This design comes from an exercise in tuning for small area, a short achievable clock period and few clock cycles per item on the open sky130 flow, not from production work. At most, simulation tests tie the RTL to the original design; equivalence was not proved. Some runs may be left out. An edit can pass the tests and still lose a function that they never use. No functional check of the RTL was part of runs 8 and 9.

[flow/config.mk]
export PLATFORM = sky130hd
export DESIGN_NAME = geofence
export DESIGN_NICKNAME = geofence
export VERILOG_FILES = /design/flow/design.v
export SDC_FILE = /design/flow/constraint.sdc
export NUM_CORES = 4
export LEC_CHECK = 0
export CAP_MARGIN = 20
export CORE_MARGIN = 2
export CORE_UTILIZATION = 40
export SLEW_MARGIN = 20
[flow/constraint.sdc]
create_clock -name core_clock -period 8.0 [get_ports {clk}]
set_input_delay 1.6000 -clock core_clock [delete_from_list [all_inputs] [get_ports {clk}]]
set_output_delay 1.6000 -clock core_clock [all_outputs]
set_load 0.01 [all_outputs]
[flow/design.v]
`timescale 1ns/10ps
module geofence (clk,reset,X,Y,valid,is_inside);
input			clk;
input			reset;
input	[9:0]	X;
input	[9:0]	Y;
output			valid;
output			is_inside;
localparam READ_INIT = 3'd0;
localparam READ = 3'd1;
localparam SORT_INIT = 3'd2;
localparam SORT = 3'd3;
localparam CHK = 3'd4;
localparam FINISH = 3'd5;
reg [2:0] currentState;
reg [2:0] nextState;
reg [2:0] cnt;
reg [9:0] x_list [0:6], y_list [0:6];
reg [9:0] obj_x, obj_y;
reg [9:0] left_x, left_y;
reg signed [10:0] sort_list [0:6];
reg sort_index;
reg signed [10:0] vectorA_x, vectorA_y, vectorB_x, vectorB_y;
reg [2:0] chk_cnt;
reg inside_flag;
integer i;
wire [19:0] ans0, ans1;
reg inside_;
wire msb0, msb1;
multiply mul0(.clk(clk), .reset(reset), .a(vectorA_x), .b(vectorB_y), .ans(ans0), .carry(msb0));
multiply mul1(.clk(clk), .reset(reset), .a(vectorA_y), .b(vectorB_x), .ans(ans1), .carry(msb1));
always @(*) begin
    case ({msb0, msb1})
        2'b10: inside_ = 1'b0;
        2'b01: inside_ = (ans0 != 20'd0) || (ans1 != 20'd0);
        2'b00: inside_ = ans0 > ans1;
        2'b11: inside_ = ans1 > ans0; 
        default: inside_ = 1'b0;
    endcase
end
assign valid = (currentState == FINISH);
assign is_inside = inside_flag;
always @(posedge clk or posedge reset) begin
    if (reset) begin
        currentState <= READ_INIT;
    end
    else currentState <= nextState;
end
always @(*) begin
    case (currentState)
		READ_INIT: nextState = READ;
        READ: nextState = (cnt == 3'd6)? SORT_INIT : READ;
        SORT_INIT: nextState = SORT;
        SORT: nextState = (cnt == 3'd6)? CHK : SORT;
        CHK: nextState = (cnt == 3'd6 || (~inside_ && chk_cnt > 1))? FINISH : CHK;
        FINISH: nextState = READ_INIT; 
        default: nextState = READ_INIT;
    endcase
end
always @(posedge clk or posedge reset) begin
    if (reset) begin
        cnt <= 0;
        left_x <= 10'd1023;
        left_y <= 0;
        sort_index <= 0;
		vectorA_x <= 0;
		vectorA_y <= 0;
		vectorB_x <= 0;
		vectorB_y <= 0;
		chk_cnt <= 0;
		inside_flag <= 0;
    end
    else begin
        case (currentState)
			READ_INIT: begin
                obj_x <= X;
                obj_y <= Y;
			end
            READ: begin
				cnt <= cnt + 3'd1;
                x_list[cnt] <= X;
                y_list[cnt] <= Y;
                if (cnt == 3'd0 || X < left_x) begin
                    left_x <= X;
                    left_y <= Y;
                end                
            end
            SORT_INIT: begin
				cnt <= 0;
                for (i = 0; i < 7; i = i + 1) begin
                    sort_list[i] <= (y_list[i] < left_y)? ~x_list[i] + 11'd1 : x_list[i];
                end
            end
            SORT: begin
                cnt <= (cnt == 3'd6)? 3'd0 : cnt + 3'd1;
                sort_index <= ~sort_index;
                if (sort_index) begin
                    for (i = 0; i < 5; i = i + 2) begin
                        sort_list[i] <= (sort_list[i] > sort_list[i + 1])? sort_list[i + 1] : sort_list[i];
                        x_list[i] <= (sort_list[i] > sort_list[i + 1])? x_list[i + 1] : x_list[i];
                        y_list[i] <= (sort_list[i] > sort_list[i + 1])? y_list[i + 1] : y_list[i];
                        sort_list[i + 1] <= (sort_list[i] > sort_list[i + 1])? sort_list[i] : sort_list[i + 1];
                        x_list[i + 1] <= (sort_list[i] > sort_list[i + 1])? x_list[i] : x_list[i + 1];
                        y_list[i + 1] <= (sort_list[i] > sort_list[i + 1])? y_list[i] : y_list[i + 1];
                    end
                end
                else begin
                    for (i = 1; i < 6; i = i + 2) begin
                        sort_list[i] <= (sort_list[i] > sort_list[i + 1])? sort_list[i + 1] : sort_list[i];
                        x_list[i] <= (sort_list[i] > sort_list[i + 1])? x_list[i + 1] : x_list[i];
                        y_list[i] <= (sort_list[i] > sort_list[i + 1])? y_list[i + 1] : y_list[i];
                        sort_list[i + 1] <= (sort_list[i] > sort_list[i + 1])? sort_list[i] : sort_list[i + 1];
                        x_list[i + 1] <= (sort_list[i] > sort_list[i + 1])? x_list[i] : x_list[i + 1];
                        y_list[i + 1] <= (sort_list[i] > sort_list[i + 1])? y_list[i] : y_list[i + 1];
                    end
                end
            end
			CHK: begin
				chk_cnt <= (chk_cnt == 6)? chk_cnt : chk_cnt + 3'd1;
				vectorB_x <= x_list[chk_cnt] - obj_x;
				vectorB_y <= y_list[chk_cnt] - obj_y;
				vectorA_x <= (chk_cnt == 3'd6)? x_list[0] - x_list[chk_cnt] : x_list[chk_cnt + 1] - x_list[chk_cnt];
				vectorA_y <= (chk_cnt == 3'd6)? y_list[0] - y_list[chk_cnt] : y_list[chk_cnt + 1] - y_list[chk_cnt];
				cnt <= (chk_cnt > 1)? cnt + 3'd1 : cnt;
				inside_flag <= inside_;
			end
            FINISH: begin
				cnt <= 0;
                left_x <= 10'd1023;
                chk_cnt <= 0;
            end  
        endcase
    end
end
endmodule
module multiply (
	clk,
	reset,
	a,
	b,
	ans,
    carry
);
parameter  MUL_WIDTH  = 11;
parameter  MUL_RESULT = 21;
input                    clk;
input                  reset;
input [MUL_WIDTH-1:0]      a;
input [MUL_WIDTH-1:0]      b;
output [MUL_RESULT-2:0]  ans;
output                 carry;
reg                             msb;
reg [MUL_RESULT-2:0]            add;
wire [MUL_WIDTH-1:0]      mul_a_reg;
wire [MUL_WIDTH-1:0]      mul_b_reg;
wire [MUL_WIDTH-2:0]   inv_a, inv_b;
wire [19:0]  stored0, stored2, stored4, stored6, stored8;
wire [19:0]  stored1, stored3, stored5, stored7, stored9;
assign inv_a = ~a[9:0] + 10'd1;
assign inv_b = ~b[9:0] + 10'd1;
assign mul_a_reg = (a[10] == 0)? a : {1'b1, inv_a};
assign mul_b_reg = (b[10] == 0)? b : {1'b1, inv_b};
assign ans = add;
assign carry = msb;
assign stored0 = mul_b_reg[0]? mul_a_reg[9:0] : 10'b0;
assign stored1 = mul_b_reg[1]? mul_a_reg[9:0] : 10'b0;
assign stored2 = mul_b_reg[2]? mul_a_reg[9:0] : 10'b0;
assign stored3 = mul_b_reg[3]? mul_a_reg[9:0] : 10'b0;
assign stored4 = mul_b_reg[4]? mul_a_reg[9:0] : 10'b0;
assign stored5 = mul_b_reg[5]? mul_a_reg[9:0] : 10'b0;
assign stored6 = mul_b_reg[6]? mul_a_reg[9:0] : 10'b0;
assign stored7 = mul_b_reg[7]? mul_a_reg[9:0] : 10'b0;
assign stored8 = mul_b_reg[8]? mul_a_reg[9:0] : 10'b0;
assign stored9 = mul_b_reg[9]? mul_a_reg[9:0] : 10'b0;
always @(posedge clk or posedge reset) begin
	if (reset) begin		
		msb<=0;
		add<=0;	
	end
	else begin
		msb <= a[10] ^ b[10];
		add <= ((({stored1, 1'b0} + stored0) + {({stored3, 1'b0} + stored2), 2'b0}) + 
               {(({stored5, 1'b0} + stored4) + {({stored7, 1'b0} + stored6),2'b0}), 4'b0}) + 
               {({stored9, 1'b0} + stored8), 8'b0};
	end
end
endmodule
[flow/run.sh]
#!/bin/bash
# synth_recipe.tcl (not shown) runs the flow's synth.tcl, then flattens the netlist and writes it again
# the make line also repeats each setting of config.mk as NAME=value (left out here)
make -C /OpenROAD-flow-scripts/flow DESIGN_CONFIG=/design/flow/config.mk WORK_HOME=/design/flow/orfs CLKGATE_MAP_FILE= SYNTH_SCRIPT=/design/flow/synth_recipe.tcl finish
Fig. 1: run 1, metal layers overlaid
Scale: 1.5 px per um. Only two layers are drawn.
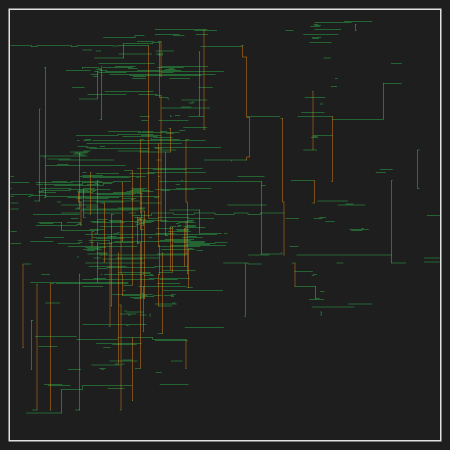
- orange: metal 4 (wire length 2930 um)
- green: metal 3 (wire length 6250 um)

Fig. 2: run 1, register map, names as in the netlist
Scale: 1.5 px per um. Other sequential cells in the stronger grey, the rest of the logic in the fainter grey.
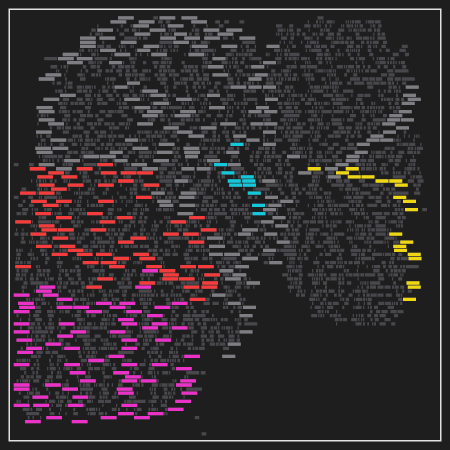
- magenta: sort_list (flops 77; where south-west)
- yellow: mul1.add (flops 20; where east)
- cyan: vectorA_x (flops 11; where centre)
- red: x_list (flops 70; where west)
register area: 10100 um2
Seq area share: 0.287
final core utilization: 0.443

==> results by group, run 1 <==
Logic synthesis
  – Syn Area/Cell: 8.85 um2
  – Cell with the most instances after synthesis: nor2_1
  – Post-synth EDFFs: around 240
  – Largest family of logic cells by synthesized area: adder cells
  – Post-synthesis adder-cell area fraction: 0.185
  – Synth top area share: 0.223
  – Post-synth top area cell: edfxtp_1
  – Warnings from Yosys: 5
  – Ys flop type: edfxtp_1

STA
  – Endpoints failing hold: 0
  – Final Max Slew Viols: 0
  – RSZ-0062 raised after global routing: false
  – Final Cycle Share: 0.866
  – Hold Slack: between 0.5 and 0.6 ns
  – FMAX: 0.144 GHz

Hold path
  – Sink of the worst hold path: left_x[8]
  – Hold_sp: left_x[8]

Setup path
  – Crit path max-delay family: adder cells
  – Crit-path max cell delay: ~0.64 ns
  – Max FO, Critical Path: 11
  – Critical Path Stages: 27
  – CP endpoint: mul1.add[19]
  – Crit path kind: flip-flop to flip-flop
  – Reg-to-reg slack, setup: between 1 and 1.5 ns

Status
  – Status: complete, no violations

Cells and area
  – Multi-input gate area: 20500 um2
  – Most frequent cells in the layout: 426 x nor2_1, 396 x ha_1, 353 x nand2_1
  – #MultiIn Comb: 2851
  – Multi-input combinational area share: 0.585
  – Biggest regs: sort_list (77), x_list (70), y_list (70)
  – Commonest non-fill, non-tap cell in the layout: nor2_1
  – Nets: roughly 4100
  – ClkCell Share: 0.0433
  – Layout cell share with drive strength beyond 1: 0.0676
  – Max FFs per register: 77
  – Fill cells: a little under 8000
  – Area growth from synthesis to layout: 9.56%
  – Diodes inserted: 0

Detailed routing
  – Post-DR vias/cell: around 5.6
  – Antenna-violating nets left: 0
  – Met1 wire length: around 42000 um
  – Met3 routed WL: roughly 6300 um

Placed design
  – Dpl cell area: 33500 um2
  – DP Cell Count: ~4600
  – HPWL Detailed: ~69000 um

Floorplan
  – Die Span Y: 287 um
  – Die X: 287 um
  – Initial Utilization: 0.405
  – Core area: roughly 80000 um2
  – Io pins: 24

Clock tree
  – H-tree Lvls: 2
  – Clock Path Buffers: 3
  – # Post-CTS Setup Buffers: 0
  – Clock sink count: roughly 350
  – Clock transition at path regs: ~0.06 ns

GRT
  – Most used routing layer: met2
  – Met3 GRT Util: 0.0305
  – Grt ovf: 0

Job
  – Max-Cap Viols: 0
Testbench counts for the RTL of run 1, summed over its fixed seeds: cycles 56,406, items 2,400.
Fig. 3: run 1, worst path highlighted
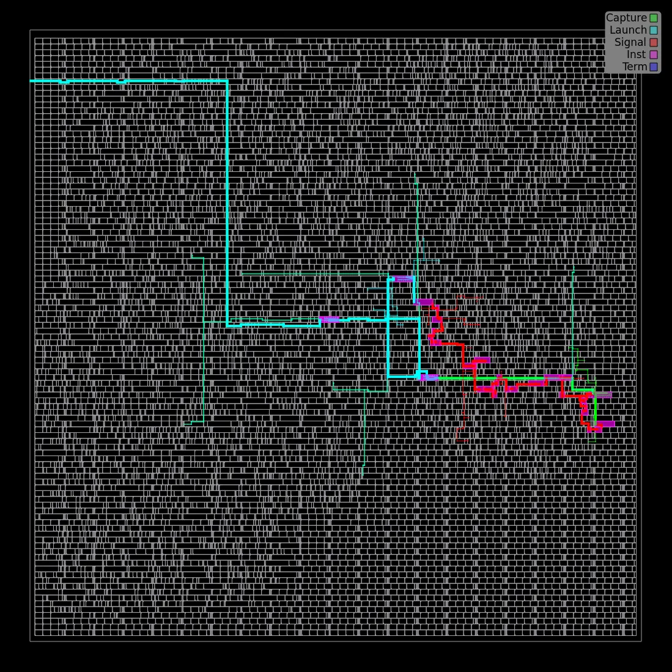
setup TNS: 0 ns
final worst slack: 1.07 ns
Layout Cells excl Fill: 4674
crit path time final: 6.93 ns

## Run 2: files that changed since run 1, shown whole
==> flow/design.v <==
`timescale 1ns/10ps
module geofence (clk,reset,X,Y,valid,is_inside);
input           clk;
input           reset;
input   [9:0]   X;
input   [9:0]   Y;
output          valid;
output          is_inside;
reg  [4:0]  cnt;
reg         valid_r;
reg         inside_r;
reg  [9:0]  ox, oy;
reg  signed [10:0] rx [0:6];
reg  signed [10:0] ry [0:6];
reg         rz [0:6];
reg  [2:0]  rk [0:6];
reg         plt [0:6][0:6];    
reg         peq [0:6][0:6];    
reg  signed [10:0] ly;
reg  signed [10:0] sx, sy;
integer i, j, k;
wire in_vtx = (cnt >= 5'd1) && (cnt <= 5'd7);
always @(posedge clk) begin
    if (cnt == 5'd0) begin
        ox <= X;
        oy <= Y;
    end
    if (in_vtx) begin
        rx[0] <= {1'b0, X} - {1'b0, ox};
        ry[0] <= {1'b0, Y} - {1'b0, oy};
        rz[0] <= (X == 10'd0);
    end else begin
        rx[0] <= rx[6];
        ry[0] <= ry[6];
        rz[0] <= rz[6];
    end
    for (i = 1; i < 7; i = i + 1) begin
        rx[i] <= rx[i-1];
        ry[i] <= ry[i-1];
        rz[i] <= rz[i-1];
    end
end
reg        clt [1:6];
reg        ceq [1:6];
reg        newmin;
always @(*) begin
    newmin = 1'b1;
    for (k = 1; k < 7; k = k + 1) begin
        clt[k] = rx[0] < rx[k];
        ceq[k] = rx[0] == rx[k];
        if (k <= cnt - 5'd2) newmin = newmin & clt[k];
    end
end
always @(posedge clk) begin
    for (j = 1; j < 7; j = j + 1)
        if (cnt == j + 2)
            for (i = 0; i < j; i = i + 1) begin
                plt[i][j] <= clt[j-i];
                peq[i][j] <= ceq[j-i];
            end
    if (cnt >= 5'd2 && cnt <= 5'd8 && newmin)
        ly <= ry[0];
end
reg        g [0:6];
reg        lt [0:6][0:6];    
reg  [2:0] rank [0:6];
always @(*) begin
    g[0] = (ry[0] < ly) && !rz[0];
    for (i = 1; i < 7; i = i + 1)
        g[i] = (ry[7-i] < ly) && !rz[7-i];
    for (i = 0; i < 7; i = i + 1)
        for (j = 0; j < 7; j = j + 1) lt[i][j] = 1'b0;
    for (i = 0; i < 7; i = i + 1)
        for (j = i + 1; j < 7; j = j + 1) begin
            if (!g[i] && !g[j])     lt[i][j] = !plt[i][j];
            else if (g[i] && g[j])  lt[i][j] = plt[i][j] || peq[i][j];
            else                    lt[i][j] = g[i];
            lt[j][i] = !lt[i][j];
        end
    for (j = 0; j < 7; j = j + 1) begin
        rank[j] = 3'd0;
        for (i = 0; i < 7; i = i + 1)
            rank[j] = rank[j] + {2'b0, lt[i][j]};
    end
end
always @(posedge clk) begin
    if (cnt == 5'd9) begin
        rk[1] <= rank[0];
        rk[0] <= rank[1];
        for (i = 2; i < 7; i = i + 1)
            rk[8-i] <= rank[i];
    end else begin
        rk[0] <= rk[6];
        for (i = 1; i < 7; i = i + 1)
            rk[i] <= rk[i-1];
    end
end
reg [2:0] tgt;
reg signed [10:0] nsx, nsy;
always @(*) begin
    tgt = (rk[6] == 3'd6) ? 3'd0 : rk[6] + 3'd1;
    nsx = 11'sd0;
    nsy = 11'sd0;
    for (i = 0; i < 7; i = i + 1)
        if (rk[i] == tgt) begin
            nsx = nsx | rx[i];
            nsy = nsy | ry[i];
        end
end
wire [10:0] a1 = sx, b1 = ry[0], a2 = sy, b2 = rx[0];
wire [21:0] ca, cb;
wire p1 = ~(a1[0] & b1[0]);
wire p2 = ~(a1[0] & b1[1]);
wire p3 = ~(a1[0] & b1[2]);
wire p4 = ~(a1[0] & b1[3]);
wire p5 = ~(a1[0] & b1[4]);
wire p6 = ~(a1[0] & b1[5]);
wire p7 = ~(a1[0] & b1[6]);
wire p8 = ~(a1[0] & b1[7]);
wire p9 = ~(a1[0] & b1[8]);
wire p10 = ~(a1[0] & b1[9]);
wire p11 = ~(a1[0] & b1[10]);
wire p12 = ~(a1[1] & b1[0]);
wire p13 = ~(a1[1] & b1[1]);
wire p14 = ~(a1[1] & b1[2]);
wire p15 = ~(a1[1] & b1[3]);
wire p16 = ~(a1[1] & b1[4]);
wire p17 = ~(a1[1] & b1[5]);
wire p18 = ~(a1[1] & b1[6]);
wire p19 = ~(a1[1] & b1[7]);
wire p20 = ~(a1[1] & b1[8]);
wire p21 = ~(a1[1] & b1[9]);
wire p22 = ~(a1[1] & b1[10]);
wire p23 = ~(a1[2] & b1[0]);
wire p24 = ~(a1[2] & b1[1]);
wire p25 = ~(a1[2] & b1[2]);
wire p26 = ~(a1[2] & b1[3]);
wire p27 = ~(a1[2] & b1[4]);
wire p28 = ~(a1[2] & b1[5]);
wire p29 = ~(a1[2] & b1[6]);
wire p30 = ~(a1[2] & b1[7]);
wire p31 = ~(a1[2] & b1[8]);
wire p32 = ~(a1[2] & b1[9]);
wire p33 = ~(a1[2] & b1[10]);
wire p34 = ~(a1[3] & b1[0]);
wire p35 = ~(a1[3] & b1[1]);
wire p36 = ~(a1[3] & b1[2]);
wire p37 = ~(a1[3] & b1[3]);
wire p38 = ~(a1[3] & b1[4]);
wire p39 = ~(a1[3] & b1[5]);
wire p40 = ~(a1[3] & b1[6]);
wire p41 = ~(a1[3] & b1[7]);
wire p42 = ~(a1[3] & b1[8]);
wire p43 = ~(a1[3] & b1[9]);
wire p44 = ~(a1[3] & b1[10]);
wire p45 = ~(a1[4] & b1[0]);
wire p46 = ~(a1[4] & b1[1]);
wire p47 = ~(a1[4] & b1[2]);
wire p48 = ~(a1[4] & b1[3]);
wire p49 = ~(a1[4] & b1[4]);
wire p50 = ~(a1[4] & b1[5]);
wire p51 = ~(a1[4] & b1[6]);
wire p52 = ~(a1[4] & b1[7]);
wire p53 = ~(a1[4] & b1[8]);
wire p54 = ~(a1[4] & b1[9]);
wire p55 = ~(a1[4] & b1[10]);
wire p56 = ~(a1[5] & b1[0]);
wire p57 = ~(a1[5] & b1[1]);
wire p58 = ~(a1[5] & b1[2]);
wire p59 = ~(a1[5] & b1[3]);
wire p60 = ~(a1[5] & b1[4]);
wire p61 = ~(a1[5] & b1[5]);
wire p62 = ~(a1[5] & b1[6]);
wire p63 = ~(a1[5] & b1[7]);
wire p64 = ~(a1[5] & b1[8]);
wire p65 = ~(a1[5] & b1[9]);
wire p66 = ~(a1[5] & b1[10]);
wire p67 = ~(a1[6] & b1[0]);
wire p68 = ~(a1[6] & b1[1]);
wire p69 = ~(a1[6] & b1[2]);
wire p70 = ~(a1[6] & b1[3]);
wire p71 = ~(a1[6] & b1[4]);
wire p72 = ~(a1[6] & b1[5]);
wire p73 = ~(a1[6] & b1[6]);
wire p74 = ~(a1[6] & b1[7]);
wire p75 = ~(a1[6] & b1[8]);
wire p76 = ~(a1[6] & b1[9]);
wire p77 = ~(a1[6] & b1[10]);
wire p78 = ~(a1[7] & b1[0]);
wire p79 = ~(a1[7] & b1[1]);
wire p80 = ~(a1[7] & b1[2]);
wire p81 = ~(a1[7] & b1[3]);
wire p82 = ~(a1[7] & b1[4]);
wire p83 = ~(a1[7] & b1[5]);
wire p84 = ~(a1[7] & b1[6]);
wire p85 = ~(a1[7] & b1[7]);
wire p86 = ~(a1[7] & b1[8]);
wire p87 = ~(a1[7] & b1[9]);
wire p88 = ~(a1[7] & b1[10]);
wire p89 = ~(a1[8] & b1[0]);
wire p90 = ~(a1[8] & b1[1]);
wire p91 = ~(a1[8] & b1[2]);
wire p92 = ~(a1[8] & b1[3]);
wire p93 = ~(a1[8] & b1[4]);
wire p94 = ~(a1[8] & b1[5]);
wire p95 = ~(a1[8] & b1[6]);
wire p96 = ~(a1[8] & b1[7]);
wire p97 = ~(a1[8] & b1[8]);
wire p98 = ~(a1[8] & b1[9]);
wire p99 = ~(a1[8] & b1[10]);
wire p100 = ~(a1[9] & b1[0]);
wire p101 = ~(a1[9] & b1[1]);
wire p102 = ~(a1[9] & b1[2]);
wire p103 = ~(a1[9] & b1[3]);
wire p104 = ~(a1[9] & b1[4]);
wire p105 = ~(a1[9] & b1[5]);
wire p106 = ~(a1[9] & b1[6]);
wire p107 = ~(a1[9] & b1[7]);
wire p108 = ~(a1[9] & b1[8]);
wire p109 = ~(a1[9] & b1[9]);
wire p110 = ~(a1[9] & b1[10]);
wire p111 = ~(a1[10] & b1[0]);
wire p112 = ~(a1[10] & b1[1]);
wire p113 = ~(a1[10] & b1[2]);
wire p114 = ~(a1[10] & b1[3]);
wire p115 = ~(a1[10] & b1[4]);
wire p116 = ~(a1[10] & b1[5]);
wire p117 = ~(a1[10] & b1[6]);
wire p118 = ~(a1[10] & b1[7]);
wire p119 = ~(a1[10] & b1[8]);
wire p120 = ~(a1[10] & b1[9]);
wire p121 = ~(a1[10] & b1[10]);
wire p122 = ~(a2[0] & b2[0]);
wire p123 = ~(a2[0] & b2[1]);
wire p124 = ~(a2[0] & b2[2]);
wire p125 = ~(a2[0] & b2[3]);
wire p126 = ~(a2[0] & b2[4]);
wire p127 = ~(a2[0] & b2[5]);
wire p128 = ~(a2[0] & b2[6]);
wire p129 = ~(a2[0] & b2[7]);
wire p130 = ~(a2[0] & b2[8]);
wire p131 = ~(a2[0] & b2[9]);
wire p132 = ~(a2[0] & b2[10]);
wire p133 = ~(a2[1] & b2[0]);
wire p134 = ~(a2[1] & b2[1]);
wire p135 = ~(a2[1] & b2[2]);
wire p136 = ~(a2[1] & b2[3]);
wire p137 = ~(a2[1] & b2[4]);
wire p138 = ~(a2[1] & b2[5]);
wire p139 = ~(a2[1] & b2[6]);
wire p140 = ~(a2[1] & b2[7]);
wire p141 = ~(a2[1] & b2[8]);
wire p142 = ~(a2[1] & b2[9]);
wire p143 = ~(a2[1] & b2[10]);
wire p144 = ~(a2[2] & b2[0]);
wire p145 = ~(a2[2] & b2[1]);
wire p146 = ~(a2[2] & b2[2]);
wire p147 = ~(a2[2] & b2[3]);
wire p148 = ~(a2[2] & b2[4]);
wire p149 = ~(a2[2] & b2[5]);
wire p150 = ~(a2[2] & b2[6]);
wire p151 = ~(a2[2] & b2[7]);
wire p152 = ~(a2[2] & b2[8]);
wire p153 = ~(a2[2] & b2[9]);
wire p154 = ~(a2[2] & b2[10]);
wire p155 = ~(a2[3] & b2[0]);
wire p156 = ~(a2[3] & b2[1]);
wire p157 = ~(a2[3] & b2[2]);
wire p158 = ~(a2[3] & b2[3]);
wire p159 = ~(a2[3] & b2[4]);
wire p160 = ~(a2[3] & b2[5]);
wire p161 = ~(a2[3] & b2[6]);
wire p162 = ~(a2[3] & b2[7]);
wire p163 = ~(a2[3] & b2[8]);
wire p164 = ~(a2[3] & b2[9]);
wire p165 = ~(a2[3] & b2[10]);
wire p166 = ~(a2[4] & b2[0]);
wire p167 = ~(a2[4] & b2[1]);
wire p168 = ~(a2[4] & b2[2]);
wire p169 = ~(a2[4] & b2[3]);
wire p170 = ~(a2[4] & b2[4]);
wire p171 = ~(a2[4] & b2[5]);
wire p172 = ~(a2[4] & b2[6]);
wire p173 = ~(a2[4] & b2[7]);
wire p174 = ~(a2[4] & b2[8]);
wire p175 = ~(a2[4] & b2[9]);
wire p176 = ~(a2[4] & b2[10]);
wire p177 = ~(a2[5] & b2[0]);
wire p178 = ~(a2[5] & b2[1]);
wire p179 = ~(a2[5] & b2[2]);
wire p180 = ~(a2[5] & b2[3]);
wire p181 = ~(a2[5] & b2[4]);
wire p182 = ~(a2[5] & b2[5]);
wire p183 = ~(a2[5] & b2[6]);
wire p184 = ~(a2[5] & b2[7]);
wire p185 = ~(a2[5] & b2[8]);
wire p186 = ~(a2[5] & b2[9]);
wire p187 = ~(a2[5] & b2[10]);
wire p188 = ~(a2[6] & b2[0]);
wire p189 = ~(a2[6] & b2[1]);
wire p190 = ~(a2[6] & b2[2]);
wire p191 = ~(a2[6] & b2[3]);
wire p192 = ~(a2[6] & b2[4]);
wire p193 = ~(a2[6] & b2[5]);
wire p194 = ~(a2[6] & b2[6]);
wire p195 = ~(a2[6] & b2[7]);
wire p196 = ~(a2[6] & b2[8]);
wire p197 = ~(a2[6] & b2[9]);
wire p198 = ~(a2[6] & b2[10]);
wire p199 = ~(a2[7] & b2[0]);
wire p200 = ~(a2[7] & b2[1]);
wire p201 = ~(a2[7] & b2[2]);
wire p202 = ~(a2[7] & b2[3]);
wire p203 = ~(a2[7] & b2[4]);
wire p204 = ~(a2[7] & b2[5]);
wire p205 = ~(a2[7] & b2[6]);
wire p206 = ~(a2[7] & b2[7]);
wire p207 = ~(a2[7] & b2[8]);
wire p208 = ~(a2[7] & b2[9]);
wire p209 = ~(a2[7] & b2[10]);
wire p210 = ~(a2[8] & b2[0]);
wire p211 = ~(a2[8] & b2[1]);
wire p212 = ~(a2[8] & b2[2]);
wire p213 = ~(a2[8] & b2[3]);
wire p214 = ~(a2[8] & b2[4]);
wire p215 = ~(a2[8] & b2[5]);
wire p216 = ~(a2[8] & b2[6]);
wire p217 = ~(a2[8] & b2[7]);
wire p218 = ~(a2[8] & b2[8]);
wire p219 = ~(a2[8] & b2[9]);
wire p220 = ~(a2[8] & b2[10]);
wire p221 = ~(a2[9] & b2[0]);
wire p222 = ~(a2[9] & b2[1]);
wire p223 = ~(a2[9] & b2[2]);
wire p224 = ~(a2[9] & b2[3]);
wire p225 = ~(a2[9] & b2[4]);
wire p226 = ~(a2[9] & b2[5]);
wire p227 = ~(a2[9] & b2[6]);
wire p228 = ~(a2[9] & b2[7]);
wire p229 = ~(a2[9] & b2[8]);
wire p230 = ~(a2[9] & b2[9]);
wire p231 = ~(a2[9] & b2[10]);
wire p232 = ~(a2[10] & b2[0]);
wire p233 = ~(a2[10] & b2[1]);
wire p234 = ~(a2[10] & b2[2]);
wire p235 = ~(a2[10] & b2[3]);
wire p236 = ~(a2[10] & b2[4]);
wire p237 = ~(a2[10] & b2[5]);
wire p238 = ~(a2[10] & b2[6]);
wire p239 = ~(a2[10] & b2[7]);
wire p240 = ~(a2[10] & b2[8]);
wire p241 = ~(a2[10] & b2[9]);
wire p242 = ~(a2[10] & b2[10]);
wire s243 = p131 ^ p141;
wire c244 = p131 | p141;
wire s245 = p11 ^ p111;
wire c246 = p11 | p111;
wire s247 = p21 ^ p31 ^ p41;
wire c248 = (p21 & p31) | (p41 & (p21 ^ p31));
wire s249 = p142 ^ p152;
wire c250 = p142 & p152;
wire s251 = p22 ^ p112;
wire c252 = p22 | p112;
wire s253 = p32 ^ p42 ^ p52;
wire c254 = (p32 & p42) | (p52 & (p32 ^ p42));
wire s255 = p153 ^ p163;
wire c256 = p153 & p163;
wire s257 = p43 ^ p53 ^ p63;
wire c258 = (p43 & p53) | (p63 & (p43 ^ p53));
wire s259 = p128 ^ p138;
wire c260 = p128 | p138;
wire s261 = p129 ^ p139;
wire c262 = p129 | p139;
wire s263 = p8 ^ p18 ^ p28;
wire c264 = (p8 & p18) | (p28 & (p8 ^ p18));
wire s265 = p149 ^ p159;
wire c266 = p149 & p159;
wire s267 = p130 ^ p140;
wire c268 = p130 | p140;
wire s269 = p9 ^ p19 ^ p29;
wire c270 = (p9 & p19) | (p29 & (p9 ^ p19));
wire s271 = p39 ^ p49 ^ p59;
wire c272 = (p39 & p49) | (p59 & (p39 ^ p49));
wire s273 = p69 ^ p79 ^ p89;
wire c274 = (p69 & p79) | (p89 & (p69 ^ p79));
wire s275 = p150 ^ p160;
wire c276 = p150 & p160;
wire s277 = p10 ^ p20 ^ p30;
wire c278 = (p10 & p20) | (p30 & (p10 ^ p20));
wire s279 = p40 ^ p50 ^ p60;
wire c280 = (p40 & p50) | (p60 & (p40 ^ p50));
wire s281 = p70 ^ p80 ^ p90;
wire c282 = (p70 & p80) | (p90 & (p70 ^ p80));
wire s283 = p151 ^ p161 ^ p171;
wire c284 = (p151 & p161) | (p171 & (p151 ^ p161));
wire s285 = p181 ^ p191 ^ p201;
wire c286 = (p181 & p191) | (p201 & (p181 ^ p191));
wire s287 = p211 ^ p221;
wire c288 = p211 & p221;
wire s289 = p51 ^ p61 ^ p71;
wire c290 = (p51 & p61) | (p71 & (p51 ^ p61));
wire s291 = p81 ^ p91 ^ p101;
wire c292 = (p81 & p91) | (p101 & (p81 ^ p91));
wire s293 = p132 ^ p232 ^ s245;
wire c294 = (p132 & p232) | (s245 & (p132 ^ p232));
wire s295 = p162 ^ p172 ^ p182;
wire c296 = (p162 & p172) | (p182 & (p162 ^ p172));
wire s297 = p192 ^ p202 ^ p212;
wire c298 = (p192 & p202) | (p212 & (p192 ^ p202));
wire s299 = p222 ^ c244 ^ s249;
wire c300 = (p222 & c244) | (s249 & (p222 ^ c244));
wire s301 = p62 ^ p72 ^ p82;
wire c302 = (p62 & p72) | (p82 & (p62 ^ p72));
wire s303 = p92 ^ p102 ^ p143;
wire c304 = (p92 & p102) | (p143 & (p92 ^ p102));
wire s305 = p233 ^ c248 ^ s251;
wire c306 = (p233 & c248) | (s251 & (p233 ^ c248));
wire s307 = p173 ^ p183 ^ p193;
wire c308 = (p173 & p183) | (p193 & (p173 ^ p183));
wire s309 = p203 ^ p213 ^ p223;
wire c310 = (p203 & p213) | (p223 & (p203 ^ p213));
wire s311 = c246 ^ c250 ^ s255;
wire c312 = (c246 & c250) | (s255 & (c246 ^ c250));
wire s313 = p73 ^ p83 ^ p93;
wire c314 = (p73 & p83) | (p93 & (p73 ^ p83));
wire s315 = p103 ^ p154 ^ p234;
wire c316 = (p103 & p154) | (p234 & (p103 ^ p154));
wire s317 = p33 ^ p113 ^ p164;
wire c318 = (p33 & p113) | (p164 & (p33 ^ p113));
wire s319 = p174 ^ p184 ^ p194;
wire c320 = (p174 & p184) | (p194 & (p174 ^ p184));
wire s321 = p204 ^ p214 ^ p224;
wire c322 = (p204 & p214) | (p224 & (p204 ^ p214));
wire i323 = ~c254;
wire s324 = c252 ^ c256 ^ i323;
wire c325 = (c252 & c256) | (i323 & (c252 ^ c256));
wire s326 = p54 ^ p64 ^ p74;
wire c327 = (p54 & p64) | (p74 & (p54 ^ p64));
wire s328 = p84 ^ p94 ^ p104;
wire c329 = (p84 & p94) | (p104 & (p84 ^ p94));
wire s330 = p165 ^ p235 ^ c258;
wire c331 = (p165 & p235) | (c258 & (p165 ^ p235));
wire s332 = p44 ^ p114 ^ p175;
wire c333 = (p44 & p114) | (p175 & (p44 ^ p114));
wire s334 = p185 ^ p195 ^ p205;
wire c335 = (p185 & p195) | (p205 & (p185 ^ p195));
wire s336 = p65 ^ p75 ^ p85;
wire c337 = (p65 & p75) | (p85 & (p65 ^ p75));
wire s338 = p95 ^ p105 ^ p176;
wire c339 = (p95 & p105) | (p176 & (p95 ^ p105));
wire s340 = p55 ^ p115 ^ p186;
wire c341 = (p55 & p115) | (p186 & (p55 ^ p115));
wire s342 = p76 ^ p86 ^ p96;
wire c343 = (p76 & p86) | (p96 & (p76 ^ p86));
wire s344 = p126 ^ p136;
wire c345 = p126 | p136;
wire s346 = p127 ^ p137;
wire c347 = p127 | p137;
wire s348 = p6 ^ p16 ^ p26;
wire c349 = (p6 & p16) | (p26 & (p6 ^ p16));
wire s350 = p147 ^ p157;
wire c351 = p147 & p157;
wire s352 = p7 ^ p17 ^ p27;
wire c353 = (p7 & p17) | (p27 & (p7 ^ p17));
wire s354 = p37 ^ p47 ^ p57;
wire c355 = (p37 & p47) | (p57 & (p37 ^ p47));
wire s356 = p148 ^ p158 ^ p168;
wire c357 = (p148 & p158) | (p168 & (p148 ^ p158));
wire s358 = p178 ^ p188;
wire c359 = p178 & p188;
wire s360 = p38 ^ p48 ^ p58;
wire c361 = (p38 & p48) | (p58 & (p38 ^ p48));
wire s362 = p68 ^ p78 ^ s261;
wire c363 = (p68 & p78) | (s261 & (p68 ^ p78));
wire s364 = p169 ^ p179 ^ p189;
wire c365 = (p169 & p179) | (p189 & (p169 ^ p179));
wire s366 = p199 ^ c260 ^ s265;
wire c367 = (p199 & c260) | (s265 & (p199 ^ c260));
wire s368 = c264 ^ s267 ^ s269;
wire c369 = (c264 & s267) | (s269 & (c264 ^ s267));
wire s370 = p170 ^ p180 ^ p190;
wire c371 = (p170 & p180) | (p190 & (p170 ^ p180));
wire s372 = p200 ^ p210 ^ c262;
wire c373 = (p200 & p210) | (c262 & (p200 ^ p210));
wire i374 = ~s271;
wire s375 = c266 ^ s275 ^ i374;
wire c376 = (c266 & s275) | (i374 & (c266 ^ s275));
wire s377 = p100 ^ s243 ^ c270;
wire c378 = (p100 & s243) | (c270 & (p100 ^ s243));
wire s379 = c272 ^ c274 ^ s277;
wire c380 = (c272 & c274) | (s277 & (c272 ^ c274));
wire s381 = c268 ^ c276 ^ s283;
wire c382 = (c268 & c276) | (s283 & (c268 ^ c276));
wire i383 = ~s279;
wire s384 = s285 ^ s287 ^ i383;
wire c385 = (s285 & s287) | (i383 & (s285 ^ s287));
wire s386 = s247 ^ c278 ^ c280;
wire c387 = (s247 & c278) | (c280 & (s247 ^ c278));
wire s388 = c282 ^ s289 ^ s291;
wire c389 = (c282 & s289) | (s291 & (c282 ^ s289));
wire s390 = c284 ^ c286 ^ c288;
wire c391 = (c284 & c286) | (c288 & (c284 ^ c286));
wire s392 = s295 ^ s297 ^ s299;
wire c393 = (s295 & s297) | (s299 & (s295 ^ s297));
wire s394 = s253 ^ c290 ^ c292;
wire c395 = (s253 & c290) | (c292 & (s253 ^ c290));
wire s396 = c294 ^ s301 ^ s303;
wire c397 = (c294 & s301) | (s303 & (c294 ^ s301));
wire s398 = c296 ^ c298 ^ c300;
wire c399 = (c296 & c298) | (c300 & (c296 ^ c298));
wire s400 = s307 ^ s309 ^ s311;
wire c401 = (s307 & s309) | (s311 & (s307 ^ s309));
wire s402 = s257 ^ c302 ^ c304;
wire c403 = (s257 & c302) | (c304 & (s257 ^ c302));
wire s404 = c306 ^ s313 ^ s315;
wire c405 = (c306 & s313) | (s315 & (c306 ^ s313));
wire s406 = c308 ^ c310 ^ c312;
wire c407 = (c308 & c310) | (c312 & (c308 ^ c310));
wire s408 = s317 ^ s319 ^ s321;
wire c409 = (s317 & s319) | (s321 & (s317 ^ s319));
wire s410 = c314 ^ c316 ^ s326;
wire c411 = (c314 & c316) | (s326 & (c314 ^ c316));
wire s412 = p215 ^ p225 ^ c318;
wire c413 = (p215 & p225) | (c318 & (p215 ^ p225));
wire s414 = c320 ^ c322 ^ c325;
wire c415 = (c320 & c322) | (c325 & (c320 ^ c322));
wire i416 = ~s328;
wire s417 = s332 ^ s334 ^ i416;
wire c418 = (s332 & s334) | (i416 & (s332 ^ s334));
wire s419 = p236 ^ c327 ^ c329;
wire c420 = (p236 & c327) | (c329 & (p236 ^ c327));
wire s421 = c331 ^ s336 ^ s338;
wire c422 = (c331 & s336) | (s338 & (c331 ^ s336));
wire s423 = p196 ^ p206 ^ p216;
wire c424 = (p196 & p206) | (p216 & (p196 ^ p206));
wire s425 = p226 ^ c333 ^ c335;
wire c426 = (p226 & c333) | (c335 & (p226 ^ c333));
wire s427 = p106 ^ p187 ^ p237;
wire c428 = (p106 & p187) | (p237 & (p106 ^ p187));
wire s429 = c337 ^ c339 ^ s342;
wire c430 = (c337 & c339) | (s342 & (c337 ^ c339));
wire s431 = p66 ^ p116 ^ p197;
wire c432 = (p66 & p116) | (p197 & (p66 ^ p116));
wire s433 = p207 ^ p217 ^ p227;
wire c434 = (p207 & p217) | (p227 & (p207 ^ p217));
wire s435 = p87 ^ p97 ^ p107;
wire c436 = (p87 & p97) | (p107 & (p87 ^ p97));
wire s437 = p198 ^ p238 ^ c343;
wire c438 = (p198 & p238) | (c343 & (p198 ^ p238));
wire s439 = p77 ^ p117 ^ p208;
wire c440 = (p77 & p117) | (p208 & (p77 ^ p117));
wire s441 = p98 ^ p108 ^ p209;
wire c442 = (p98 & p108) | (p209 & (p98 ^ p108));
wire s443 = p124 ^ p134;
wire c444 = p124 & p134;
wire s445 = p125 ^ p135;
wire c446 = p125 | p135;
wire s447 = p4 ^ p14 ^ p24;
wire c448 = (p4 & p14) | (p24 & (p4 ^ p14));
wire s449 = p5 ^ p15 ^ p25;
wire c450 = (p5 & p15) | (p25 & (p5 ^ p15));
wire s451 = p35 ^ p45 ^ s344;
wire c452 = (p35 & p45) | (s344 & (p35 ^ p45));
wire s453 = p146 ^ p156;
wire c454 = p146 & p156;
wire s455 = p36 ^ p46 ^ p56;
wire c456 = (p36 & p46) | (p56 & (p36 ^ p46));
wire s457 = p167 ^ p177 ^ c345;
wire c458 = (p167 & p177) | (c345 & (p167 ^ p177));
wire i459 = ~s350;
wire s460 = i459 ^ s346 ^ s348;
wire c461 = (i459 & s346) | (s348 & (i459 ^ s346));
wire s462 = p67 ^ s259 ^ c349;
wire c463 = (p67 & s259) | (c349 & (p67 ^ s259));
wire s464 = c347 ^ c351 ^ s356;
wire c465 = (c347 & c351) | (s356 & (c347 ^ c351));
wire i466 = ~s358;
wire s467 = i466 ^ s352 ^ s354;
wire c468 = (i466 & s352) | (s354 & (i466 ^ s352));
wire s469 = s263 ^ c353 ^ c355;
wire c470 = (s263 & c353) | (c355 & (s263 ^ c353));
wire s471 = c357 ^ c359 ^ s364;
wire c472 = (c357 & c359) | (s364 & (c357 ^ c359));
wire i473 = ~s366;
wire s474 = i473 ^ s360 ^ s362;
wire c475 = (i473 & s360) | (s362 & (i473 ^ s360));
wire s476 = s273 ^ c361 ^ c363;
wire c477 = (s273 & c361) | (c363 & (s273 ^ c361));
wire s478 = c365 ^ c367 ^ s370;
wire c479 = (c365 & c367) | (s370 & (c365 ^ c367));
wire i480 = ~s368;
wire s481 = s372 ^ s375 ^ i480;
wire c482 = (s372 & s375) | (i480 & (s372 ^ s375));
wire s483 = s281 ^ c369 ^ s377;
wire c484 = (s281 & c369) | (s377 & (s281 ^ c369));
wire s485 = c371 ^ c373 ^ c376;
wire c486 = (c371 & c373) | (c376 & (c371 ^ c373));
wire i487 = ~s379;
wire s488 = s381 ^ s384 ^ i487;
wire c489 = (s381 & s384) | (i487 & (s381 ^ s384));
wire s490 = s293 ^ c378 ^ c380;
wire c491 = (s293 & c378) | (c380 & (s293 ^ c378));
wire s492 = c382 ^ c385 ^ s390;
wire c493 = (c382 & c385) | (s390 & (c382 ^ c385));
wire i494 = ~s392;
wire s495 = i494 ^ s386 ^ s388;
wire c496 = (i494 & s386) | (s388 & (i494 ^ s386));
wire s497 = s305 ^ c387 ^ c389;
wire c498 = (s305 & c387) | (c389 & (s305 ^ c387));
wire s499 = c391 ^ c393 ^ s398;
wire c500 = (c391 & c393) | (s398 & (c391 ^ c393));
wire i501 = ~s400;
wire s502 = i501 ^ s394 ^ s396;
wire c503 = (i501 & s394) | (s396 & (i501 ^ s394));
wire s504 = c395 ^ c397 ^ s402;
wire c505 = (c395 & c397) | (s402 & (c395 ^ c397));
wire s506 = s324 ^ c399 ^ c401;
wire c507 = (s324 & c399) | (c401 & (s324 ^ c399));
wire i508 = ~s404;
wire s509 = s406 ^ s408 ^ i508;
wire c510 = (s406 & s408) | (i508 & (s406 ^ s408));
wire s511 = s330 ^ c403 ^ c405;
wire c512 = (s330 & c403) | (c405 & (s330 ^ c403));
wire s513 = c407 ^ c409 ^ s412;
wire c514 = (c407 & c409) | (s412 & (c407 ^ c409));
wire i515 = ~s410;
wire s516 = s414 ^ s417 ^ i515;
wire c517 = (s414 & s417) | (i515 & (s414 ^ s417));
wire s518 = c411 ^ s419 ^ s421;
wire c519 = (c411 & s419) | (s421 & (c411 ^ s419));
wire s520 = s340 ^ c413 ^ c415;
wire c521 = (s340 & c413) | (c415 & (s340 ^ c413));
wire s522 = c418 ^ s423 ^ s425;
wire c523 = (c418 & s423) | (s425 & (c418 ^ s423));
wire s524 = c420 ^ c422 ^ s427;
wire c525 = (c420 & c422) | (s427 & (c420 ^ c422));
wire s526 = c341 ^ c424 ^ c426;
wire c527 = (c341 & c424) | (c426 & (c341 ^ c424));
wire i528 = ~s429;
wire s529 = s431 ^ s433 ^ i528;
wire c530 = (s431 & s433) | (i528 & (s431 ^ s433));
wire s531 = c428 ^ c430 ^ s435;
wire c532 = (c428 & c430) | (s435 & (c428 ^ c430));
wire s533 = p218 ^ p228 ^ c432;
wire c534 = (p218 & p228) | (c432 & (p218 ^ p228));
wire i535 = ~s437;
wire s536 = c434 ^ s439 ^ i535;
wire c537 = (c434 & s439) | (i535 & (c434 ^ s439));
wire s538 = p239 ^ c436 ^ c438;
wire c539 = (p239 & c436) | (c438 & (p239 ^ c436));
wire s540 = p88 ^ p118 ^ p219;
wire c541 = (p88 & p118) | (p219 & (p88 ^ p118));
wire i542 = ~s441;
wire s543 = p229 ^ c440 ^ i542;
wire c544 = (p229 & c440) | (i542 & (p229 ^ c440));
wire s545 = p109 ^ p220 ^ p240;
wire c546 = (p109 & p220) | (p240 & (p109 ^ p220));
wire s547 = p99 ^ p119 ^ p230;
wire c548 = (p99 & p119) | (p230 & (p99 ^ p119));
wire s549 = p123 ^ p133;
wire c550 = p123 & p133;
wire s551 = p144 ^ s443;
wire c552 = p144 | s443;
wire s553 = p3 ^ p13;
wire c554 = ~p3 & ~p13;
wire s555 = p34 ^ s445 ^ s447;
wire c556 = (p34 & s445) | (s447 & (p34 ^ s445));
wire s557 = p145 ^ p155 ^ c444;
wire c558 = (p145 & p155) | (c444 & (p145 ^ p155));
wire s559 = c448 ^ s449 ^ s451;
wire c560 = (c448 & s449) | (s451 & (c448 ^ s449));
wire s561 = p166 ^ c446 ^ s453;
wire c562 = (p166 & c446) | (s453 & (p166 ^ c446));
wire s563 = c450 ^ c452 ^ s455;
wire c564 = (c450 & c452) | (s455 & (c450 ^ c452));
wire i565 = ~s460;
wire s566 = c454 ^ s457 ^ i565;
wire c567 = (c454 & s457) | (i565 & (c454 ^ s457));
wire s568 = c456 ^ c461 ^ s462;
wire c569 = (c456 & c461) | (s462 & (c456 ^ c461));
wire i570 = ~s467;
wire s571 = c458 ^ s464 ^ i570;
wire c572 = (c458 & s464) | (i570 & (c458 ^ s464));
wire s573 = c463 ^ c468 ^ s469;
wire c574 = (c463 & c468) | (s469 & (c463 ^ c468));
wire i575 = ~s474;
wire s576 = c465 ^ s471 ^ i575;
wire c577 = (c465 & s471) | (i575 & (c465 ^ s471));
wire s578 = c470 ^ c475 ^ s476;
wire c579 = (c470 & c475) | (s476 & (c470 ^ c475));
wire s580 = c472 ^ s478 ^ s481;
wire c581 = (c472 & s478) | (s481 & (c472 ^ s478));
wire s582 = c479 ^ c482 ^ s485;
wire c583 = (c479 & c482) | (s485 & (c479 ^ c482));
wire i584 = ~s488;
wire s585 = i584 ^ c477 ^ s483;
wire c586 = (i584 & c477) | (s483 & (i584 ^ c477));
wire s587 = c484 ^ s490 ^ s495;
wire c588 = (c484 & s490) | (s495 & (c484 ^ s490));
wire s589 = c486 ^ c489 ^ s492;
wire c590 = (c486 & c489) | (s492 & (c486 ^ c489));
wire s591 = c491 ^ c496 ^ s497;
wire c592 = (c491 & c496) | (s497 & (c491 ^ c496));
wire i593 = ~s502;
wire s594 = c493 ^ s499 ^ i593;
wire c595 = (c493 & s499) | (i593 & (c493 ^ s499));
wire s596 = c498 ^ c503 ^ s504;
wire c597 = (c498 & c503) | (s504 & (c498 ^ c503));
wire s598 = c500 ^ s506 ^ s509;
wire c599 = (c500 & s506) | (s509 & (c500 ^ s506));
wire s600 = c507 ^ c510 ^ s513;
wire c601 = (c507 & c510) | (s513 & (c507 ^ c510));
wire i602 = ~s516;
wire s603 = i602 ^ c505 ^ s511;
wire c604 = (i602 & c505) | (s511 & (i602 ^ c505));
wire s605 = c514 ^ c517 ^ s520;
wire c606 = (c514 & c517) | (s520 & (c514 ^ c517));
wire i607 = ~s522;
wire s608 = i607 ^ c512 ^ s518;
wire c609 = (i607 & c512) | (s518 & (i607 ^ c512));
wire s610 = c521 ^ c523 ^ s526;
wire c611 = (c521 & c523) | (s526 & (c521 ^ c523));
wire i612 = ~s529;
wire s613 = i612 ^ c519 ^ s524;
wire c614 = (i612 & c519) | (s524 & (i612 ^ c519));
wire s615 = c527 ^ c530 ^ s533;
wire c616 = (c527 & c530) | (s533 & (c527 ^ c530));
wire i617 = ~s536;
wire s618 = i617 ^ c525 ^ s531;
wire c619 = (i617 & c525) | (s531 & (i617 ^ c525));
wire s620 = c534 ^ c537 ^ s540;
wire c621 = (c534 & c537) | (s540 & (c534 ^ c537));
wire i622 = ~s543;
wire s623 = i622 ^ c532 ^ s538;
wire c624 = (i622 & c532) | (s538 & (i622 ^ c532));
wire s625 = c442 ^ c539 ^ s545;
wire c626 = (c442 & c539) | (s545 & (c442 ^ c539));
wire s627 = c541 ^ c544 ^ s547;
wire c628 = (c541 & c544) | (s547 & (c541 ^ c544));
wire s629 = p231 ^ p241 ^ c546;
wire c630 = (p231 & p241) | (c546 & (p231 ^ p241));
wire s631 = p110 ^ p120 ^ c548;
wire c632 = (p110 & p120) | (c548 & (p110 ^ p120));
wire s633 = s549 ^ p2;
wire c634 = s549 & ~p2;
wire i635 = ~p23;
wire s636 = c550 ^ s553 ^ i635;
wire c637 = (c550 & s553) | (i635 & (c550 ^ s553));
wire s638 = c552 ^ c554 ^ s557;
wire c639 = (c552 & c554) | (s557 & (c552 ^ c554));
wire i640 = ~c556;
wire s641 = c558 ^ s561 ^ i640;
wire c642 = (c558 & s561) | (i640 & (c558 ^ s561));
wire i643 = ~c560;
wire s644 = c562 ^ s566 ^ i643;
wire c645 = (c562 & s566) | (i643 & (c562 ^ s566));
wire i646 = ~c564;
wire s647 = c567 ^ s571 ^ i646;
wire c648 = (c567 & s571) | (i646 & (c567 ^ s571));
wire i649 = ~c569;
wire s650 = c572 ^ s576 ^ i649;
wire c651 = (c572 & s576) | (i649 & (c572 ^ s576));
wire i652 = ~c574;
wire s653 = c577 ^ s580 ^ i652;
wire c654 = (c577 & s580) | (i652 & (c577 ^ s580));
wire i655 = ~c579;
wire s656 = c581 ^ s582 ^ i655;
wire c657 = (c581 & s582) | (i655 & (c581 ^ s582));
wire i658 = ~c586;
wire s659 = c583 ^ s589 ^ i658;
wire c660 = (c583 & s589) | (i658 & (c583 ^ s589));
wire i661 = ~c588;
wire s662 = c590 ^ s594 ^ i661;
wire c663 = (c590 & s594) | (i661 & (c590 ^ s594));
wire i664 = ~c592;
wire s665 = c595 ^ s598 ^ i664;
wire c666 = (c595 & s598) | (i664 & (c595 ^ s598));
wire i667 = ~c597;
wire s668 = c599 ^ s600 ^ i667;
wire c669 = (c599 & s600) | (i667 & (c599 ^ s600));
wire i670 = ~c604;
wire s671 = c601 ^ s605 ^ i670;
wire c672 = (c601 & s605) | (i670 & (c601 ^ s605));
wire i673 = ~c609;
wire s674 = c606 ^ s610 ^ i673;
wire c675 = (c606 & s610) | (i673 & (c606 ^ s610));
wire i676 = ~c614;
wire s677 = c611 ^ s615 ^ i676;
wire c678 = (c611 & s615) | (i676 & (c611 ^ s615));
wire i679 = ~c619;
wire s680 = c616 ^ s620 ^ i679;
wire c681 = (c616 & s620) | (i679 & (c616 ^ s620));
wire i682 = ~c624;
wire s683 = c621 ^ s627 ^ i682;
wire c684 = (c621 & s627) | (i682 & (c621 ^ s627));
wire i685 = ~c626;
wire s686 = c628 ^ s631 ^ i685;
wire c687 = (c628 & s631) | (i685 & (c628 ^ s631));
wire i688 = ~p121;
wire s689 = p242 ^ c632 ^ i688;
wire c690 = (p242 & c632) | (i688 & (p242 ^ c632));
wire s691 = p12 ^ s633;
wire c692 = ~p12 & ~s633;
wire i693 = ~s551;
wire s694 = c634 ^ s636 ^ i693;
wire c695 = (c634 & s636) | (i693 & (c634 ^ s636));
wire i696 = ~s555;
wire s697 = c637 ^ s638 ^ i696;
wire c698 = (c637 & s638) | (i696 & (c637 ^ s638));
wire i699 = ~s559;
wire s700 = c639 ^ s641 ^ i699;
wire c701 = (c639 & s641) | (i699 & (c639 ^ s641));
wire i702 = ~s563;
wire s703 = c642 ^ s644 ^ i702;
wire c704 = (c642 & s644) | (i702 & (c642 ^ s644));
wire i705 = ~s568;
wire s706 = c645 ^ s647 ^ i705;
wire c707 = (c645 & s647) | (i705 & (c645 ^ s647));
wire i708 = ~s573;
wire s709 = c648 ^ s650 ^ i708;
wire c710 = (c648 & s650) | (i708 & (c648 ^ s650));
wire i711 = ~s578;
wire s712 = c651 ^ s653 ^ i711;
wire c713 = (c651 & s653) | (i711 & (c651 ^ s653));
wire i714 = ~s585;
wire s715 = c654 ^ s656 ^ i714;
wire c716 = (c654 & s656) | (i714 & (c654 ^ s656));
wire i717 = ~s587;
wire s718 = c657 ^ s659 ^ i717;
wire c719 = (c657 & s659) | (i717 & (c657 ^ s659));
wire i720 = ~s591;
wire s721 = c660 ^ s662 ^ i720;
wire c722 = (c660 & s662) | (i720 & (c660 ^ s662));
wire i723 = ~s596;
wire s724 = c663 ^ s665 ^ i723;
wire c725 = (c663 & s665) | (i723 & (c663 ^ s665));
wire i726 = ~s603;
wire s727 = c666 ^ s668 ^ i726;
wire c728 = (c666 & s668) | (i726 & (c666 ^ s668));
wire i729 = ~s608;
wire s730 = c669 ^ s671 ^ i729;
wire c731 = (c669 & s671) | (i729 & (c669 ^ s671));
wire i732 = ~s613;
wire s733 = c672 ^ s674 ^ i732;
wire c734 = (c672 & s674) | (i732 & (c672 ^ s674));
wire i735 = ~s618;
wire s736 = c675 ^ s677 ^ i735;
wire c737 = (c675 & s677) | (i735 & (c675 ^ s677));
wire i738 = ~s623;
wire s739 = c678 ^ s680 ^ i738;
wire c740 = (c678 & s680) | (i738 & (c678 ^ s680));
wire i741 = ~s625;
wire s742 = c681 ^ s683 ^ i741;
wire c743 = (c681 & s683) | (i741 & (c681 ^ s683));
wire i744 = ~s629;
wire s745 = c684 ^ s686 ^ i744;
wire c746 = (c684 & s686) | (i744 & (c684 ^ s686));
wire i747 = ~c630;
wire s748 = c687 ^ s689 ^ i747;
wire c749 = (c687 & s689) | (i747 & (c687 ^ s689));
assign ca = {c690, c746, c743, c740, c737, c734, c731, c728, c725, c722, c719, c716, c713, c710, c707, c704, c701, c698, c695, c692, s691, p122};
assign cb = {c749, s748, s745, s742, s739, s736, s733, s730, s727, s724, s721, s718, s715, s712, s709, s706, s703, s700, s697, s694, 1'b1, ~p1};
reg  [21:0] csa, csb;
always @(posedge clk) begin
    sx <= nsx;
    sy <= nsy;
    csa <= ca;
    csb <= cb;
end
wire [21:0] dm1 = csa + csb;
wire pass = !dm1[21];
wire chk  = (cnt >= 5'd12) && (cnt <= 5'd18);
always @(posedge clk) begin
    if (reset) begin
        cnt <= 5'd0;
        valid_r <= 1'b0;
    end else begin
        cnt <= valid_r ? 5'd0 : cnt + 5'd1;
        valid_r <= !valid_r && chk && (!pass || cnt == 5'd18);
    end
end
always @(posedge clk)
    inside_r <= pass;
assign valid = valid_r;
assign is_inside = inside_r;
endmodule
==> flow/config.mk <==
export PLATFORM = sky130hd
export DESIGN_NAME = geofence
export DESIGN_NICKNAME = geofence
export VERILOG_FILES = /design/flow/design.v
export SDC_FILE = /design/flow/constraint.sdc
export NUM_CORES = 4
export LEC_CHECK = 0
export CAP_MARGIN = 20
export CORE_MARGIN = 2
export CORE_UTILIZATION = 40
export SETUP_SLACK_MARGIN = 4.0
export SLEW_MARGIN = 20
==> run 2 against run 1 <==
Net effect:
- still clean on timing, DRC and antenna
- first-iteration DRC count decreased by 62%
- critical path type unchanged
- final area decreased by 30%
- synthesized cell count decreased by 44%
==> results by group, run 2 <==
Cells and area
  – Commonest non-fill, non-tap cell in the layout: inv_1
  – Nets: around 2600
  – Seq area share: 0.300
  – Seq cells: around 330
  – #MultiIn Comb: 1288
  – Layout cell share with drive strength beyond 1: 0.146
  – Diodes inserted: 0
  – Most frequent cells in the layout: 322 x inv_1, 216 x dfxtp_1, 208 x and2_1
  – ClkCell Share: 0.0492
  – Fill cells: just under 5000
  – Biggest regs: rx (77), ry (77), csa (22)
  – Area growth from synthesis to layout: 15.3%
  – Register area: around 7400 um2
  – Multi-input gate area: ~13000 um2
  – Signal buf overhead: 0.0358
  – Multi-input combinational area share: 0.529
  – Clock buffers: 52

Setup path
  – Worst r2r src: ly[2]
  – Crit path kind: flip-flop to flip-flop
  – Max FO, Critical Path: 8
  – Crit path max-delay family: adder cells
  – CP startpoint kind: flip-flop
  – Worst path buffer plus inverter count: 2
  – Crit-path max cell delay: roughly 0.52 ns
  – CP endpoint: rk[4][1]
  – Worst-case reg-to-reg path depth: 15
  – Reg-to-reg slack, setup: approximately 3.8 ns
  – R2R Path End: rk[4][1]
  – CP required: approximately 8.5 ns
  – CP endpoint kind: flip-flop
  – Critical Path Stages: 15

Floorplan
  – Io pins: 24
  – Die X: between 200 and 250 um
  – Initial Utilization: 0.406
  – Die Span Y: between 200 and 250 um
  – Core area: around 53000 um2
  – # rows: 84
  – Die area: 55400 um2

Status
  – Status: complete, no violations

Placed design
  – Buffers on Ports: 23
  – DP Cell Count: between 2000 and 3000
  – Dpl cell area: ~22000 um2
  – HPWL Detailed: roughly 39000 um

Logic synthesis
  – Sequential element share of the synthesized area: 0.340
  – Syn Area/Cell: 10.6 um2
  – Compound-Gate Fraction of Synth Area: 0.106
  – Post-synthesis async set-or-reset flop share: 0
  – Largest family of logic cells by synthesized area: adder cells
  – Cell with the most instances after synthesis: inv_1
  – Post-synth EDFFs: 73
  – Synth top area share: 0.238
  – Post-synth top area cell: dfxtp_1
  – Warnings from Yosys: 12
  – Mapped Cells: a little over 2000
  – Synth Net Count: between 2000 and 2500
  – Post-synthesis adder-cell area fraction: 0.333
  – Ys flop type: dfxtp_1
  – Netlist cell types: 75
  – Xor and xnor area share after synthesis: 0.00818
  – FF+latch count, synth: about 330

Hold path
  – Sink of the worst hold path: rx[3][10]
  – Hold_sp: rx[2][10]
  – Hold Path Class: flip-flop to flip-flop

Clock tree
  – Clock Path Buffers: 3
  – Clock transition at path regs: roughly 0.070 ns
  – # Post-CTS Setup Buffers: 52
  – H-tree Lvls: 2
  – Cts bufs inserted: 37
  – CTS tree: built
  – Clock sink count: roughly 330

GRT
  – Grt ovf: 0
  – Met1 Use GR: 0.274
  – Vias in the first global route: 15471
  – Antenna violations before repair: 0
  – Met3 GRT Util: 0.0257
  – Largest net degree at the start of global routing: a little under 50
  – Most used routing layer: met2

STA
  – Endpoints failing hold: 0
  – RSZ-0062 raised after global routing: true
  – Setup TNS: 0 ns
  – Final Cycle Share: 0.522
  – Setup-failing EPs final: 0
  – Hold Slack: between 0.3 and 0.4 ns
  – Worst-Margin Slew: 1.07 ns
  – Final Max Slew Viols: 0
  – FMAX: around 0.24 GHz

Detailed routing
  – Routed WL: 55300 um
  – Met3 routed WL: 2090 um
  – Drt first pass iters: 5
  – Routed length per instance: ~20 um
  – Post-DR vias/cell: roughly 5.2
  – Met1 wire length: about 25000 um
  – Antenna-violating nets left: 0

Job
  – Max-Cap Viols: 0
Testbench counts for the RTL of run 2, summed over its fixed seeds: cycles 41,391, items 2,400.
Fig. 4: run 2, metal layers overlaid
Scale: 2 px per um. Only two layers are drawn.
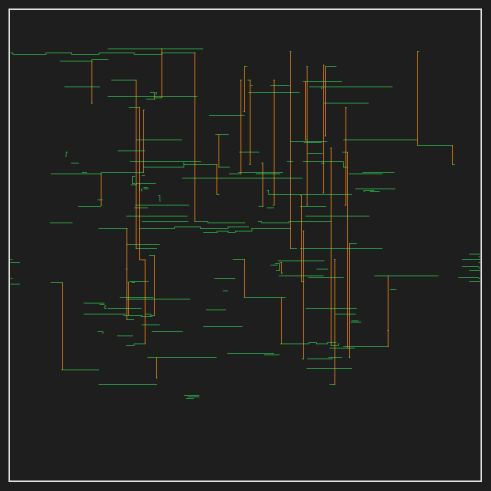
- green: metal 3 (wire length 2090 um)
- orange: metal 4 (wire length 1660 um)

Fig. 5: run 2, worst path highlighted
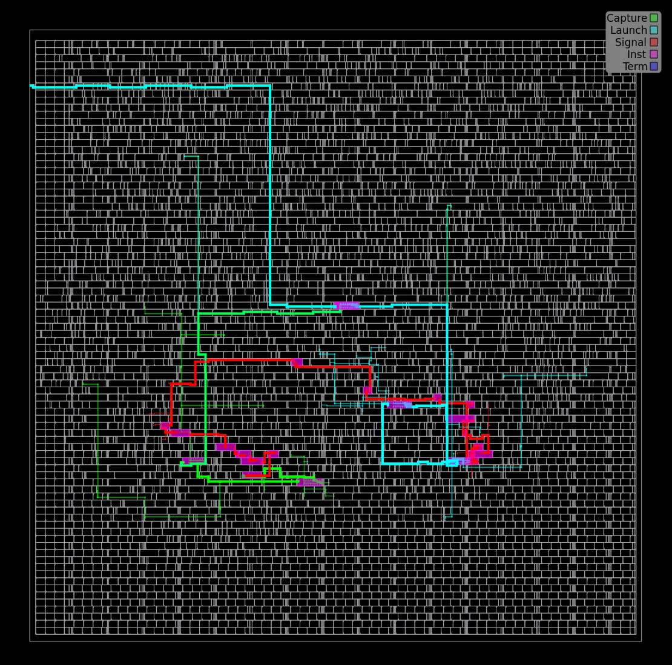
crit path time final: 4.18 ns
Layout Cells excl Fill: 2810
final core utilization: 0.468
final worst slack: 3.82 ns

Fig. 6: run 2, register map, names as in the netlist
Scale: 2 px per um. Other sequential cells in the stronger grey, the rest of the logic in the fainter grey.
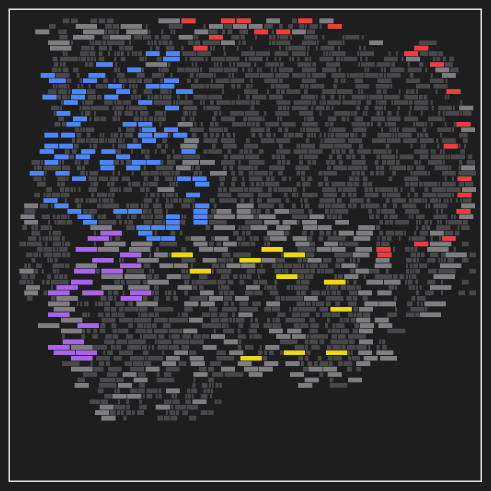
- yellow: ly (flops 11; where centre)
- purple: plt (flops 21; where west)
- blue: rx (flops 77)
- red: csa (flops 22)
- not coloured: 196

==> inputs of run 3 (changes only) <==
--- a/flow/config.mk
+++ b/flow/config.mk
@@ -8,5 +8,4 @@
 export CAP_MARGIN = 20
 export CORE_MARGIN = 2
 export CORE_UTILIZATION = 40
-export SETUP_SLACK_MARGIN = 4.0
 export SLEW_MARGIN = 20
==> run 3 against run 2 <==
Net effect:
- still clean
- final area down 4.6%
- synthesized cell count unchanged
- sequential share of layout area up 0.98 points
- synthesized area unchanged
- clock skew up 0.0046 ns
- global-route usage down 0.88 points
- first-iteration DRC count down 9.1%
- via count down 3.6%
- critical path type unchanged
- largest cell class unchanged
==> results by group, run 3 <==
GRT
  – First-pass GRT wire length: 84300 um
  – Vias in the first global route: 15235
  – Grt ovf: 0
  – Antenna violations before repair: 2
  – Met1 Use GR: 0.257
  – GR Util All Layers: 0.194
  – Met3 GRT Util: 0.0291
  – M2 GR Usage: 0.329
  – Most used routing layer: met2
  – Largest net degree at the start of global routing: 49

Floorplan
  – Die area: 55400 um2
  – Die X: 235 um
  – # Taps: between 600 and 700
  – Core area: 52800 um2
  – Die Span Y: ~240 um
  – Io pins: 24
  – # rows: 84
  – Initial Utilization: 0.406

STA
  – Endpoints failing hold: 0
  – Final Max Slew Viols: 0
  – Final Cycle Share: 0.579
  – RSZ-0062 raised after global routing: false
  – Crit path time final: 4.63 ns
  – FMAX: between 0.2 and 0.25 GHz
  – Max transition margin: 0.278
  – Clock Skew: 0.0243 ns
  – Setup TNS: 0 ns
  – Setup-failing EPs final: 0
  – Hold Slack: around 0.36 ns
  – Worst-Margin Slew: 1.08 ns

Logic synthesis
  – Ranking of synthesized cells by area: dfxtp_1 24%, fa_1 21%, ha_1 13%, edfxtp_1 10%, and2_1 6.3%
  – Post-synth top area cell: dfxtp_1
  – Xor and xnor area share after synthesis: 0.00818
  – Post-synthesis adder-cell area fraction: 0.333
  – Synth cell count leaders: 336 x inv_1, 254 x dfxtp_1, 222 x fa_1, 215 x ha_1, 214 x and2_1
  – Warnings from Yosys: 12
  – Ys flop type: dfxtp_1
  – Area of the mapped netlist: 21400 um2
  – Syn Area/Cell: around 11 um2
  – Mapped Cells: slightly above 2000
  – Post-synthesis async set-or-reset flop share: 0
  – Mux contribution to synthesized area: 0.0133
  – Largest family of logic cells by synthesized area: adder cells
  – Netlist cell types: 75
  – Simple-Gate Fraction of Synth Area: 0.125
  – Cell with the most instances after synthesis: inv_1
  – Synth Net Count: around 2500
  – FF+latch count, synth: approximately 330
  – Post-synth EDFFs: 73
  – Compound-Gate Fraction of Synth Area: 0.106
  – Sequential element share of the synthesized area: 0.340
  – Synth top area share: 0.238

Cells and area
  – Diodes inserted: 2
  – Layout cell share with drive strength beyond 1: 0.0543
  – Fill cells: between 4000 and 5000
  – #MultiIn Comb: around 1300
  – Biggest regs: rx (77), ry (77), csa (22)
  – Multi-input combinational area share: 0.536
  – ClkCell Share: 0.0523
  – Commonest non-fill, non-tap cell in the layout: inv_1
  – Multi-input gate area: roughly 13000 um2
  – Signal buf overhead: 0.0117
  – Nets: 2476
  – Seq area share: 0.309
  – Most frequent cells in the layout: 336 x inv_1, 254 x dfxtp_1, 222 x fa_1
  – Non-clock inverter total of the final layout: around 340
  – Clock buffers: 52
  – Seq cells: between 300 and 400
  – Largest cell class: multi-input gates

Clock tree
  – Cts bufs inserted: 36
  – Worst-Skew Late Latency: about 0.57 ns
  – # Post-CTS Setup Buffers: 0
  – CTS tree: built
  – CTS Root Cell: clkbuf_16
  – Clock transition at path regs: roughly 0.06 ns
  – Post-cts resize count: 0
  – Clock sink count: around 330
  – H-tree Lvls: 2
  – Clock Path Buffers: 3
  – CTS Hold Buffers Added: 0

Setup path
  – Worst r2r src: ly[5]
  – CP startpoint kind: flip-flop
  – Max FO, Critical Path: 11
  – CP endpoint: rk[5][1]
  – CP required: 8.46 ns
  – Worst path buffer plus inverter count: 1
  – Critical Path Stages: 13
  – Worst-case reg-to-reg path depth: 13
  – CP max stage cell: a21oi_1
  – Crit path from: ly[5]
  – R2R Path End: rk[5][1]
  – Reg-to-reg slack, setup: approximately 3.4 ns
  – Crit path kind: flip-flop to flip-flop
  – Crit path max-delay family: adder cells
  – Most frequent CP cell: fa_1
  – CP endpoint kind: flip-flop
  – CP cell instances: inv_1, ha_1, a211oi_1, o21ai_1, a31oi_1, o2111ai_1, a21oi_1, o32ai_1, fa_1, fa_1, ha_1, fa_1, mux2_2
  – Crit-path max cell delay: 0.71 ns
  – CP arrival: around 5 ns

Detailed routing
  – Routed WL: slightly above 50000 um
  – Drt first pass iters: 5
  – Starting DRC count in detailed routing: 839
  – DR top layer: met4
  – DRC Markers: 0
  – Antenna-violating nets left: 0
  – Met1 wire length: between 20000 and 25000 um
  – Routed length per instance: 19.0 um
  – Via count: approximately 14000
  – Met2 WL post-DR: 24900 um
  – Post-DR vias/cell: a little over 5
  – Met3 routed WL: ~2100 um

Hold path
  – Hold Path Cell Cnt: 0
  – Sink of the worst hold path: rz[5]
  – Hold_sp: rz[4]
  – Hold Path Class: flip-flop to flip-flop

Placed design
  – Dpl cell area: between 20000 and 25000 um2
  – DP Cell Count: 2667
  – HPWL Detailed: 39200 um
  – Final GP Congestion: roughly 0.86
  – Pre-CTS WS: about 3.4 ns
  – Buffers on Ports: 23

Status
  – Status: complete, no violations

Job
  – Max-Cap Viols: 0
Fig. 7: run 3, worst path highlighted
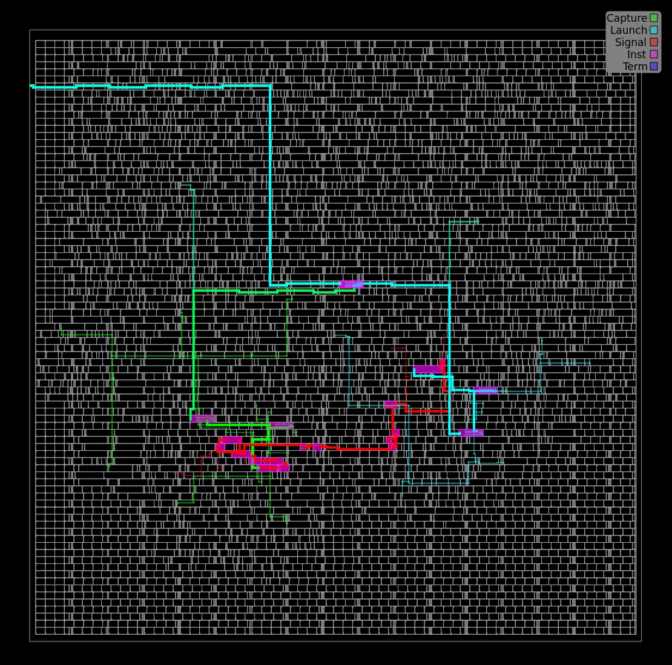
final worst slack: 3.37 ns
Layout Cells excl Fill: 2734
final core utilization: 0.446

Fig. 8: run 3, drive-strength map
Scale: 1.5 px per um.
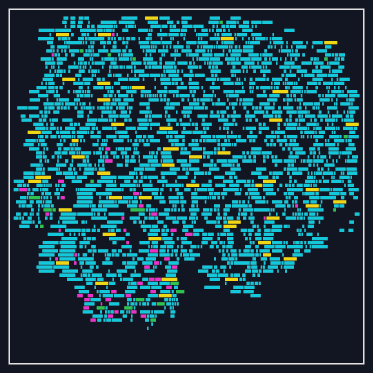
- magenta: _2 cells (cells 45; share 2.2%; most used mux2_2)
- yellow: _6 and larger (cells 46; share 2.3%; most used clkbuf_16)
- cyan: _0 and _1 cells (cells 1933; share 95%; most used inv_1)
- green: _3 and _4 cells (cells 20; share 0.98%)
Non-Clock Buffer Count: 29
finished layout cell area: 23500 um2
area growth from synthesis to layout: 9.92%

Fig. 9: run 3, register map, names as in the netlist
Scale: 2 px per um. Other sequential cells in the stronger grey, the rest of the logic in the fainter grey.
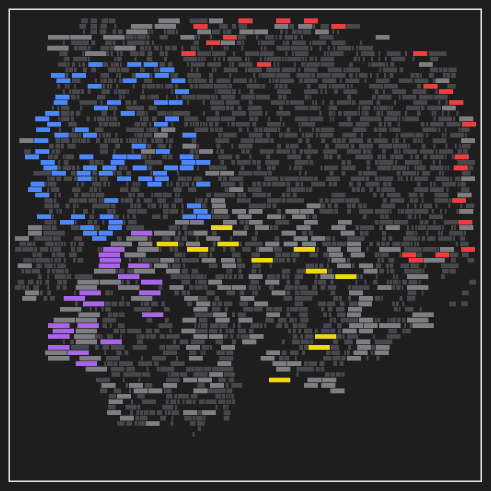
register area: 7280 um2

==> inputs of run 4 (changes only) <==
--- a/flow/config.mk
+++ b/flow/config.mk
@@ -7,5 +7,7 @@
 export LEC_CHECK = 0
 export CAP_MARGIN = 20
 export CORE_MARGIN = 2
-export CORE_UTILIZATION = 40
+export CORE_UTILIZATION = 60
+export PLACE_DENSITY = 0.75
+export SETUP_SLACK_MARGIN = 4.0
 export SLEW_MARGIN = 20
==> run 4 against run 3 <==
Net effect:
- register-to-register slack improved by 0.52 ns
- fmax increased by 13%
- die area decreased by 33%
- final area increased by 4.2%
==> results by group, run 4 <==
STA
  – FMAX: 0.243 GHz
  – Crit path time final: 4.11 ns
  – Hold Slack: approximately 0.37 ns
  – Setup-failing EPs final: 0
  – Final Cycle Share: 0.514
  – Clock Skew: 0.0163 ns
  – RSZ-0062 raised after global routing: true
  – Max transition margin: 0.280
  – Endpoints failing hold: 0

Clock tree
  – Post-cts resize count: 115
  – Clock sink count: about 330
  – Clock transition at path regs: around 0.060 ns
  – H-tree Lvls: 2
  – CTS Root Cell: clkbuf_16
  – Cts bufs inserted: 37
  – CTS Hold Buffers Added: 0
  – Clock Path Buffers: 3
  – CTS tree: built
  – # Post-CTS Setup Buffers: 48

Detailed routing
  – Met1 wire length: approximately 22000 um
  – DRC Markers: 0
  – Drt first pass iters: 6
  – Routed WL: ~54000 um
  – DR top layer: met4
  – Met2 WL post-DR: ~26000 um
  – Antenna-violating nets left: 0
  – Post-DR vias/cell: roughly 5.8
  – Starting DRC count in detailed routing: 930
  – Via count: ~15000
  – Routed length per instance: approximately 21 um

Setup path
  – CP endpoint: rk[6][1]
  – CP arrival: 4.56 ns
  – CP cell instances: inv_4, buf_6, ha_4, nor2b_4, o21ai_4, a2111oi_4, o32ai_4, buf_6, o22a_1, fa_1, fa_1, ha_2, fa_1, mux2_4
  – CP max stage cell: fa_1
  – Crit path from: ly[2]
  – CP startpoint kind: flip-flop
  – Worst path buffer plus inverter count: 3
  – CP endpoint kind: flip-flop
  – Max FO, Critical Path: 5
  – Reg-to-reg slack, setup: ~4 ns
  – Crit path kind: flip-flop to flip-flop
  – Crit path max-delay family: adder cells
  – Critical Path Stages: 14
  – Crit-path max cell delay: roughly 0.55 ns
  – Most frequent CP cell: fa_1
  – R2R Path End: rk[6][1]
  – Worst r2r src: ly[2]

Logic synthesis
  – Syn Area/Cell: roughly 11 um2
  – Xor and xnor area share after synthesis: 0.00818
  – Post-synthesis adder-cell area fraction: 0.333
  – Simple-Gate Fraction of Synth Area: 0.125
  – FF+latch count, synth: between 300 and 400
  – Post-synthesis async set-or-reset flop share: 0
  – Largest family of logic cells by synthesized area: adder cells
  – Mux contribution to synthesized area: 0.0133
  – Compound-Gate Fraction of Synth Area: 0.106
  – Sequential element share of the synthesized area: 0.340
  – Synth cell count leaders: 336 x inv_1, 254 x dfxtp_1, 222 x fa_1, 215 x ha_1, 214 x and2_1
  – Area of the mapped netlist: between 20000 and 25000 um2
  – Ys flop type: dfxtp_1
  – Cell with the most instances after synthesis: inv_1
  – Netlist cell types: between 70 and 80
  – Mapped Cells: 2022
  – Synth top area share: 0.238
  – Warnings from Yosys: 12

Placed design
  – Dpl cell area: around 22000 um2
  – HPWL Detailed: ~38000 um
  – DP Cell Count: roughly 2400
  – Final GP Congestion: between 0.9 and 1
  – Pre-CTS WS: about 3.4 ns
  – Buffers on Ports: 23

Cells and area
  – Multi-input combinational area share: 0.538
  – Multi-input gate area: around 13000 um2
  – Non-clock inverter total of the final layout: ~340
  – Nets: roughly 2500
  – Signal buf overhead: 0.0354
  – Diodes inserted: 0
  – ClkCell Share: 0.0488
  – Layout cell share with drive strength beyond 1: 0.158
  – Seq cells: around 330
  – Largest cell class: multi-input gates
  – Biggest regs: rx (77), ry (77), csa (22)
  – #MultiIn Comb: 1287
  – Register area: approximately 7400 um2
  – Fill cells: between 2000 and 3000
  – Commonest non-fill, non-tap cell in the layout: inv_1
  – Layout Cells excl Fill: 2575
  – Most frequent cells in the layout: 312 x inv_1, 212 x dfxtp_1, 204 x and2_1
  – Clock buffers: 57

Floorplan
  – Core area: between 30000 and 40000 um2
  – # rows: 69
  – Initial Utilization: 0.606
  – # Taps: 461
  – Die Span Y: 193 um
  – Io pins: 24

GRT
  – First-pass GRT wire length: approximately 86000 um
  – Grt ovf: 0
  – Largest net degree at the start of global routing: 26
  – Met3 GRT Util: 0.0466
  – Vias in the first global route: approximately 16000
  – Met1 Use GR: 0.376
  – Most used routing layer: met2
  – Antenna violations before repair: 0
  – GR Util All Layers: 0.304
  – M2 GR Usage: 0.517

Hold path
  – Sink of the worst hold path: rx[5][5]
  – Hold Path Class: flip-flop to flip-flop
  – Hold_sp: rx[4][5]

Job
  – Max-Cap Viols: 0

Status
  – Status: complete, no violations
Fig. 10: run 4, drive-strength map
Scale: 2 px per um.
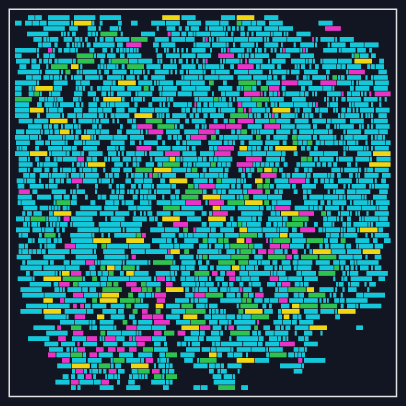
Non-Clock Buffer Count: 96
area growth from synthesis to layout: 14.5%
final worst slack: 3.89 ns
finished layout cell area: 24500 um2

Fig. 11: run 4, register map, names as in the netlist
Scale: 2 px per um. Other sequential cells in the stronger grey, the rest of the logic in the fainter grey.
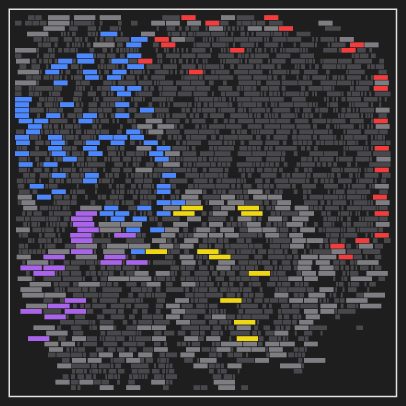
final core utilization: 0.694
Seq area share: 0.302

Fig. 12: run 4, clock network drawn from the DEF
Scale: 2 px per um.
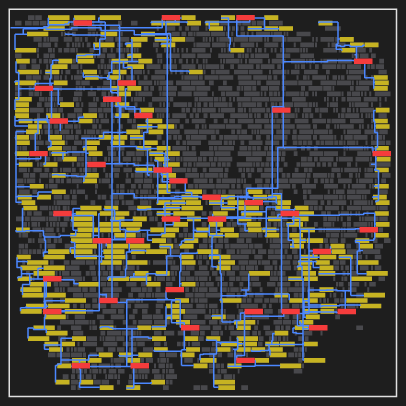
- yellow: flip-flops (count 327)
- blue: clock wires (length 4330 um)
- red: clock drivers (count 37)
- flops lie: spread over the die
- routed clock nets: 38

==> inputs of run 5 (changes only) <==
--- a/flow/design.v
+++ b/flow/design.v
@@ -7,73 +7,126 @@
 output          valid;
 output          is_inside;
 reg  [4:0]  cnt;
-reg         valid_r;
-reg         inside_r;
+reg         ph0, ph1, in_vtx, st8, chk, last;
+reg  [5:0]  vm;                
 reg  [9:0]  ox, oy;
 reg  signed [10:0] rx [0:6];
 reg  signed [10:0] ry [0:6];
-reg         rz [0:6];
+reg         rg [0:6];
+reg         rl [0:6];          
 reg  [2:0]  rk [0:6];
-reg         plt [0:6][0:6];    
-reg         peq [0:6][0:6];    
-reg  signed [10:0] ly;
+reg         pl [0:6][0:5];     
+reg         pe [0:6][0:5];     
+reg         yl [0:5];          
+reg         nyl, nyp, newl_r;  
 reg  signed [10:0] sx, sy;
 integer i, j, k;
-wire in_vtx = (cnt >= 5'd1) && (cnt <= 5'd7);
+function automatic [10:0] sub10(input [9:0] a, input [9:0] b);
+    reg [9:0] g, p, nb;
+    integer q, d;
+    begin
+        nb = ~b;
+        g = a & nb;
+        p = a | nb;
+        for (d = 1; d < 10; d = d * 2)
+            for (q = 9; q >= d; q = q - 1) begin
+                g[q] = g[q] | (p[q] & g[q-d]);
+                p[q] = p[q] & p[q-d];
+            end
+        sub10 = {~(g[9] | p[9]), (a ^ nb) ^ {g[8:0] | p[8:0], 1'b1}};
+    end
+endfunction
+function automatic [1:0] cmp11(input [10:0] a, input [10:0] b);
+    reg [10:0] ua, ub, g, p;
+    integer q, d;
+    begin
+        ua = {~a[10], a[9:0]};
+        ub = {~b[10], b[9:0]};
+        g = ub & ~ua;
+        p = ub | ~ua;
+        for (d = 1; d < 11; d = d * 2)
+            for (q = 10; q >= d; q = q - 1) begin
+                g[q] = g[q] | (p[q] & g[q-d]);
+                p[q] = p[q] & p[q-d];
+            end
+        cmp11 = {g[10], g[10] | p[10]};
+    end
+endfunction
+wire signed [10:0] nx = sub10(X, ox);
+wire signed [10:0] ny = sub10(Y, oy);
+wire        nz = (X == 10'd0);
+reg  [1:0] cx [0:5];
+reg  [1:0] cy [0:5];
+reg        cl;
+always @(*) begin
+    cl = 1'b0;
+    for (k = 0; k < 6; k = k + 1) begin
+        cx[k] = cmp11(nx, rx[k]);
+        cy[k] = cmp11(ry[k], ny);
+        if (k > 0) cl = cl | (rl[k] & !cy[k][0]);
+    end
+end
+reg        newl, ng;
+reg        gn [0:6];           
+always @(*) begin
+    newl = 1'b1;
+    for (k = 0; k < 6; k = k + 1)
+        newl = newl & (pl[0][k] | !vm[k]);
+    ng = !newl && (newl_r ? nyp : nyl);
+    gn[0] = ng;
+    for (k = 1; k < 7; k = k + 1)
+        gn[k] = newl ? yl[k-1] : rg[k];
+end
 always @(posedge clk) begin
-    if (cnt == 5'd0) begin
+    if (ph0) begin
         ox <= X;
         oy <= Y;
     end
+    for (k = 0; k < 6; k = k + 1) begin
+        pl[0][k] <= cx[k][1];
+        pe[0][k] <= cx[k][0];
+        yl[k] <= cy[k][1];
+    end
+    for (i = 1; i < 7; i = i + 1)
+        for (k = 0; k < 6; k = k + 1) begin
+            pl[i][k] <= pl[i-1][k];
+            pe[i][k] <= pe[i-1][k];
+        end
+    nyl <= cl && !nz;
+    nyp <= !cy[0][0] && !nz;
+    newl_r <= newl;
     if (in_vtx) begin
-        rx[0] <= {1'b0, X} - {1'b0, ox};
-        ry[0] <= {1'b0, Y} - {1'b0, oy};
-        rz[0] <= (X == 10'd0);
+        rx[0] <= nx;
+        ry[0] <= ny;
+        rg[0] <= 1'b0;
     end else begin
         rx[0] <= rx[6];
         ry[0] <= ry[6];
-        rz[0] <= rz[6];
+        rg[0] <= gn[6];
     end
+    rl[0] <= 1'b0;
+    rl[1] <= newl | rl[0];
     for (i = 1; i < 7; i = i + 1) begin
         rx[i] <= rx[i-1];
         ry[i] <= ry[i-1];
-        rz[i] <= rz[i-1];
-    end
-end
-reg        clt [1:6];
-reg        ceq [1:6];
-reg        newmin;
-always @(*) begin
-    newmin = 1'b1;
-    for (k = 1; k < 7; k = k + 1) begin
-        clt[k] = rx[0] < rx[k];
-        ceq[k] = rx[0] == rx[k];
-        if (k <= cnt - 5'd2) newmin = newmin & clt[k];
+        rg[i] <= gn[i-1];
+        if (i > 1) rl[i] <= rl[i-1] & !newl;
     end
 end
-always @(posedge clk) begin
-    for (j = 1; j < 7; j = j + 1)
-        if (cnt == j + 2)
-            for (i = 0; i < j; i = i + 1) begin
-                plt[i][j] <= clt[j-i];
-                peq[i][j] <= ceq[j-i];
-            end
-    if (cnt >= 5'd2 && cnt <= 5'd8 && newmin)
-        ly <= ry[0];
-end
 reg        g [0:6];
 reg        lt [0:6][0:6];    
 reg  [2:0] rank [0:6];
+reg        smax;
+reg        sel0 [0:6];       
 always @(*) begin
-    g[0] = (ry[0] < ly) && !rz[0];
-    for (i = 1; i < 7; i = i + 1)
-        g[i] = (ry[7-i] < ly) && !rz[7-i];
+    for (i = 0; i < 7; i = i + 1)
+        g[i] = gn[6-i];
     for (i = 0; i < 7; i = i + 1)
         for (j = 0; j < 7; j = j + 1) lt[i][j] = 1'b0;
     for (i = 0; i < 7; i = i + 1)
         for (j = i + 1; j < 7; j = j + 1) begin
-            if (!g[i] && !g[j])     lt[i][j] = !plt[i][j];
-            else if (g[i] && g[j])  lt[i][j] = plt[i][j] || peq[i][j];
+            if (!g[i] && !g[j])     lt[i][j] = !pl[6-j][j-1-i];
+            else if (g[i] && g[j])  lt[i][j] = pe[6-j][j-1-i];
             else                    lt[i][j] = g[i];
             lt[j][i] = !lt[i][j];
         end
@@ -82,13 +135,24 @@
         for (i = 0; i < 7; i = i + 1)
             rank[j] = rank[j] + {2'b0, lt[i][j]};
     end
+    smax = 1'b1;
+    for (j = 1; j < 7; j = j + 1)
+        smax = smax & !lt[0][j];
+    sel0[0] = 1'b0;
+    for (j = 1; j < 7; j = j + 1) begin
+        sel0[j] = smax ? 1'b1 : lt[0][j];
+        for (k = 0; k < 7; k = k + 1)
+            if (k != j) begin
+                if (smax) sel0[j] = sel0[j] & !lt[k][j];
+                else if (k != 0) sel0[j] = sel0[j] & !(lt[0][k] & lt[k][j]);
+            end
+    end
 end
 always @(posedge clk) begin
-    if (cnt == 5'd9) begin
-        rk[1] <= rank[0];
-        rk[0] <= rank[1];
-        for (i = 2; i < 7; i = i + 1)
-            rk[8-i] <= rank[i];
+    if (st8) begin
+        rk[0] <= rank[0];
+        for (i = 1; i < 7; i = i + 1)
+            rk[7-i] <= rank[i];
     end else begin
         rk[0] <= rk[6];
         for (i = 1; i < 7; i = i + 1)
@@ -96,13 +160,16 @@
     end
 end
 reg [2:0] tgt;
+reg       sel [0:6];
 reg signed [10:0] nsx, nsy;
 always @(*) begin
     tgt = (rk[6] == 3'd6) ? 3'd0 : rk[6] + 3'd1;
+    for (i = 0; i < 7; i = i + 1)
+        sel[i] = st8 ? sel0[6-i] : (rk[i] == tgt);
     nsx = 11'sd0;
     nsy = 11'sd0;
     for (i = 0; i < 7; i = i + 1)
-        if (rk[i] == tgt) begin
+        if (sel[i]) begin
             nsx = nsx | rx[i];
             nsy = nsy | ry[i];
         end
@@ -869,18 +936,28 @@
 end
 wire [21:0] dm1 = csa + csb;
 wire pass = !dm1[21];
-wire chk  = (cnt >= 5'd12) && (cnt <= 5'd18);
+wire done = chk && (!pass || last);
+wire [4:0] cnt_n = done ? 5'd0 : cnt + 5'd1;
 always @(posedge clk) begin
     if (reset) begin
         cnt <= 5'd0;
-        valid_r <= 1'b0;
+        ph0 <= 1'b1;
+        ph1 <= 1'b0;
+        in_vtx <= 1'b0;
+        st8 <= 1'b0;
+        chk <= 1'b0;
+        last <= 1'b0;
     end else begin
-        cnt <= valid_r ? 5'd0 : cnt + 5'd1;
-        valid_r <= !valid_r && chk && (!pass || cnt == 5'd18);
+        cnt <= cnt_n;
+        ph0 <= cnt_n == 5'd0;
+        ph1 <= cnt_n == 5'd1;
+        in_vtx <= cnt_n >= 5'd1 && cnt_n <= 5'd7;
+        st8 <= cnt_n == 5'd8;
+        chk <= cnt_n >= 5'd10 && cnt_n <= 5'd16;
+        last <= cnt_n == 5'd16;
     end
+    vm <= (ph0 || ph1) ? 6'd0 : {vm[4:0], 1'b1};
 end
-always @(posedge clk)
-    inside_r <= pass;
-assign valid = valid_r;
-assign is_inside = inside_r;
+assign valid = done;
+assign is_inside = pass;
 endmodule
--- a/flow/config.mk
+++ b/flow/config.mk
@@ -5,6 +5,7 @@
 export SDC_FILE = /design/flow/constraint.sdc
 export NUM_CORES = 4
 export LEC_CHECK = 0
+export ABC_AREA = 1
 export CAP_MARGIN = 20
 export CORE_MARGIN = 2
 export CORE_UTILIZATION = 60
==> run 5 against run 4 <==
Net effect:
- still clean on timing, DRC and antenna
- die area increased by 3.7%
- critical path depth shrank 2
==> results by group, run 5 <==
Cells and area
  – Layout cell share with drive strength beyond 1: 0.104
  – Final core utilization: 0.686
  – Multi-input combinational area share: 0.502
  – Layout Cells excl Fill: around 3500
  – Non-clock inverter total of the final layout: between 600 and 700
  – Biggest regs: rx (77), ry (77), csa (22)
  – #MultiIn Comb: between 1500 and 2000
  – Nets: about 3300
  – Fill cells: 3033
  – Register area: between 7000 and 8000 um2
  – Seq area share: 0.283
  – Most frequent cells in the layout: 790 x nand2_1, 678 x inv_1, 273 x dfxtp_1
  – ClkCell Share: 0.0540
  – Commonest non-fill, non-tap cell in the layout: nand2_1
  – Signal buf overhead: 0.0324
  – Finished layout cell area: between 20000 and 30000 um2
  – Area growth from synthesis to layout: 12.8%

Floorplan
  – Io pins: 24
  – # Taps: roughly 470
  – Core area: 36500 um2
  – Initial Utilization: 0.608
  – Die area: about 39000 um2
  – # rows: 70
  – Die X: 196 um

Placed design
  – Final GP Congestion: around 0.93
  – HPWL Detailed: approximately 44000 um
  – Dpl cell area: 22700 um2
  – DP Cell Count: ~3400
  – Pre-CTS WS: between 3 and 4 ns
  – Buffers on Ports: 23

Logic synthesis
  – Netlist cell types: 47
  – Sequential element share of the synthesized area: 0.314
  – Ys flop type: dfxtp_1
  – Xor and xnor area share after synthesis: 0.00631
  – Largest family of logic cells by synthesized area: adder cells
  – Synth top area share: 0.287
  – Post-synth EDFFs: 20
  – Simple-Gate Fraction of Synth Area: 0.223
  – Mux contribution to synthesized area: 0
  – Synth cell count leaders: 808 x nand2_1, 688 x inv_1, 318 x dfxtp_1, 220 x fa_1, 188 x nor2_1
  – FF+latch count, synth: between 300 and 400
  – Syn Area/Cell: 7.54 um2
  – Cell with the most instances after synthesis: nand2_1
  – Post-synthesis async set-or-reset flop share: 0

GRT
  – Antenna violations before repair: 0
  – Most used routing layer: met2
  – Met1 Use GR: 0.422
  – First-pass GRT wire length: just under 100000 um
  – Met3 GRT Util: 0.0488
  – GR Util All Layers: 0.320
  – Largest net degree at the start of global routing: 40

Detailed routing
  – Routed WL: ~60000 um
  – Via count: approximately 18000
  – Post-DR vias/cell: about 5.3
  – DRC Markers: 0
  – Met1 wire length: around 25000 um
  – Antenna-violating nets left: 0
  – Drt first pass iters: 6
  – Met2 WL post-DR: around 28000 um
  – Met3 routed WL: 4140 um

STA
  – Setup-failing EPs final: 0
  – Hold Slack: 0.342 ns
  – Final Max Slew Viols: 0
  – Final Cycle Share: 0.514
  – Setup TNS: 0 ns
  – Endpoints failing hold: 0
  – Crit path time final: around 4.1 ns

Setup path
  – CP arrival: around 2.5 ns
  – Worst r2r src: ry[0][9]
  – Critical Path Stages: 12
  – R2R Path End: csb[12]
  – Crit-path max cell delay: 0.30 ns
  – Crit path from: csb[11]
  – CP max stage cell: dfxtp_1
  – CP cell instances: ha_1, nand4_1, buf_6, nor3_4, nand3_2, nand3_4, xor2_2, buf_6, nand2_4, nand2_4, inv_2, buf_6
  – Worst-case reg-to-reg path depth: 13
  – CP required: between 6 and 7 ns
  – Worst path buffer plus inverter count: 4
  – Crit path max-delay family: simple AND/OR/NAND/NOR gates
  – Reg-to-reg slack, setup: ~4.1 ns
  – Crit path kind: flip-flop to output pin
  – CP startpoint kind: flip-flop

Hold path
  – Sink of the worst hold path: pe[30]
  – Hold_sp: pe[24]
  – Hold Path Class: flip-flop to flip-flop
  – Hold Path Cell Cnt: 0

Status
  – Status: complete, no violations

Clock tree
  – CTS Hold Buffers Added: 0
  – Clock transition at path regs: roughly 0.06 ns
  – # Post-CTS Setup Buffers: 23
  – CTS Root Cell: clkbuf_16
  – H-tree Lvls: 2
  – Cts bufs inserted: 38
  – Clock sink count: approximately 340
Testbench counts for the RTL of run 5, summed over its fixed seeds: cycles 34,026, items 2,400.
Fig. 13: run 5, register map, names as in the netlist
Scale: 2 px per um. Other sequential cells in the stronger grey, the rest of the logic in the fainter grey.
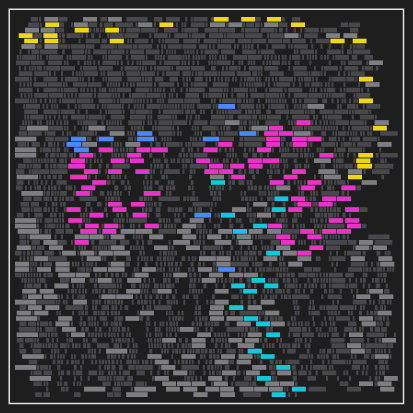
- yellow: csa (flops 22)
- blue: sy (flops 11)
- magenta: rx (flops 77; where a horizontal strip, middle)
- cyan: pl (flops 21)

Fig. 14: run 5, clock network drawn from the DEF
Scale: 2 px per um.
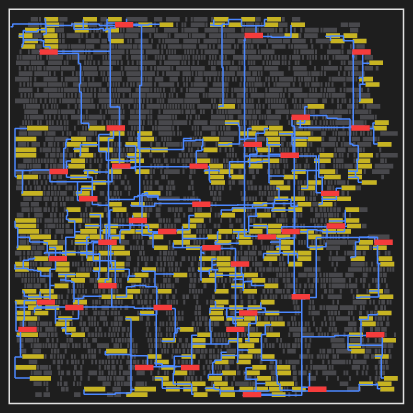
Clock Skew: 0.0214 ns
Worst-Skew Late Latency: 0.57 ns

Fig. 15: run 5, metal layers overlaid
Scale: 2 px per um. Only two layers are drawn.
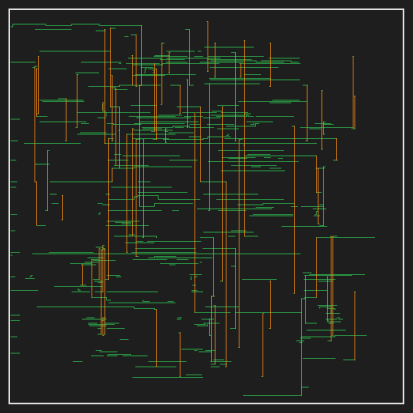
- green: metal 3 (wire length 4140 um)
- orange: metal 4 (wire length 2690 um)

--- run 6: outline of the changes from run 5 ---
flow/design.v: 963 -> 981 lines; modules unchanged: 0
  geofence: edited, 962 -> 974 lines
  fadd: new, 6 lines
==> module fadd as of run 6 <==
module fadd (a, b, c, s, co);
input  a, b, c;
output s, co;
assign s = a ^ b ^ c;
assign co = (a & b) | (c & (a ^ b));
endmodule
--- a/flow/config.mk
+++ b/flow/config.mk
@@ -13,2 +13,4 @@
 export SETUP_SLACK_MARGIN = 4.0
 export SLEW_MARGIN = 20
+export SYNTH_HIERARCHICAL = 1
+export SYNTH_MINIMUM_KEEP_SIZE = 0
==> run 6 against run 5 <==
Net effect:
- core utilization decreased by 0.13 points
- non-clock buffer count decreased by 27
- worst hold slack got worse by 0.0061 ns
- fmax increased by 4.2%
- still clean on timing, DRC and antenna
- via count decreased by 5.0%
- cell count decreased by 9.1%
- synthesized area decreased by 4.8%
==> results by group, run 6 <==
Setup path
  – CP cell instances: nand2_1, fa_1, inv_1, fa_1, fa_1, inv_1, fa_1, inv_1, fa_1, fa_1
  – CP max stage cell: dfxtp_1
  – Most frequent CP cell: fa_1
  – Worst-case reg-to-reg path depth: 10
  – R2R Path End: csb[14]
  – Crit-path max cell delay: approximately 0.66 ns
  – CP endpoint: csb[14]
  – Reg-to-reg slack, setup: between 4 and 5 ns
  – CP endpoint kind: flip-flop
  – Worst path buffer plus inverter count: 3
  – Max FO, Critical Path: 11
  – CP arrival: roughly 4.4 ns
  – CP required: approximately 8.4 ns
  – Crit path from: sx[9]
  – Critical Path Stages: 10

Cells and area
  – Signal buf overhead: 0.0244
  – Seq cells: between 300 and 400
  – Final core utilization: 0.685
  – Multi-input combinational area share: 0.535
  – Diodes inserted: 0
  – Layout cell share with drive strength beyond 1: 0.108
  – Seq area share: 0.298
  – Clock buffers: 53
  – Largest cell class: multi-input gates
  – Register area: 7070 um2
  – Nets: 3003
  – Fill cells: around 2700

STA
  – Hold Slack: roughly 0.34 ns
  – Worst-Margin Slew: 1.02 ns
  – Endpoints failing hold: 0
  – Final Cycle Share: 0.494
  – Crit path time final: 3.95 ns
  – Final Max Slew Viols: 0
  – Setup TNS: 0 ns
  – FMAX: 0.253 GHz
  – RSZ-0062 raised after global routing: true

Logic synthesis
  – Ys flop type: dfxtp_1
  – Simple-Gate Fraction of Synth Area: 0.254
  – FF+latch count, synth: 338
  – Area of the mapped netlist: 21100 um2
  – Synth Net Count: between 2000 and 3000
  – Synth top area share: 0.301
  – Mapped Cells: roughly 2700
  – Netlist cell types: 54
  – Post-synthesis adder-cell area fraction: 0.255
  – Syn Area/Cell: roughly 8 um2
  – Xor and xnor area share after synthesis: 0.00829
  – Ranking of synthesized cells by area: dfxtp_1 30%, fa_1 21%, nand2_1 14%, inv_1 6.6%, ha_1 4.6%
  – Post-synthesis async set-or-reset flop share: 0
  – Post-synth EDFFs: 20
  – Compound-Gate Fraction of Synth Area: 0.0664
  – Warnings from Yosys: 23
  – Sequential element share of the synthesized area: 0.330
  – Cell with the most instances after synthesis: nand2_1

Detailed routing
  – Antenna-violating nets left: 0
  – Met1 wire length: ~24000 um
  – Met2 WL post-DR: around 27000 um
  – Starting DRC count in detailed routing: approximately 1400
  – Routed WL: around 57000 um
  – Met3 routed WL: between 4000 and 5000 um
  – Routed length per instance: between 15 and 20 um
  – Post-DR vias/cell: between 5 and 6
  – DRC Markers: 0
  – Drt first pass iters: 6

Placed design
  – DP Cell Count: roughly 3100
  – Final GP Congestion: about 0.94
  – Pre-CTS WS: roughly 3.3 ns
  – Buffers on Ports: 23

GRT
  – Vias in the first global route: between 15000 and 20000
  – Met1 Use GR: 0.420
  – Most used routing layer: met2
  – Met3 GRT Util: 0.0523
  – Largest net degree at the start of global routing: between 40 and 50
  – M2 GR Usage: 0.527
  – GR Util All Layers: 0.321
  – Grt ovf: 0
  – Antenna violations before repair: 0
  – First-pass GRT wire length: 90400 um

Clock tree
  – CTS Hold Buffers Added: 0
  – H-tree Lvls: 2
  – Clock Path Buffers: 3
  – CTS Root Cell: clkbuf_16
  – CTS tree: built
  – Cts bufs inserted: 39
  – Worst-Skew Late Latency: 0.57 ns
  – # Post-CTS Setup Buffers: 14

Floorplan
  – # rows: 68
  – Die area: approximately 37000 um2
  – Io pins: 24
  – Initial Utilization: 0.610
  – Core area: 34600 um2
  – Die X: roughly 190 um
  – # Taps: between 400 and 500
  – Die Span Y: 192 um

Hold path
  – Hold Path Class: flip-flop to flip-flop
  – Sink of the worst hold path: rx[3][2]
  – Hold Path Cell Cnt: 0

Status
  – Status: complete, no violations
Testbench counts for the RTL of run 6, summed over its fixed seeds: cycles 34,026, items 2,400.
Fig. 16: run 6, clock wiring as the flow saved it
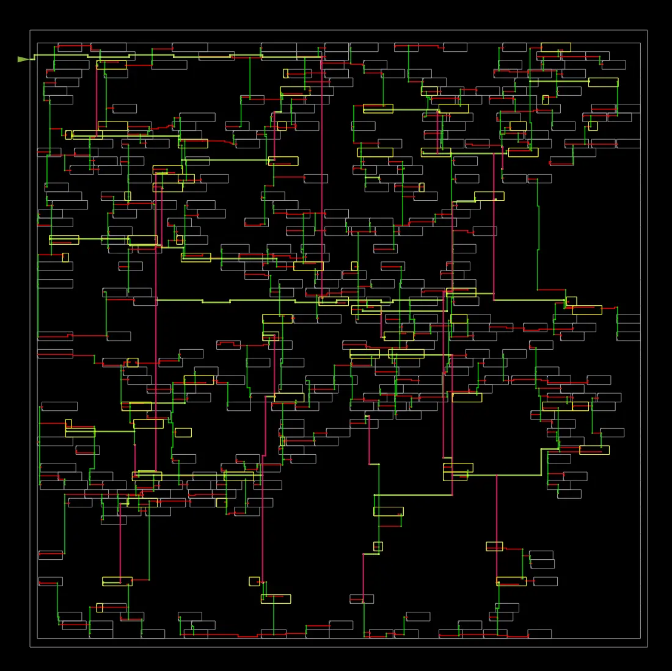
Clock Skew: 0.0185 ns
clock sink count: 338

Fig. 17: run 6, drive-strength map
Scale: 2 px per um.
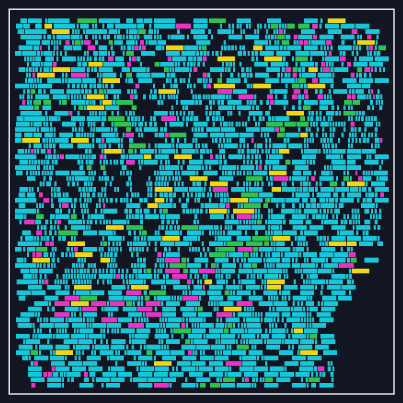
- green: _3 and _4 cells (cells 101; share 3.7%; most used buf_4)
- cyan: _0 and _1 cells (cells 2421; share 89%; most used nand2_1)
- magenta: _2 cells (cells 131; share 4.8%; most used nand2_2)
- yellow: _6 and larger (cells 60; share 2.2%; most used clkbuf_16)
finished layout cell area: 23700 um2
final worst slack: 4.05 ns
area growth from synthesis to layout: 12.2%
Non-Clock Buffer Count: 65

Fig. 18: run 6, clock network drawn from the DEF
Scale: 2 px per um.
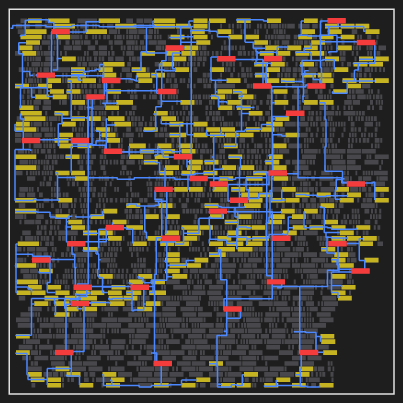

==> inputs of run 7 (changes only) <==
--- a/flow/design.v
+++ b/flow/design.v
@@ -927,28 +927,45 @@
 fadd us748 (.a(c687), .b(s689), .c(i747), .s(s748), .co(c749));
 assign ca = {c690, c746, c743, c740, c737, c734, c731, c728, c725, c722, c719, c716, c713, c710, c707, c704, c701, c698, c695, c692, s691, p122};
 assign cb = {c749, s748, s745, s742, s739, s736, s733, s730, s727, s724, s721, s718, s715, s712, s709, s706, s703, s700, s697, s694, 1'b1, ~p1};
-reg  [21:0] csa, csb;
+function automatic carry8(input [7:0] a, input [7:0] b);
+    reg [7:0] g, p;
+    integer q, d;
+    begin
+        g = a & b;
+        p = a | b;
+        for (d = 1; d < 8; d = d * 2)
+            for (q = 2 * d - 1; q < 8; q = q + 2 * d) begin
+                g[q] = g[q] | (p[q] & g[q-d]);
+                p[q] = p[q] & p[q-d];
+            end
+        carry8 = g[7];
+    end
+endfunction
+reg  [21:8] csa, csb;
+reg         cs8;
 always @(posedge clk) begin
     sx <= nsx;
     sy <= nsy;
-    csa <= ca;
-    csb <= cb;
+    csa <= ca[21:8];
+    csb <= cb[21:8];
+    cs8 <= carry8(ca[7:0], cb[7:0]);
 end
-reg  [20:0] tg, tp;
+reg  [12:0] tg, tp;
 integer q, d;
 always @(*) begin
-    tg = csa[20:0] & csb[20:0];
-    tp = csa[20:0] | csb[20:0];
-    for (d = 1; d < 16; d = d * 2)
-        for (q = 2 * d - 1; q < 21; q = q + 2 * d) begin
+    tg = csa[20:8] & csb[20:8];
+    tp = csa[20:8] | csb[20:8];
+    for (d = 1; d < 8; d = d * 2)
+        for (q = 2 * d - 1; q < 13; q = q + 2 * d) begin
             tg[q] = tg[q] | (tp[q] & tg[q-d]);
             tp[q] = tp[q] & tp[q-d];
         end
 end
-wire c20 = tg[19] | (tp[19] & tg[15]);
-wire c21 = tg[20] | (tp[20] & c20);
+wire c16 = tg[7] | (tp[7] & cs8);
+wire c20 = tg[11] | (tp[11] & c16);
+wire c21 = tg[12] | (tp[12] & c20);
 wire pass = !(csa[21] ^ csb[21] ^ c21);
-wire done = chk && (!pass || last);
+wire done = last || (chk && !pass);
 wire [4:0] cnt_n = done ? 5'd0 : cnt + 5'd1;
 always @(posedge clk) begin
     if (reset) begin
--- a/flow/config.mk
+++ b/flow/config.mk
@@ -10,7 +10,7 @@
 export CORE_MARGIN = 2
 export CORE_UTILIZATION = 60
 export PLACE_DENSITY = 0.75
-export SETUP_SLACK_MARGIN = 4.0
+export SETUP_SLACK_MARGIN = 3.5
 export SLEW_MARGIN = 20
 export SYNTH_HIERARCHICAL = 1
 export SYNTH_MINIMUM_KEEP_SIZE = 0
==> run 7 against run 6 <==
Net effect:
- still clean
- synthesized area decreased by 2.4%
- fmax decreased by 9.4%
- critical path depth increased by 6
- non-clock buffer count decreased by 31
- routed wire length decreased by 4.7%
- global-route usage decreased by 0.73 points
- register-to-register slack got worse by 0.36 ns
- critical path type is now input port to flip-flop
- highest routed layer unchanged
==> results by group, run 7 <==
Placed design
  – DP Cell Count: around 3000
  – HPWL Detailed: around 41000 um
  – Buffers on Ports: 23
  – Dpl cell area: roughly 21000 um2

Cells and area
  – Multi-input gate area: 12200 um2
  – Diodes inserted: 0
  – Biggest regs: rx (77), ry (77)
  – Clock buffers: 46
  – Layout cell share with drive strength beyond 1: 0.0557
  – Register area: 6700 um2
  – Nets: between 2000 and 3000
  – Seq area share: 0.300
  – Most frequent cells in the layout: 803 x nand2_1, 378 x inv_1, 293 x dfxtp_1
  – Layout Cells excl Fill: approximately 3100
  – Seq cells: about 320

Status
  – Status: complete, no violations

Clock tree
  – Clock transition at path regs: 0.06 ns
  – # Post-CTS Setup Buffers: 0
  – H-tree Lvls: 2
  – CTS Root Cell: clkbuf_16
  – CTS Hold Buffers Added: 0

STA
  – Worst-Margin Slew: 0.949 ns
  – FMAX: 0.229 GHz
  – Setup TNS: 0 ns
  – Setup-failing EPs final: 0
  – RSZ-0062 raised after global routing: false

Detailed routing
  – Routed length per instance: approximately 18 um
  – Routed WL: ~55000 um
  – Starting DRC count in detailed routing: between 1500 and 2000
  – Met3 routed WL: between 4000 and 5000 um
  – Via count: about 17000
  – Post-DR vias/cell: 5.47
  – DR top layer: met4

Logic synthesis
  – Compound-Gate Fraction of Synth Area: 0.0694
  – Post-synthesis adder-cell area fraction: 0.261
  – Ys flop type: dfxtp_1
  – Area of the mapped netlist: 20600 um2
  – Synth Net Count: ~3000
  – Warnings from Yosys: 23
  – Ranking of synthesized cells by area: dfxtp_1 29%, fa_1 21%, nand2_1 15%, inv_1 6.9%, ha_1 4.7%
  – Post-synth EDFFs: 20
  – Synth top area share: 0.295
  – Sequential element share of the synthesized area: 0.324
  – Post-synth top area cell: dfxtp_1
  – Synth cell count leaders: 808 x nand2_1, 378 x inv_1, 304 x dfxtp_1, 220 x fa_1, 219 x nor2_1
  – Mux contribution to synthesized area: 0
  – Post-synthesis async set-or-reset flop share: 0

Floorplan
  – Io pins: 24
  – Die Span Y: between 150 and 200 um
  – # rows: 67

GRT
  – Vias in the first global route: 16703
  – Met3 GRT Util: 0.0476
  – First-pass GRT wire length: 87500 um
  – Met1 Use GR: 0.425
  – Largest net degree at the start of global routing: 41
  – Grt ovf: 0
  – GR Util All Layers: 0.314

Setup path
  – CP endpoint kind: flip-flop
  – Most frequent CP cell: nor2_1
  – CP required: about 8.4 ns
  – CP arrival: around 4.8 ns
  – CP cell instances: clkdlybuf4s50_1, inv_1, ha_1, nor2_1, inv_1, nor2_1, and2_1, nand2_1, nand3_1, nor2_1, a31oi_1, nand3_1, nor3b_1, nand2_1, nand4_1, nor2_1

Hold path
  – Hold_sp: rx[4][6]

Job
  – Max-Cap Viols: 0
Testbench counts for the RTL of run 7, summed over its fixed seeds: cycles 34,026, items 2,400.
Fig. 19: run 7, clock network drawn from the DEF
Scale: 2 px per um.
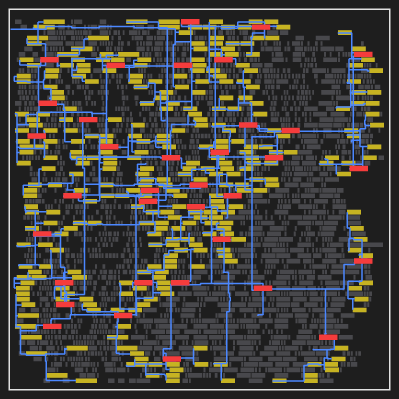
Clock Skew: 0.0286 ns

Fig. 20: run 7, drive-strength map
Scale: 2 px per um.
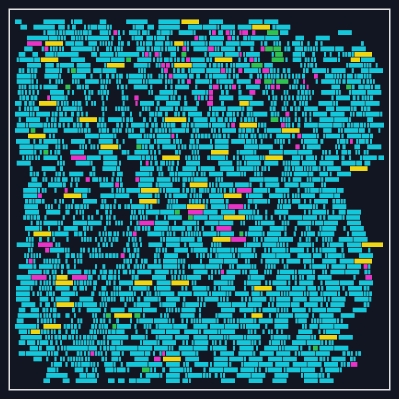
final worst slack: 3.64 ns
Non-Clock Buffer Count: 34
finished layout cell area: 22400 um2

Fig. 21: run 7, metal layers overlaid
Scale: 2 px per um. Only two layers are drawn.
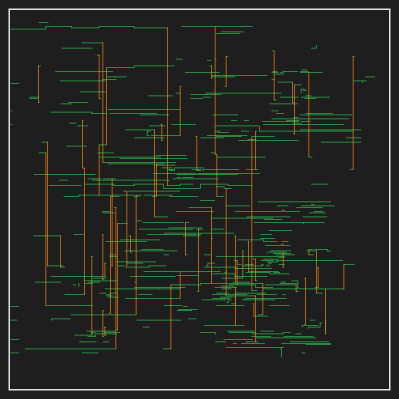
- orange: metal 4 (wire length 1800 um)
- green: metal 3 (wire length 4030 um)

==> inputs of run 8 (changes only) <==
--- a/flow/design.v
+++ b/flow/design.v
@@ -20,6 +20,7 @@
 reg         yl [0:5];          
 reg         nyl, nyp, newl_r;  
 reg  signed [10:0] sx, sy;
+reg         bxp, bxn, byp, byn;    
 integer i, j, k;
 function automatic [10:0] sub10(input [9:0] a, input [9:0] b);
     reg [9:0] g, p, nb;
@@ -92,6 +93,12 @@
             pl[i][k] <= pl[i-1][k];
             pe[i][k] <= pe[i-1][k];
         end
+    if (in_vtx) begin
+        bxp <= (bxp || ph1) && !nx[10];
+        bxn <= (bxn || ph1) && (nx[10] || nx == 11'd0);
+        byp <= (byp || ph1) && !ny[10];
+        byn <= (byn || ph1) && (ny[10] || ny == 11'd0);
+    end
     nyl <= cl && !nz;
     nyp <= !cy[0][0] && !nz;
     newl_r <= newl;
@@ -965,7 +972,8 @@
 wire c20 = tg[11] | (tp[11] & c16);
 wire c21 = tg[12] | (tp[12] & c20);
 wire pass = !(csa[21] ^ csb[21] ^ c21);
-wire done = last || (chk && !pass);
+wire boxout = bxp || bxn || byp || byn;
+wire done = last || (chk && !pass) || (st8 && boxout);
 wire [4:0] cnt_n = done ? 5'd0 : cnt + 5'd1;
 always @(posedge clk) begin
     if (reset) begin
@@ -988,7 +996,7 @@
     vm <= (ph0 || ph1) ? 6'd0 : {vm[4:0], 1'b1};
 end
 assign valid = done;
-assign is_inside = pass;
+assign is_inside = pass && !st8;
 endmodule
 module fadd (a, b, c, s, co);
 input  a, b, c;
--- a/flow/config.mk
+++ b/flow/config.mk
@@ -9,8 +9,10 @@
 export CAP_MARGIN = 20
 export CORE_MARGIN = 2
 export CORE_UTILIZATION = 60
+export CTS_CLUSTER_DIAMETER = 100
+export CTS_CLUSTER_SIZE = 30
 export PLACE_DENSITY = 0.75
-export SETUP_SLACK_MARGIN = 3.5
+export SETUP_SLACK_MARGIN = 4.0
 export SLEW_MARGIN = 20
 export SYNTH_HIERARCHICAL = 1
 export SYNTH_MINIMUM_KEEP_SIZE = 0
==> run 8 against run 7 <==
Net effect:
- routed wire length rose by 9.2%
- first-iteration DRC count is 6.5% higher
- core utilization grew 1.4 points
- cell count is 3.8% higher
- synthesized area grew 2.5%
- non-clock buffer count is 75 higher
- via count grew 7.4%
- sequential share of layout area fell by 0.45 points
- final area increased by 5.0%
- largest cell class unchanged
==> results by group, run 8 <==
STA
  – Setup-failing EPs final: 0
  – Setup TNS: 0 ns
  – Final Cycle Share: 0.507
  – Hold Slack: about 0.34 ns
  – Final Max Slew Viols: 0
  – Worst-Margin Slew: about 0.91 ns

Cells and area
  – Largest cell class: multi-input gates
  – Multi-input gate area: roughly 13000 um2
  – Fill cells: 2791
  – Nets: 3044
  – Seq cells: 328
  – Biggest regs: rx (77), ry (77)
  – Diodes inserted: 0
  – Layout Cells excl Fill: 3185
  – Signal buf overhead: 0.0426
  – Non-clock inverter total of the final layout: 401
  – Commonest non-fill, non-tap cell in the layout: nand2_1
  – Multi-input combinational area share: 0.553
  – Layout cell share with drive strength beyond 1: 0.119
  – Most frequent cells in the layout: 771 x nand2_1, 382 x inv_1, 258 x dfxtp_1
  – Clock buffers: 18
  – ClkCell Share: 0.0212

Setup path
  – CP max stage cell: fa_1
  – Crit path max-delay family: adder cells
  – Worst path buffer plus inverter count: 3
  – Max FO, Critical Path: 4
  – Crit path kind: flip-flop to flip-flop
  – CP startpoint kind: flip-flop
  – Worst r2r src: rx[0][8]
  – Reg-to-reg slack, setup: 3.94 ns
  – CP endpoint kind: flip-flop
  – CP cell instances: buf_8, nand2_4, ha_4, fa_1, fa_1, inv_1, fa_1, inv_2, fa_2, fa_2, fa_1
  – CP required: between 8 and 9 ns
  – Crit path from: rx[0][8]
  – Most frequent CP cell: fa_1
  – Crit-path max cell delay: roughly 0.57 ns

Floorplan
  – Die area: about 37000 um2
  – Core area: approximately 35000 um2
  – # rows: roughly 70
  – # Taps: 455
  – Die Span Y: 192 um
  – Io pins: 24
  – Initial Utilization: 0.611

Logic synthesis
  – Mapped Cells: between 2000 and 3000
  – Post-synthesis async set-or-reset flop share: 0
  – Largest family of logic cells by synthesized area: adder cells
  – Mux contribution to synthesized area: 0
  – Sequential element share of the synthesized area: 0.322
  – Synth top area share: 0.288
  – Post-synthesis adder-cell area fraction: 0.254
  – Warnings from Yosys: 23
  – Netlist cell types: 51
  – Synth Net Count: around 3000
  – Post-synth top area cell: dfxtp_1
  – FF+latch count, synth: 328
  – Ranking of synthesized cells by area: dfxtp_1 29%, fa_1 21%, nand2_1 14%, inv_1 6.9%, ha_1 4.6%
  – Xor and xnor area share after synthesis: 0.0116
  – Syn Area/Cell: 7.89 um2
  – Area of the mapped netlist: approximately 21000 um2
  – Synth cell count leaders: 798 x nand2_1, 391 x inv_1, 304 x dfxtp_1, 220 x fa_1, 219 x nor2_1

Detailed routing
  – Post-DR vias/cell: between 5 and 6
  – Met3 routed WL: roughly 6600 um
  – DR top layer: met4
  – Antenna-violating nets left: 0
  – Routed length per instance: 18.8 um
  – Via count: ~18000
  – Met1 wire length: approximately 24000 um
  – DRC Markers: 0
  – Routed WL: 59800 um
  – Met2 WL post-DR: between 20000 and 30000 um
  – Drt first pass iters: 8
  – Starting DRC count in detailed routing: 1814

Clock tree
  – CTS Hold Buffers Added: 0
  – Clock Path Buffers: 3
  – Cts bufs inserted: 16
  – Clock sink count: about 330
  – CTS Root Cell: clkbuf_16
  – # Post-CTS Setup Buffers: 28
  – CTS tree: built
  – H-tree Lvls: 1
  – Post-cts resize count: 100

GRT
  – Met3 GRT Util: 0.0665
  – First-pass GRT wire length: 91300 um
  – Grt ovf: 0
  – Largest net degree at the start of global routing: 44
  – Most used routing layer: met2
  – Vias in the first global route: ~17000
  – M2 GR Usage: 0.508
  – Antenna violations before repair: 0
  – GR Util All Layers: 0.322

Hold path
  – Sink of the worst hold path: rx[2][2]
  – Hold Path Cell Cnt: 0
  – Hold Path Class: flip-flop to flip-flop
  – Hold_sp: rx[1][2]

Placed design
  – Buffers on Ports: 23
  – DP Cell Count: between 3000 and 4000
  – Pre-CTS WS: around 3.2 ns
  – HPWL Detailed: between 40000 and 50000 um

Status
  – Status: complete, no violations
Fig. 22: run 8, clock network drawn from the DEF
Scale: 2 px per um.
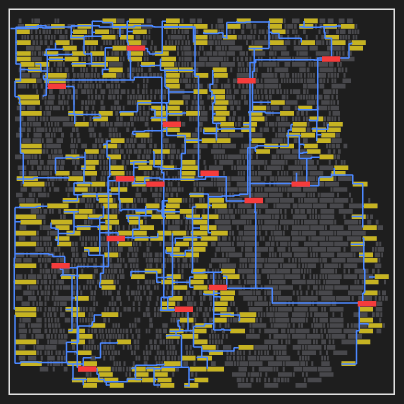
Worst-Skew Late Latency: 0.55 ns
Clock Skew: 0.0412 ns

Fig. 23: run 8, drive-strength map
Scale: 2 px per um.
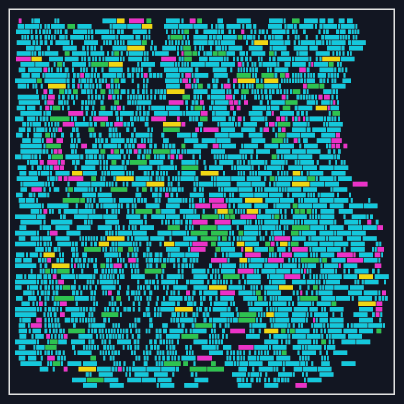
- green: _3 and _4 cells (cells 136; share 5.0%; most used buf_4)
- cyan: _0 and _1 cells (cells 2405; share 88%; most used nand2_1)
- yellow: _6 and larger (cells 39; share 1.4%; most used clkbuf_16)
- magenta: _2 cells (cells 150; share 5.5%; most used nand2_2)
Non-Clock Buffer Count: 109
final worst slack: 3.94 ns
finished layout cell area: 23500 um2
area growth from synthesis to layout: 11.0%

Fig. 24: run 8, register map, names as in the netlist
Scale: 2 px per um. Other sequential cells in the stronger grey, the rest of the logic in the fainter grey.
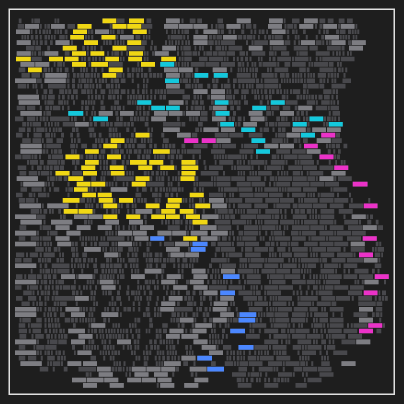
- cyan: pl (flops 21)
- blue: sy (flops 11; where south)
- magenta: csb (flops 14)
- yellow: rx (flops 77)
final core utilization: 0.678
Seq area share: 0.295
register area: 6930 um2

==> inputs of run 9 (changes only) <==
--- a/flow/config.mk
+++ b/flow/config.mk
@@ -8,10 +8,10 @@
 export ABC_AREA = 1
 export CAP_MARGIN = 20
 export CORE_MARGIN = 2
-export CORE_UTILIZATION = 60
+export CORE_UTILIZATION = 70
 export CTS_CLUSTER_DIAMETER = 100
 export CTS_CLUSTER_SIZE = 30
-export PLACE_DENSITY = 0.75
+export PLACE_DENSITY = 0.85
 export SETUP_SLACK_MARGIN = 4.0
 export SLEW_MARGIN = 20
 export SYNTH_HIERARCHICAL = 1
==> run 9 against run 8 <==
Net effect:
- still clean
- non-clock buffer count decreased by 5
- via count increased by 2.7%
- setup slack gained 0.066 ns
- flip-flop and latch count unchanged
- first-iteration DRC count rose by 30%
- synthesized cell count did not move
==> results by group, run 9 <==
Status
  – Status: complete, no violations

Setup path
  – CP required: roughly 8.4 ns
  – CP max stage cell: fa_1
  – CP arrival: roughly 4.4 ns
  – CP endpoint kind: flip-flop
  – Crit path max-delay family: adder cells
  – Crit path kind: flip-flop to flip-flop
  – Max FO, Critical Path: 6
  – R2R Path End: csb[11]
  – Worst-case reg-to-reg path depth: 11
  – CP endpoint: csb[11]
  – Critical Path Stages: 11

Cells and area
  – #MultiIn Comb: 1867
  – Non-Clock Buffer Count: approximately 100
  – Signal buf overhead: 0.0405
  – Finished layout cell area: ~23000 um2
  – Seq area share: 0.297
  – Commonest non-fill, non-tap cell in the layout: nand2_1
  – Biggest regs: rx (77), ry (77)
  – Fill cells: about 2000
  – ClkCell Share: 0.0222
  – Register area: between 6000 and 7000 um2
  – Multi-input gate area: 13000 um2
  – Seq cells: around 330
  – Multi-input combinational area share: 0.555

Detailed routing
  – Met2 WL post-DR: approximately 28000 um
  – Routed length per instance: ~20 um
  – Antenna-violating nets left: 0
  – DR top layer: met5
  – Met1 wire length: 23500 um
  – DRC Markers: 0
  – Drt first pass iters: 14

GRT
  – Antenna violations before repair: 1
  – Largest net degree at the start of global routing: 44
  – Most used routing layer: met2
  – Met3 GRT Util: 0.0688
  – Vias in the first global route: 17751
  – First-pass GRT wire length: 92300 um
  – Grt ovf: 0
  – Met1 Use GR: 0.500

Clock tree
  – Post-cts resize count: 102
  – H-tree Lvls: 1
  – CTS Root Cell: clkbuf_16
  – Clock transition at path regs: 0.11 ns
  – CTS tree: built
  – CTS Hold Buffers Added: 0

Logic synthesis
  – Synth Net Count: approximately 3000
  – FF+latch count, synth: between 300 and 400
  – Netlist cell types: between 50 and 60
  – Compound-Gate Fraction of Synth Area: 0.0704
  – Sequential element share of the synthesized area: 0.322
  – Ys flop type: dfxtp_1
  – Post-synthesis async set-or-reset flop share: 0
  – Post-synth EDFFs: 24
  – Post-synth top area cell: dfxtp_1
  – Synth top area share: 0.288

Floorplan
  – Die area: 31600 um2
  – Die Span Y: between 150 and 200 um
  – # rows: 63
  – Io pins: 24

STA
  – Max transition margin: 0.284
  – Setup TNS: 0 ns
  – FMAX: roughly 0.25 GHz
  – Setup-failing EPs final: 0
  – Worst-Margin Slew: between 1 and 1.5 ns

Placed design
  – DP Cell Count: approximately 3000
  – Pre-CTS WS: 3.27 ns
  – Buffers on Ports: 23

Hold path
  – Hold_sp: pl[6]
  – Hold Path Cell Cnt: 0

Job
  – Max-Cap Viols: 0
Fig. 25: run 9, clock wiring as the flow saved it
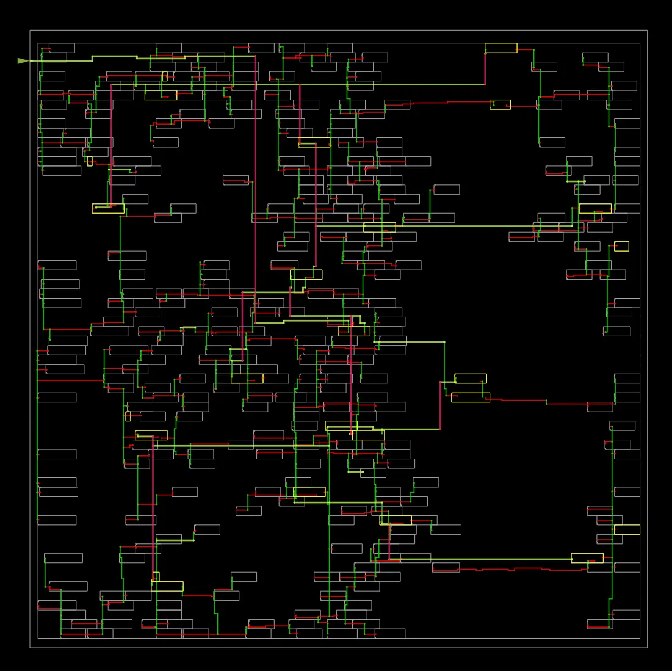
clock sink count: 328
Worst-Skew Late Latency: 0.54 ns
cts bufs inserted: 16

Fig. 26: run 9, drive-strength map
Scale: 2 px per um.
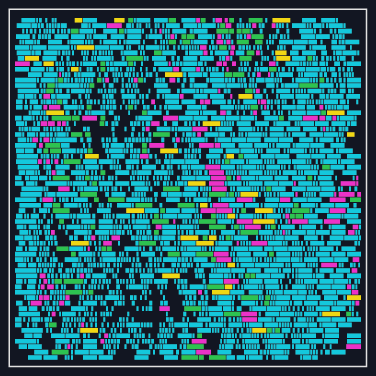
- cyan: _0 and _1 cells (cells 2408; share 88%; most used nand2_1)
- yellow: _6 and larger (cells 37; share 1.4%; most used clkbuf_16)
- green: _3 and _4 cells (cells 132; share 4.8%; most used buf_4)
- magenta: _2 cells (cells 148; share 5.4%; most used nand2_2)
final worst slack: 4.01 ns
area growth from synthesis to layout: 10.4%

Fig. 27: run 9, clock network drawn from the DEF
Scale: 2 px per um.
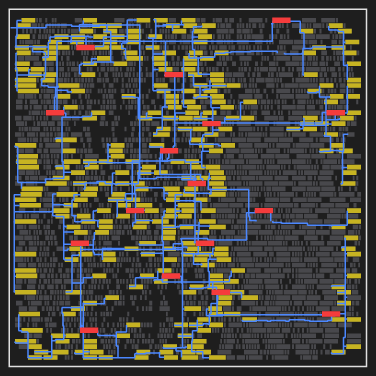
Clock Skew: 0.0201 ns

## afterwards: timing with drivers on the ports
No port has a modelled driver above. Below, the same layouts with a new extraction and two added sets of constraints. Step 1: set_driving_cell puts a clkbuf_16 on clk and a buf_2 on each other input, an assumption about the parent block. Step 2 adds t to the input delays and takes it off the output delays; t is the mean of the earliest and latest rising clock arrival at the registers after step 1. Input paths then give back, and output paths get back, about the clock's delay inside the block. a / b / c = no drivers / after step 1 / after step 2; a / b = the first two.
run | t (ns) | setup WS [ns] | latest minus earliest clock arrival (ns) | slew at the worst register clock pin (ns)
run 1 | 0.669 | 1.073 / 1.073 / 1.073 | 0.050 / 0.050 | 0.06 / 0.06
run 2 | 0.629 | 3.823 / 3.823 / 3.677 | 0.020 / 0.020 | 0.07 / 0.07
run 3 | 0.611 | 3.366 / 3.366 / 3.366 | 0.025 / 0.025 | 0.06 / 0.06
run 4 | 0.615 | 3.890 / 3.890 / 3.705 | 0.017 / 0.016 | 0.07 / 0.07
run 5 | 0.610 | 3.885 / 3.830 / 3.619 | 0.022 / 0.022 | 0.06 / 0.06
run 6 | 0.612 | 4.049 / 4.034 / 3.580 | 0.018 / 0.018 | 0.07 / 0.07
run 7 | 0.597 | 3.641 / 3.668 / 3.070 | 0.028 / 0.029 | 0.06 / 0.06
run 8 | 0.587 | 3.943 / 3.943 / 3.631 | 0.041 / 0.041 | 0.11 / 0.11
run 9 | 0.587 | 4.008 / 4.004 / 3.587 | 0.020 / 0.020 | 0.12 / 0.12
After both steps every run listed still meets setup and hold. The setup slack of run 7, which loses most, moves by +0.027 ns with the drivers and by -0.571 ns with both steps.
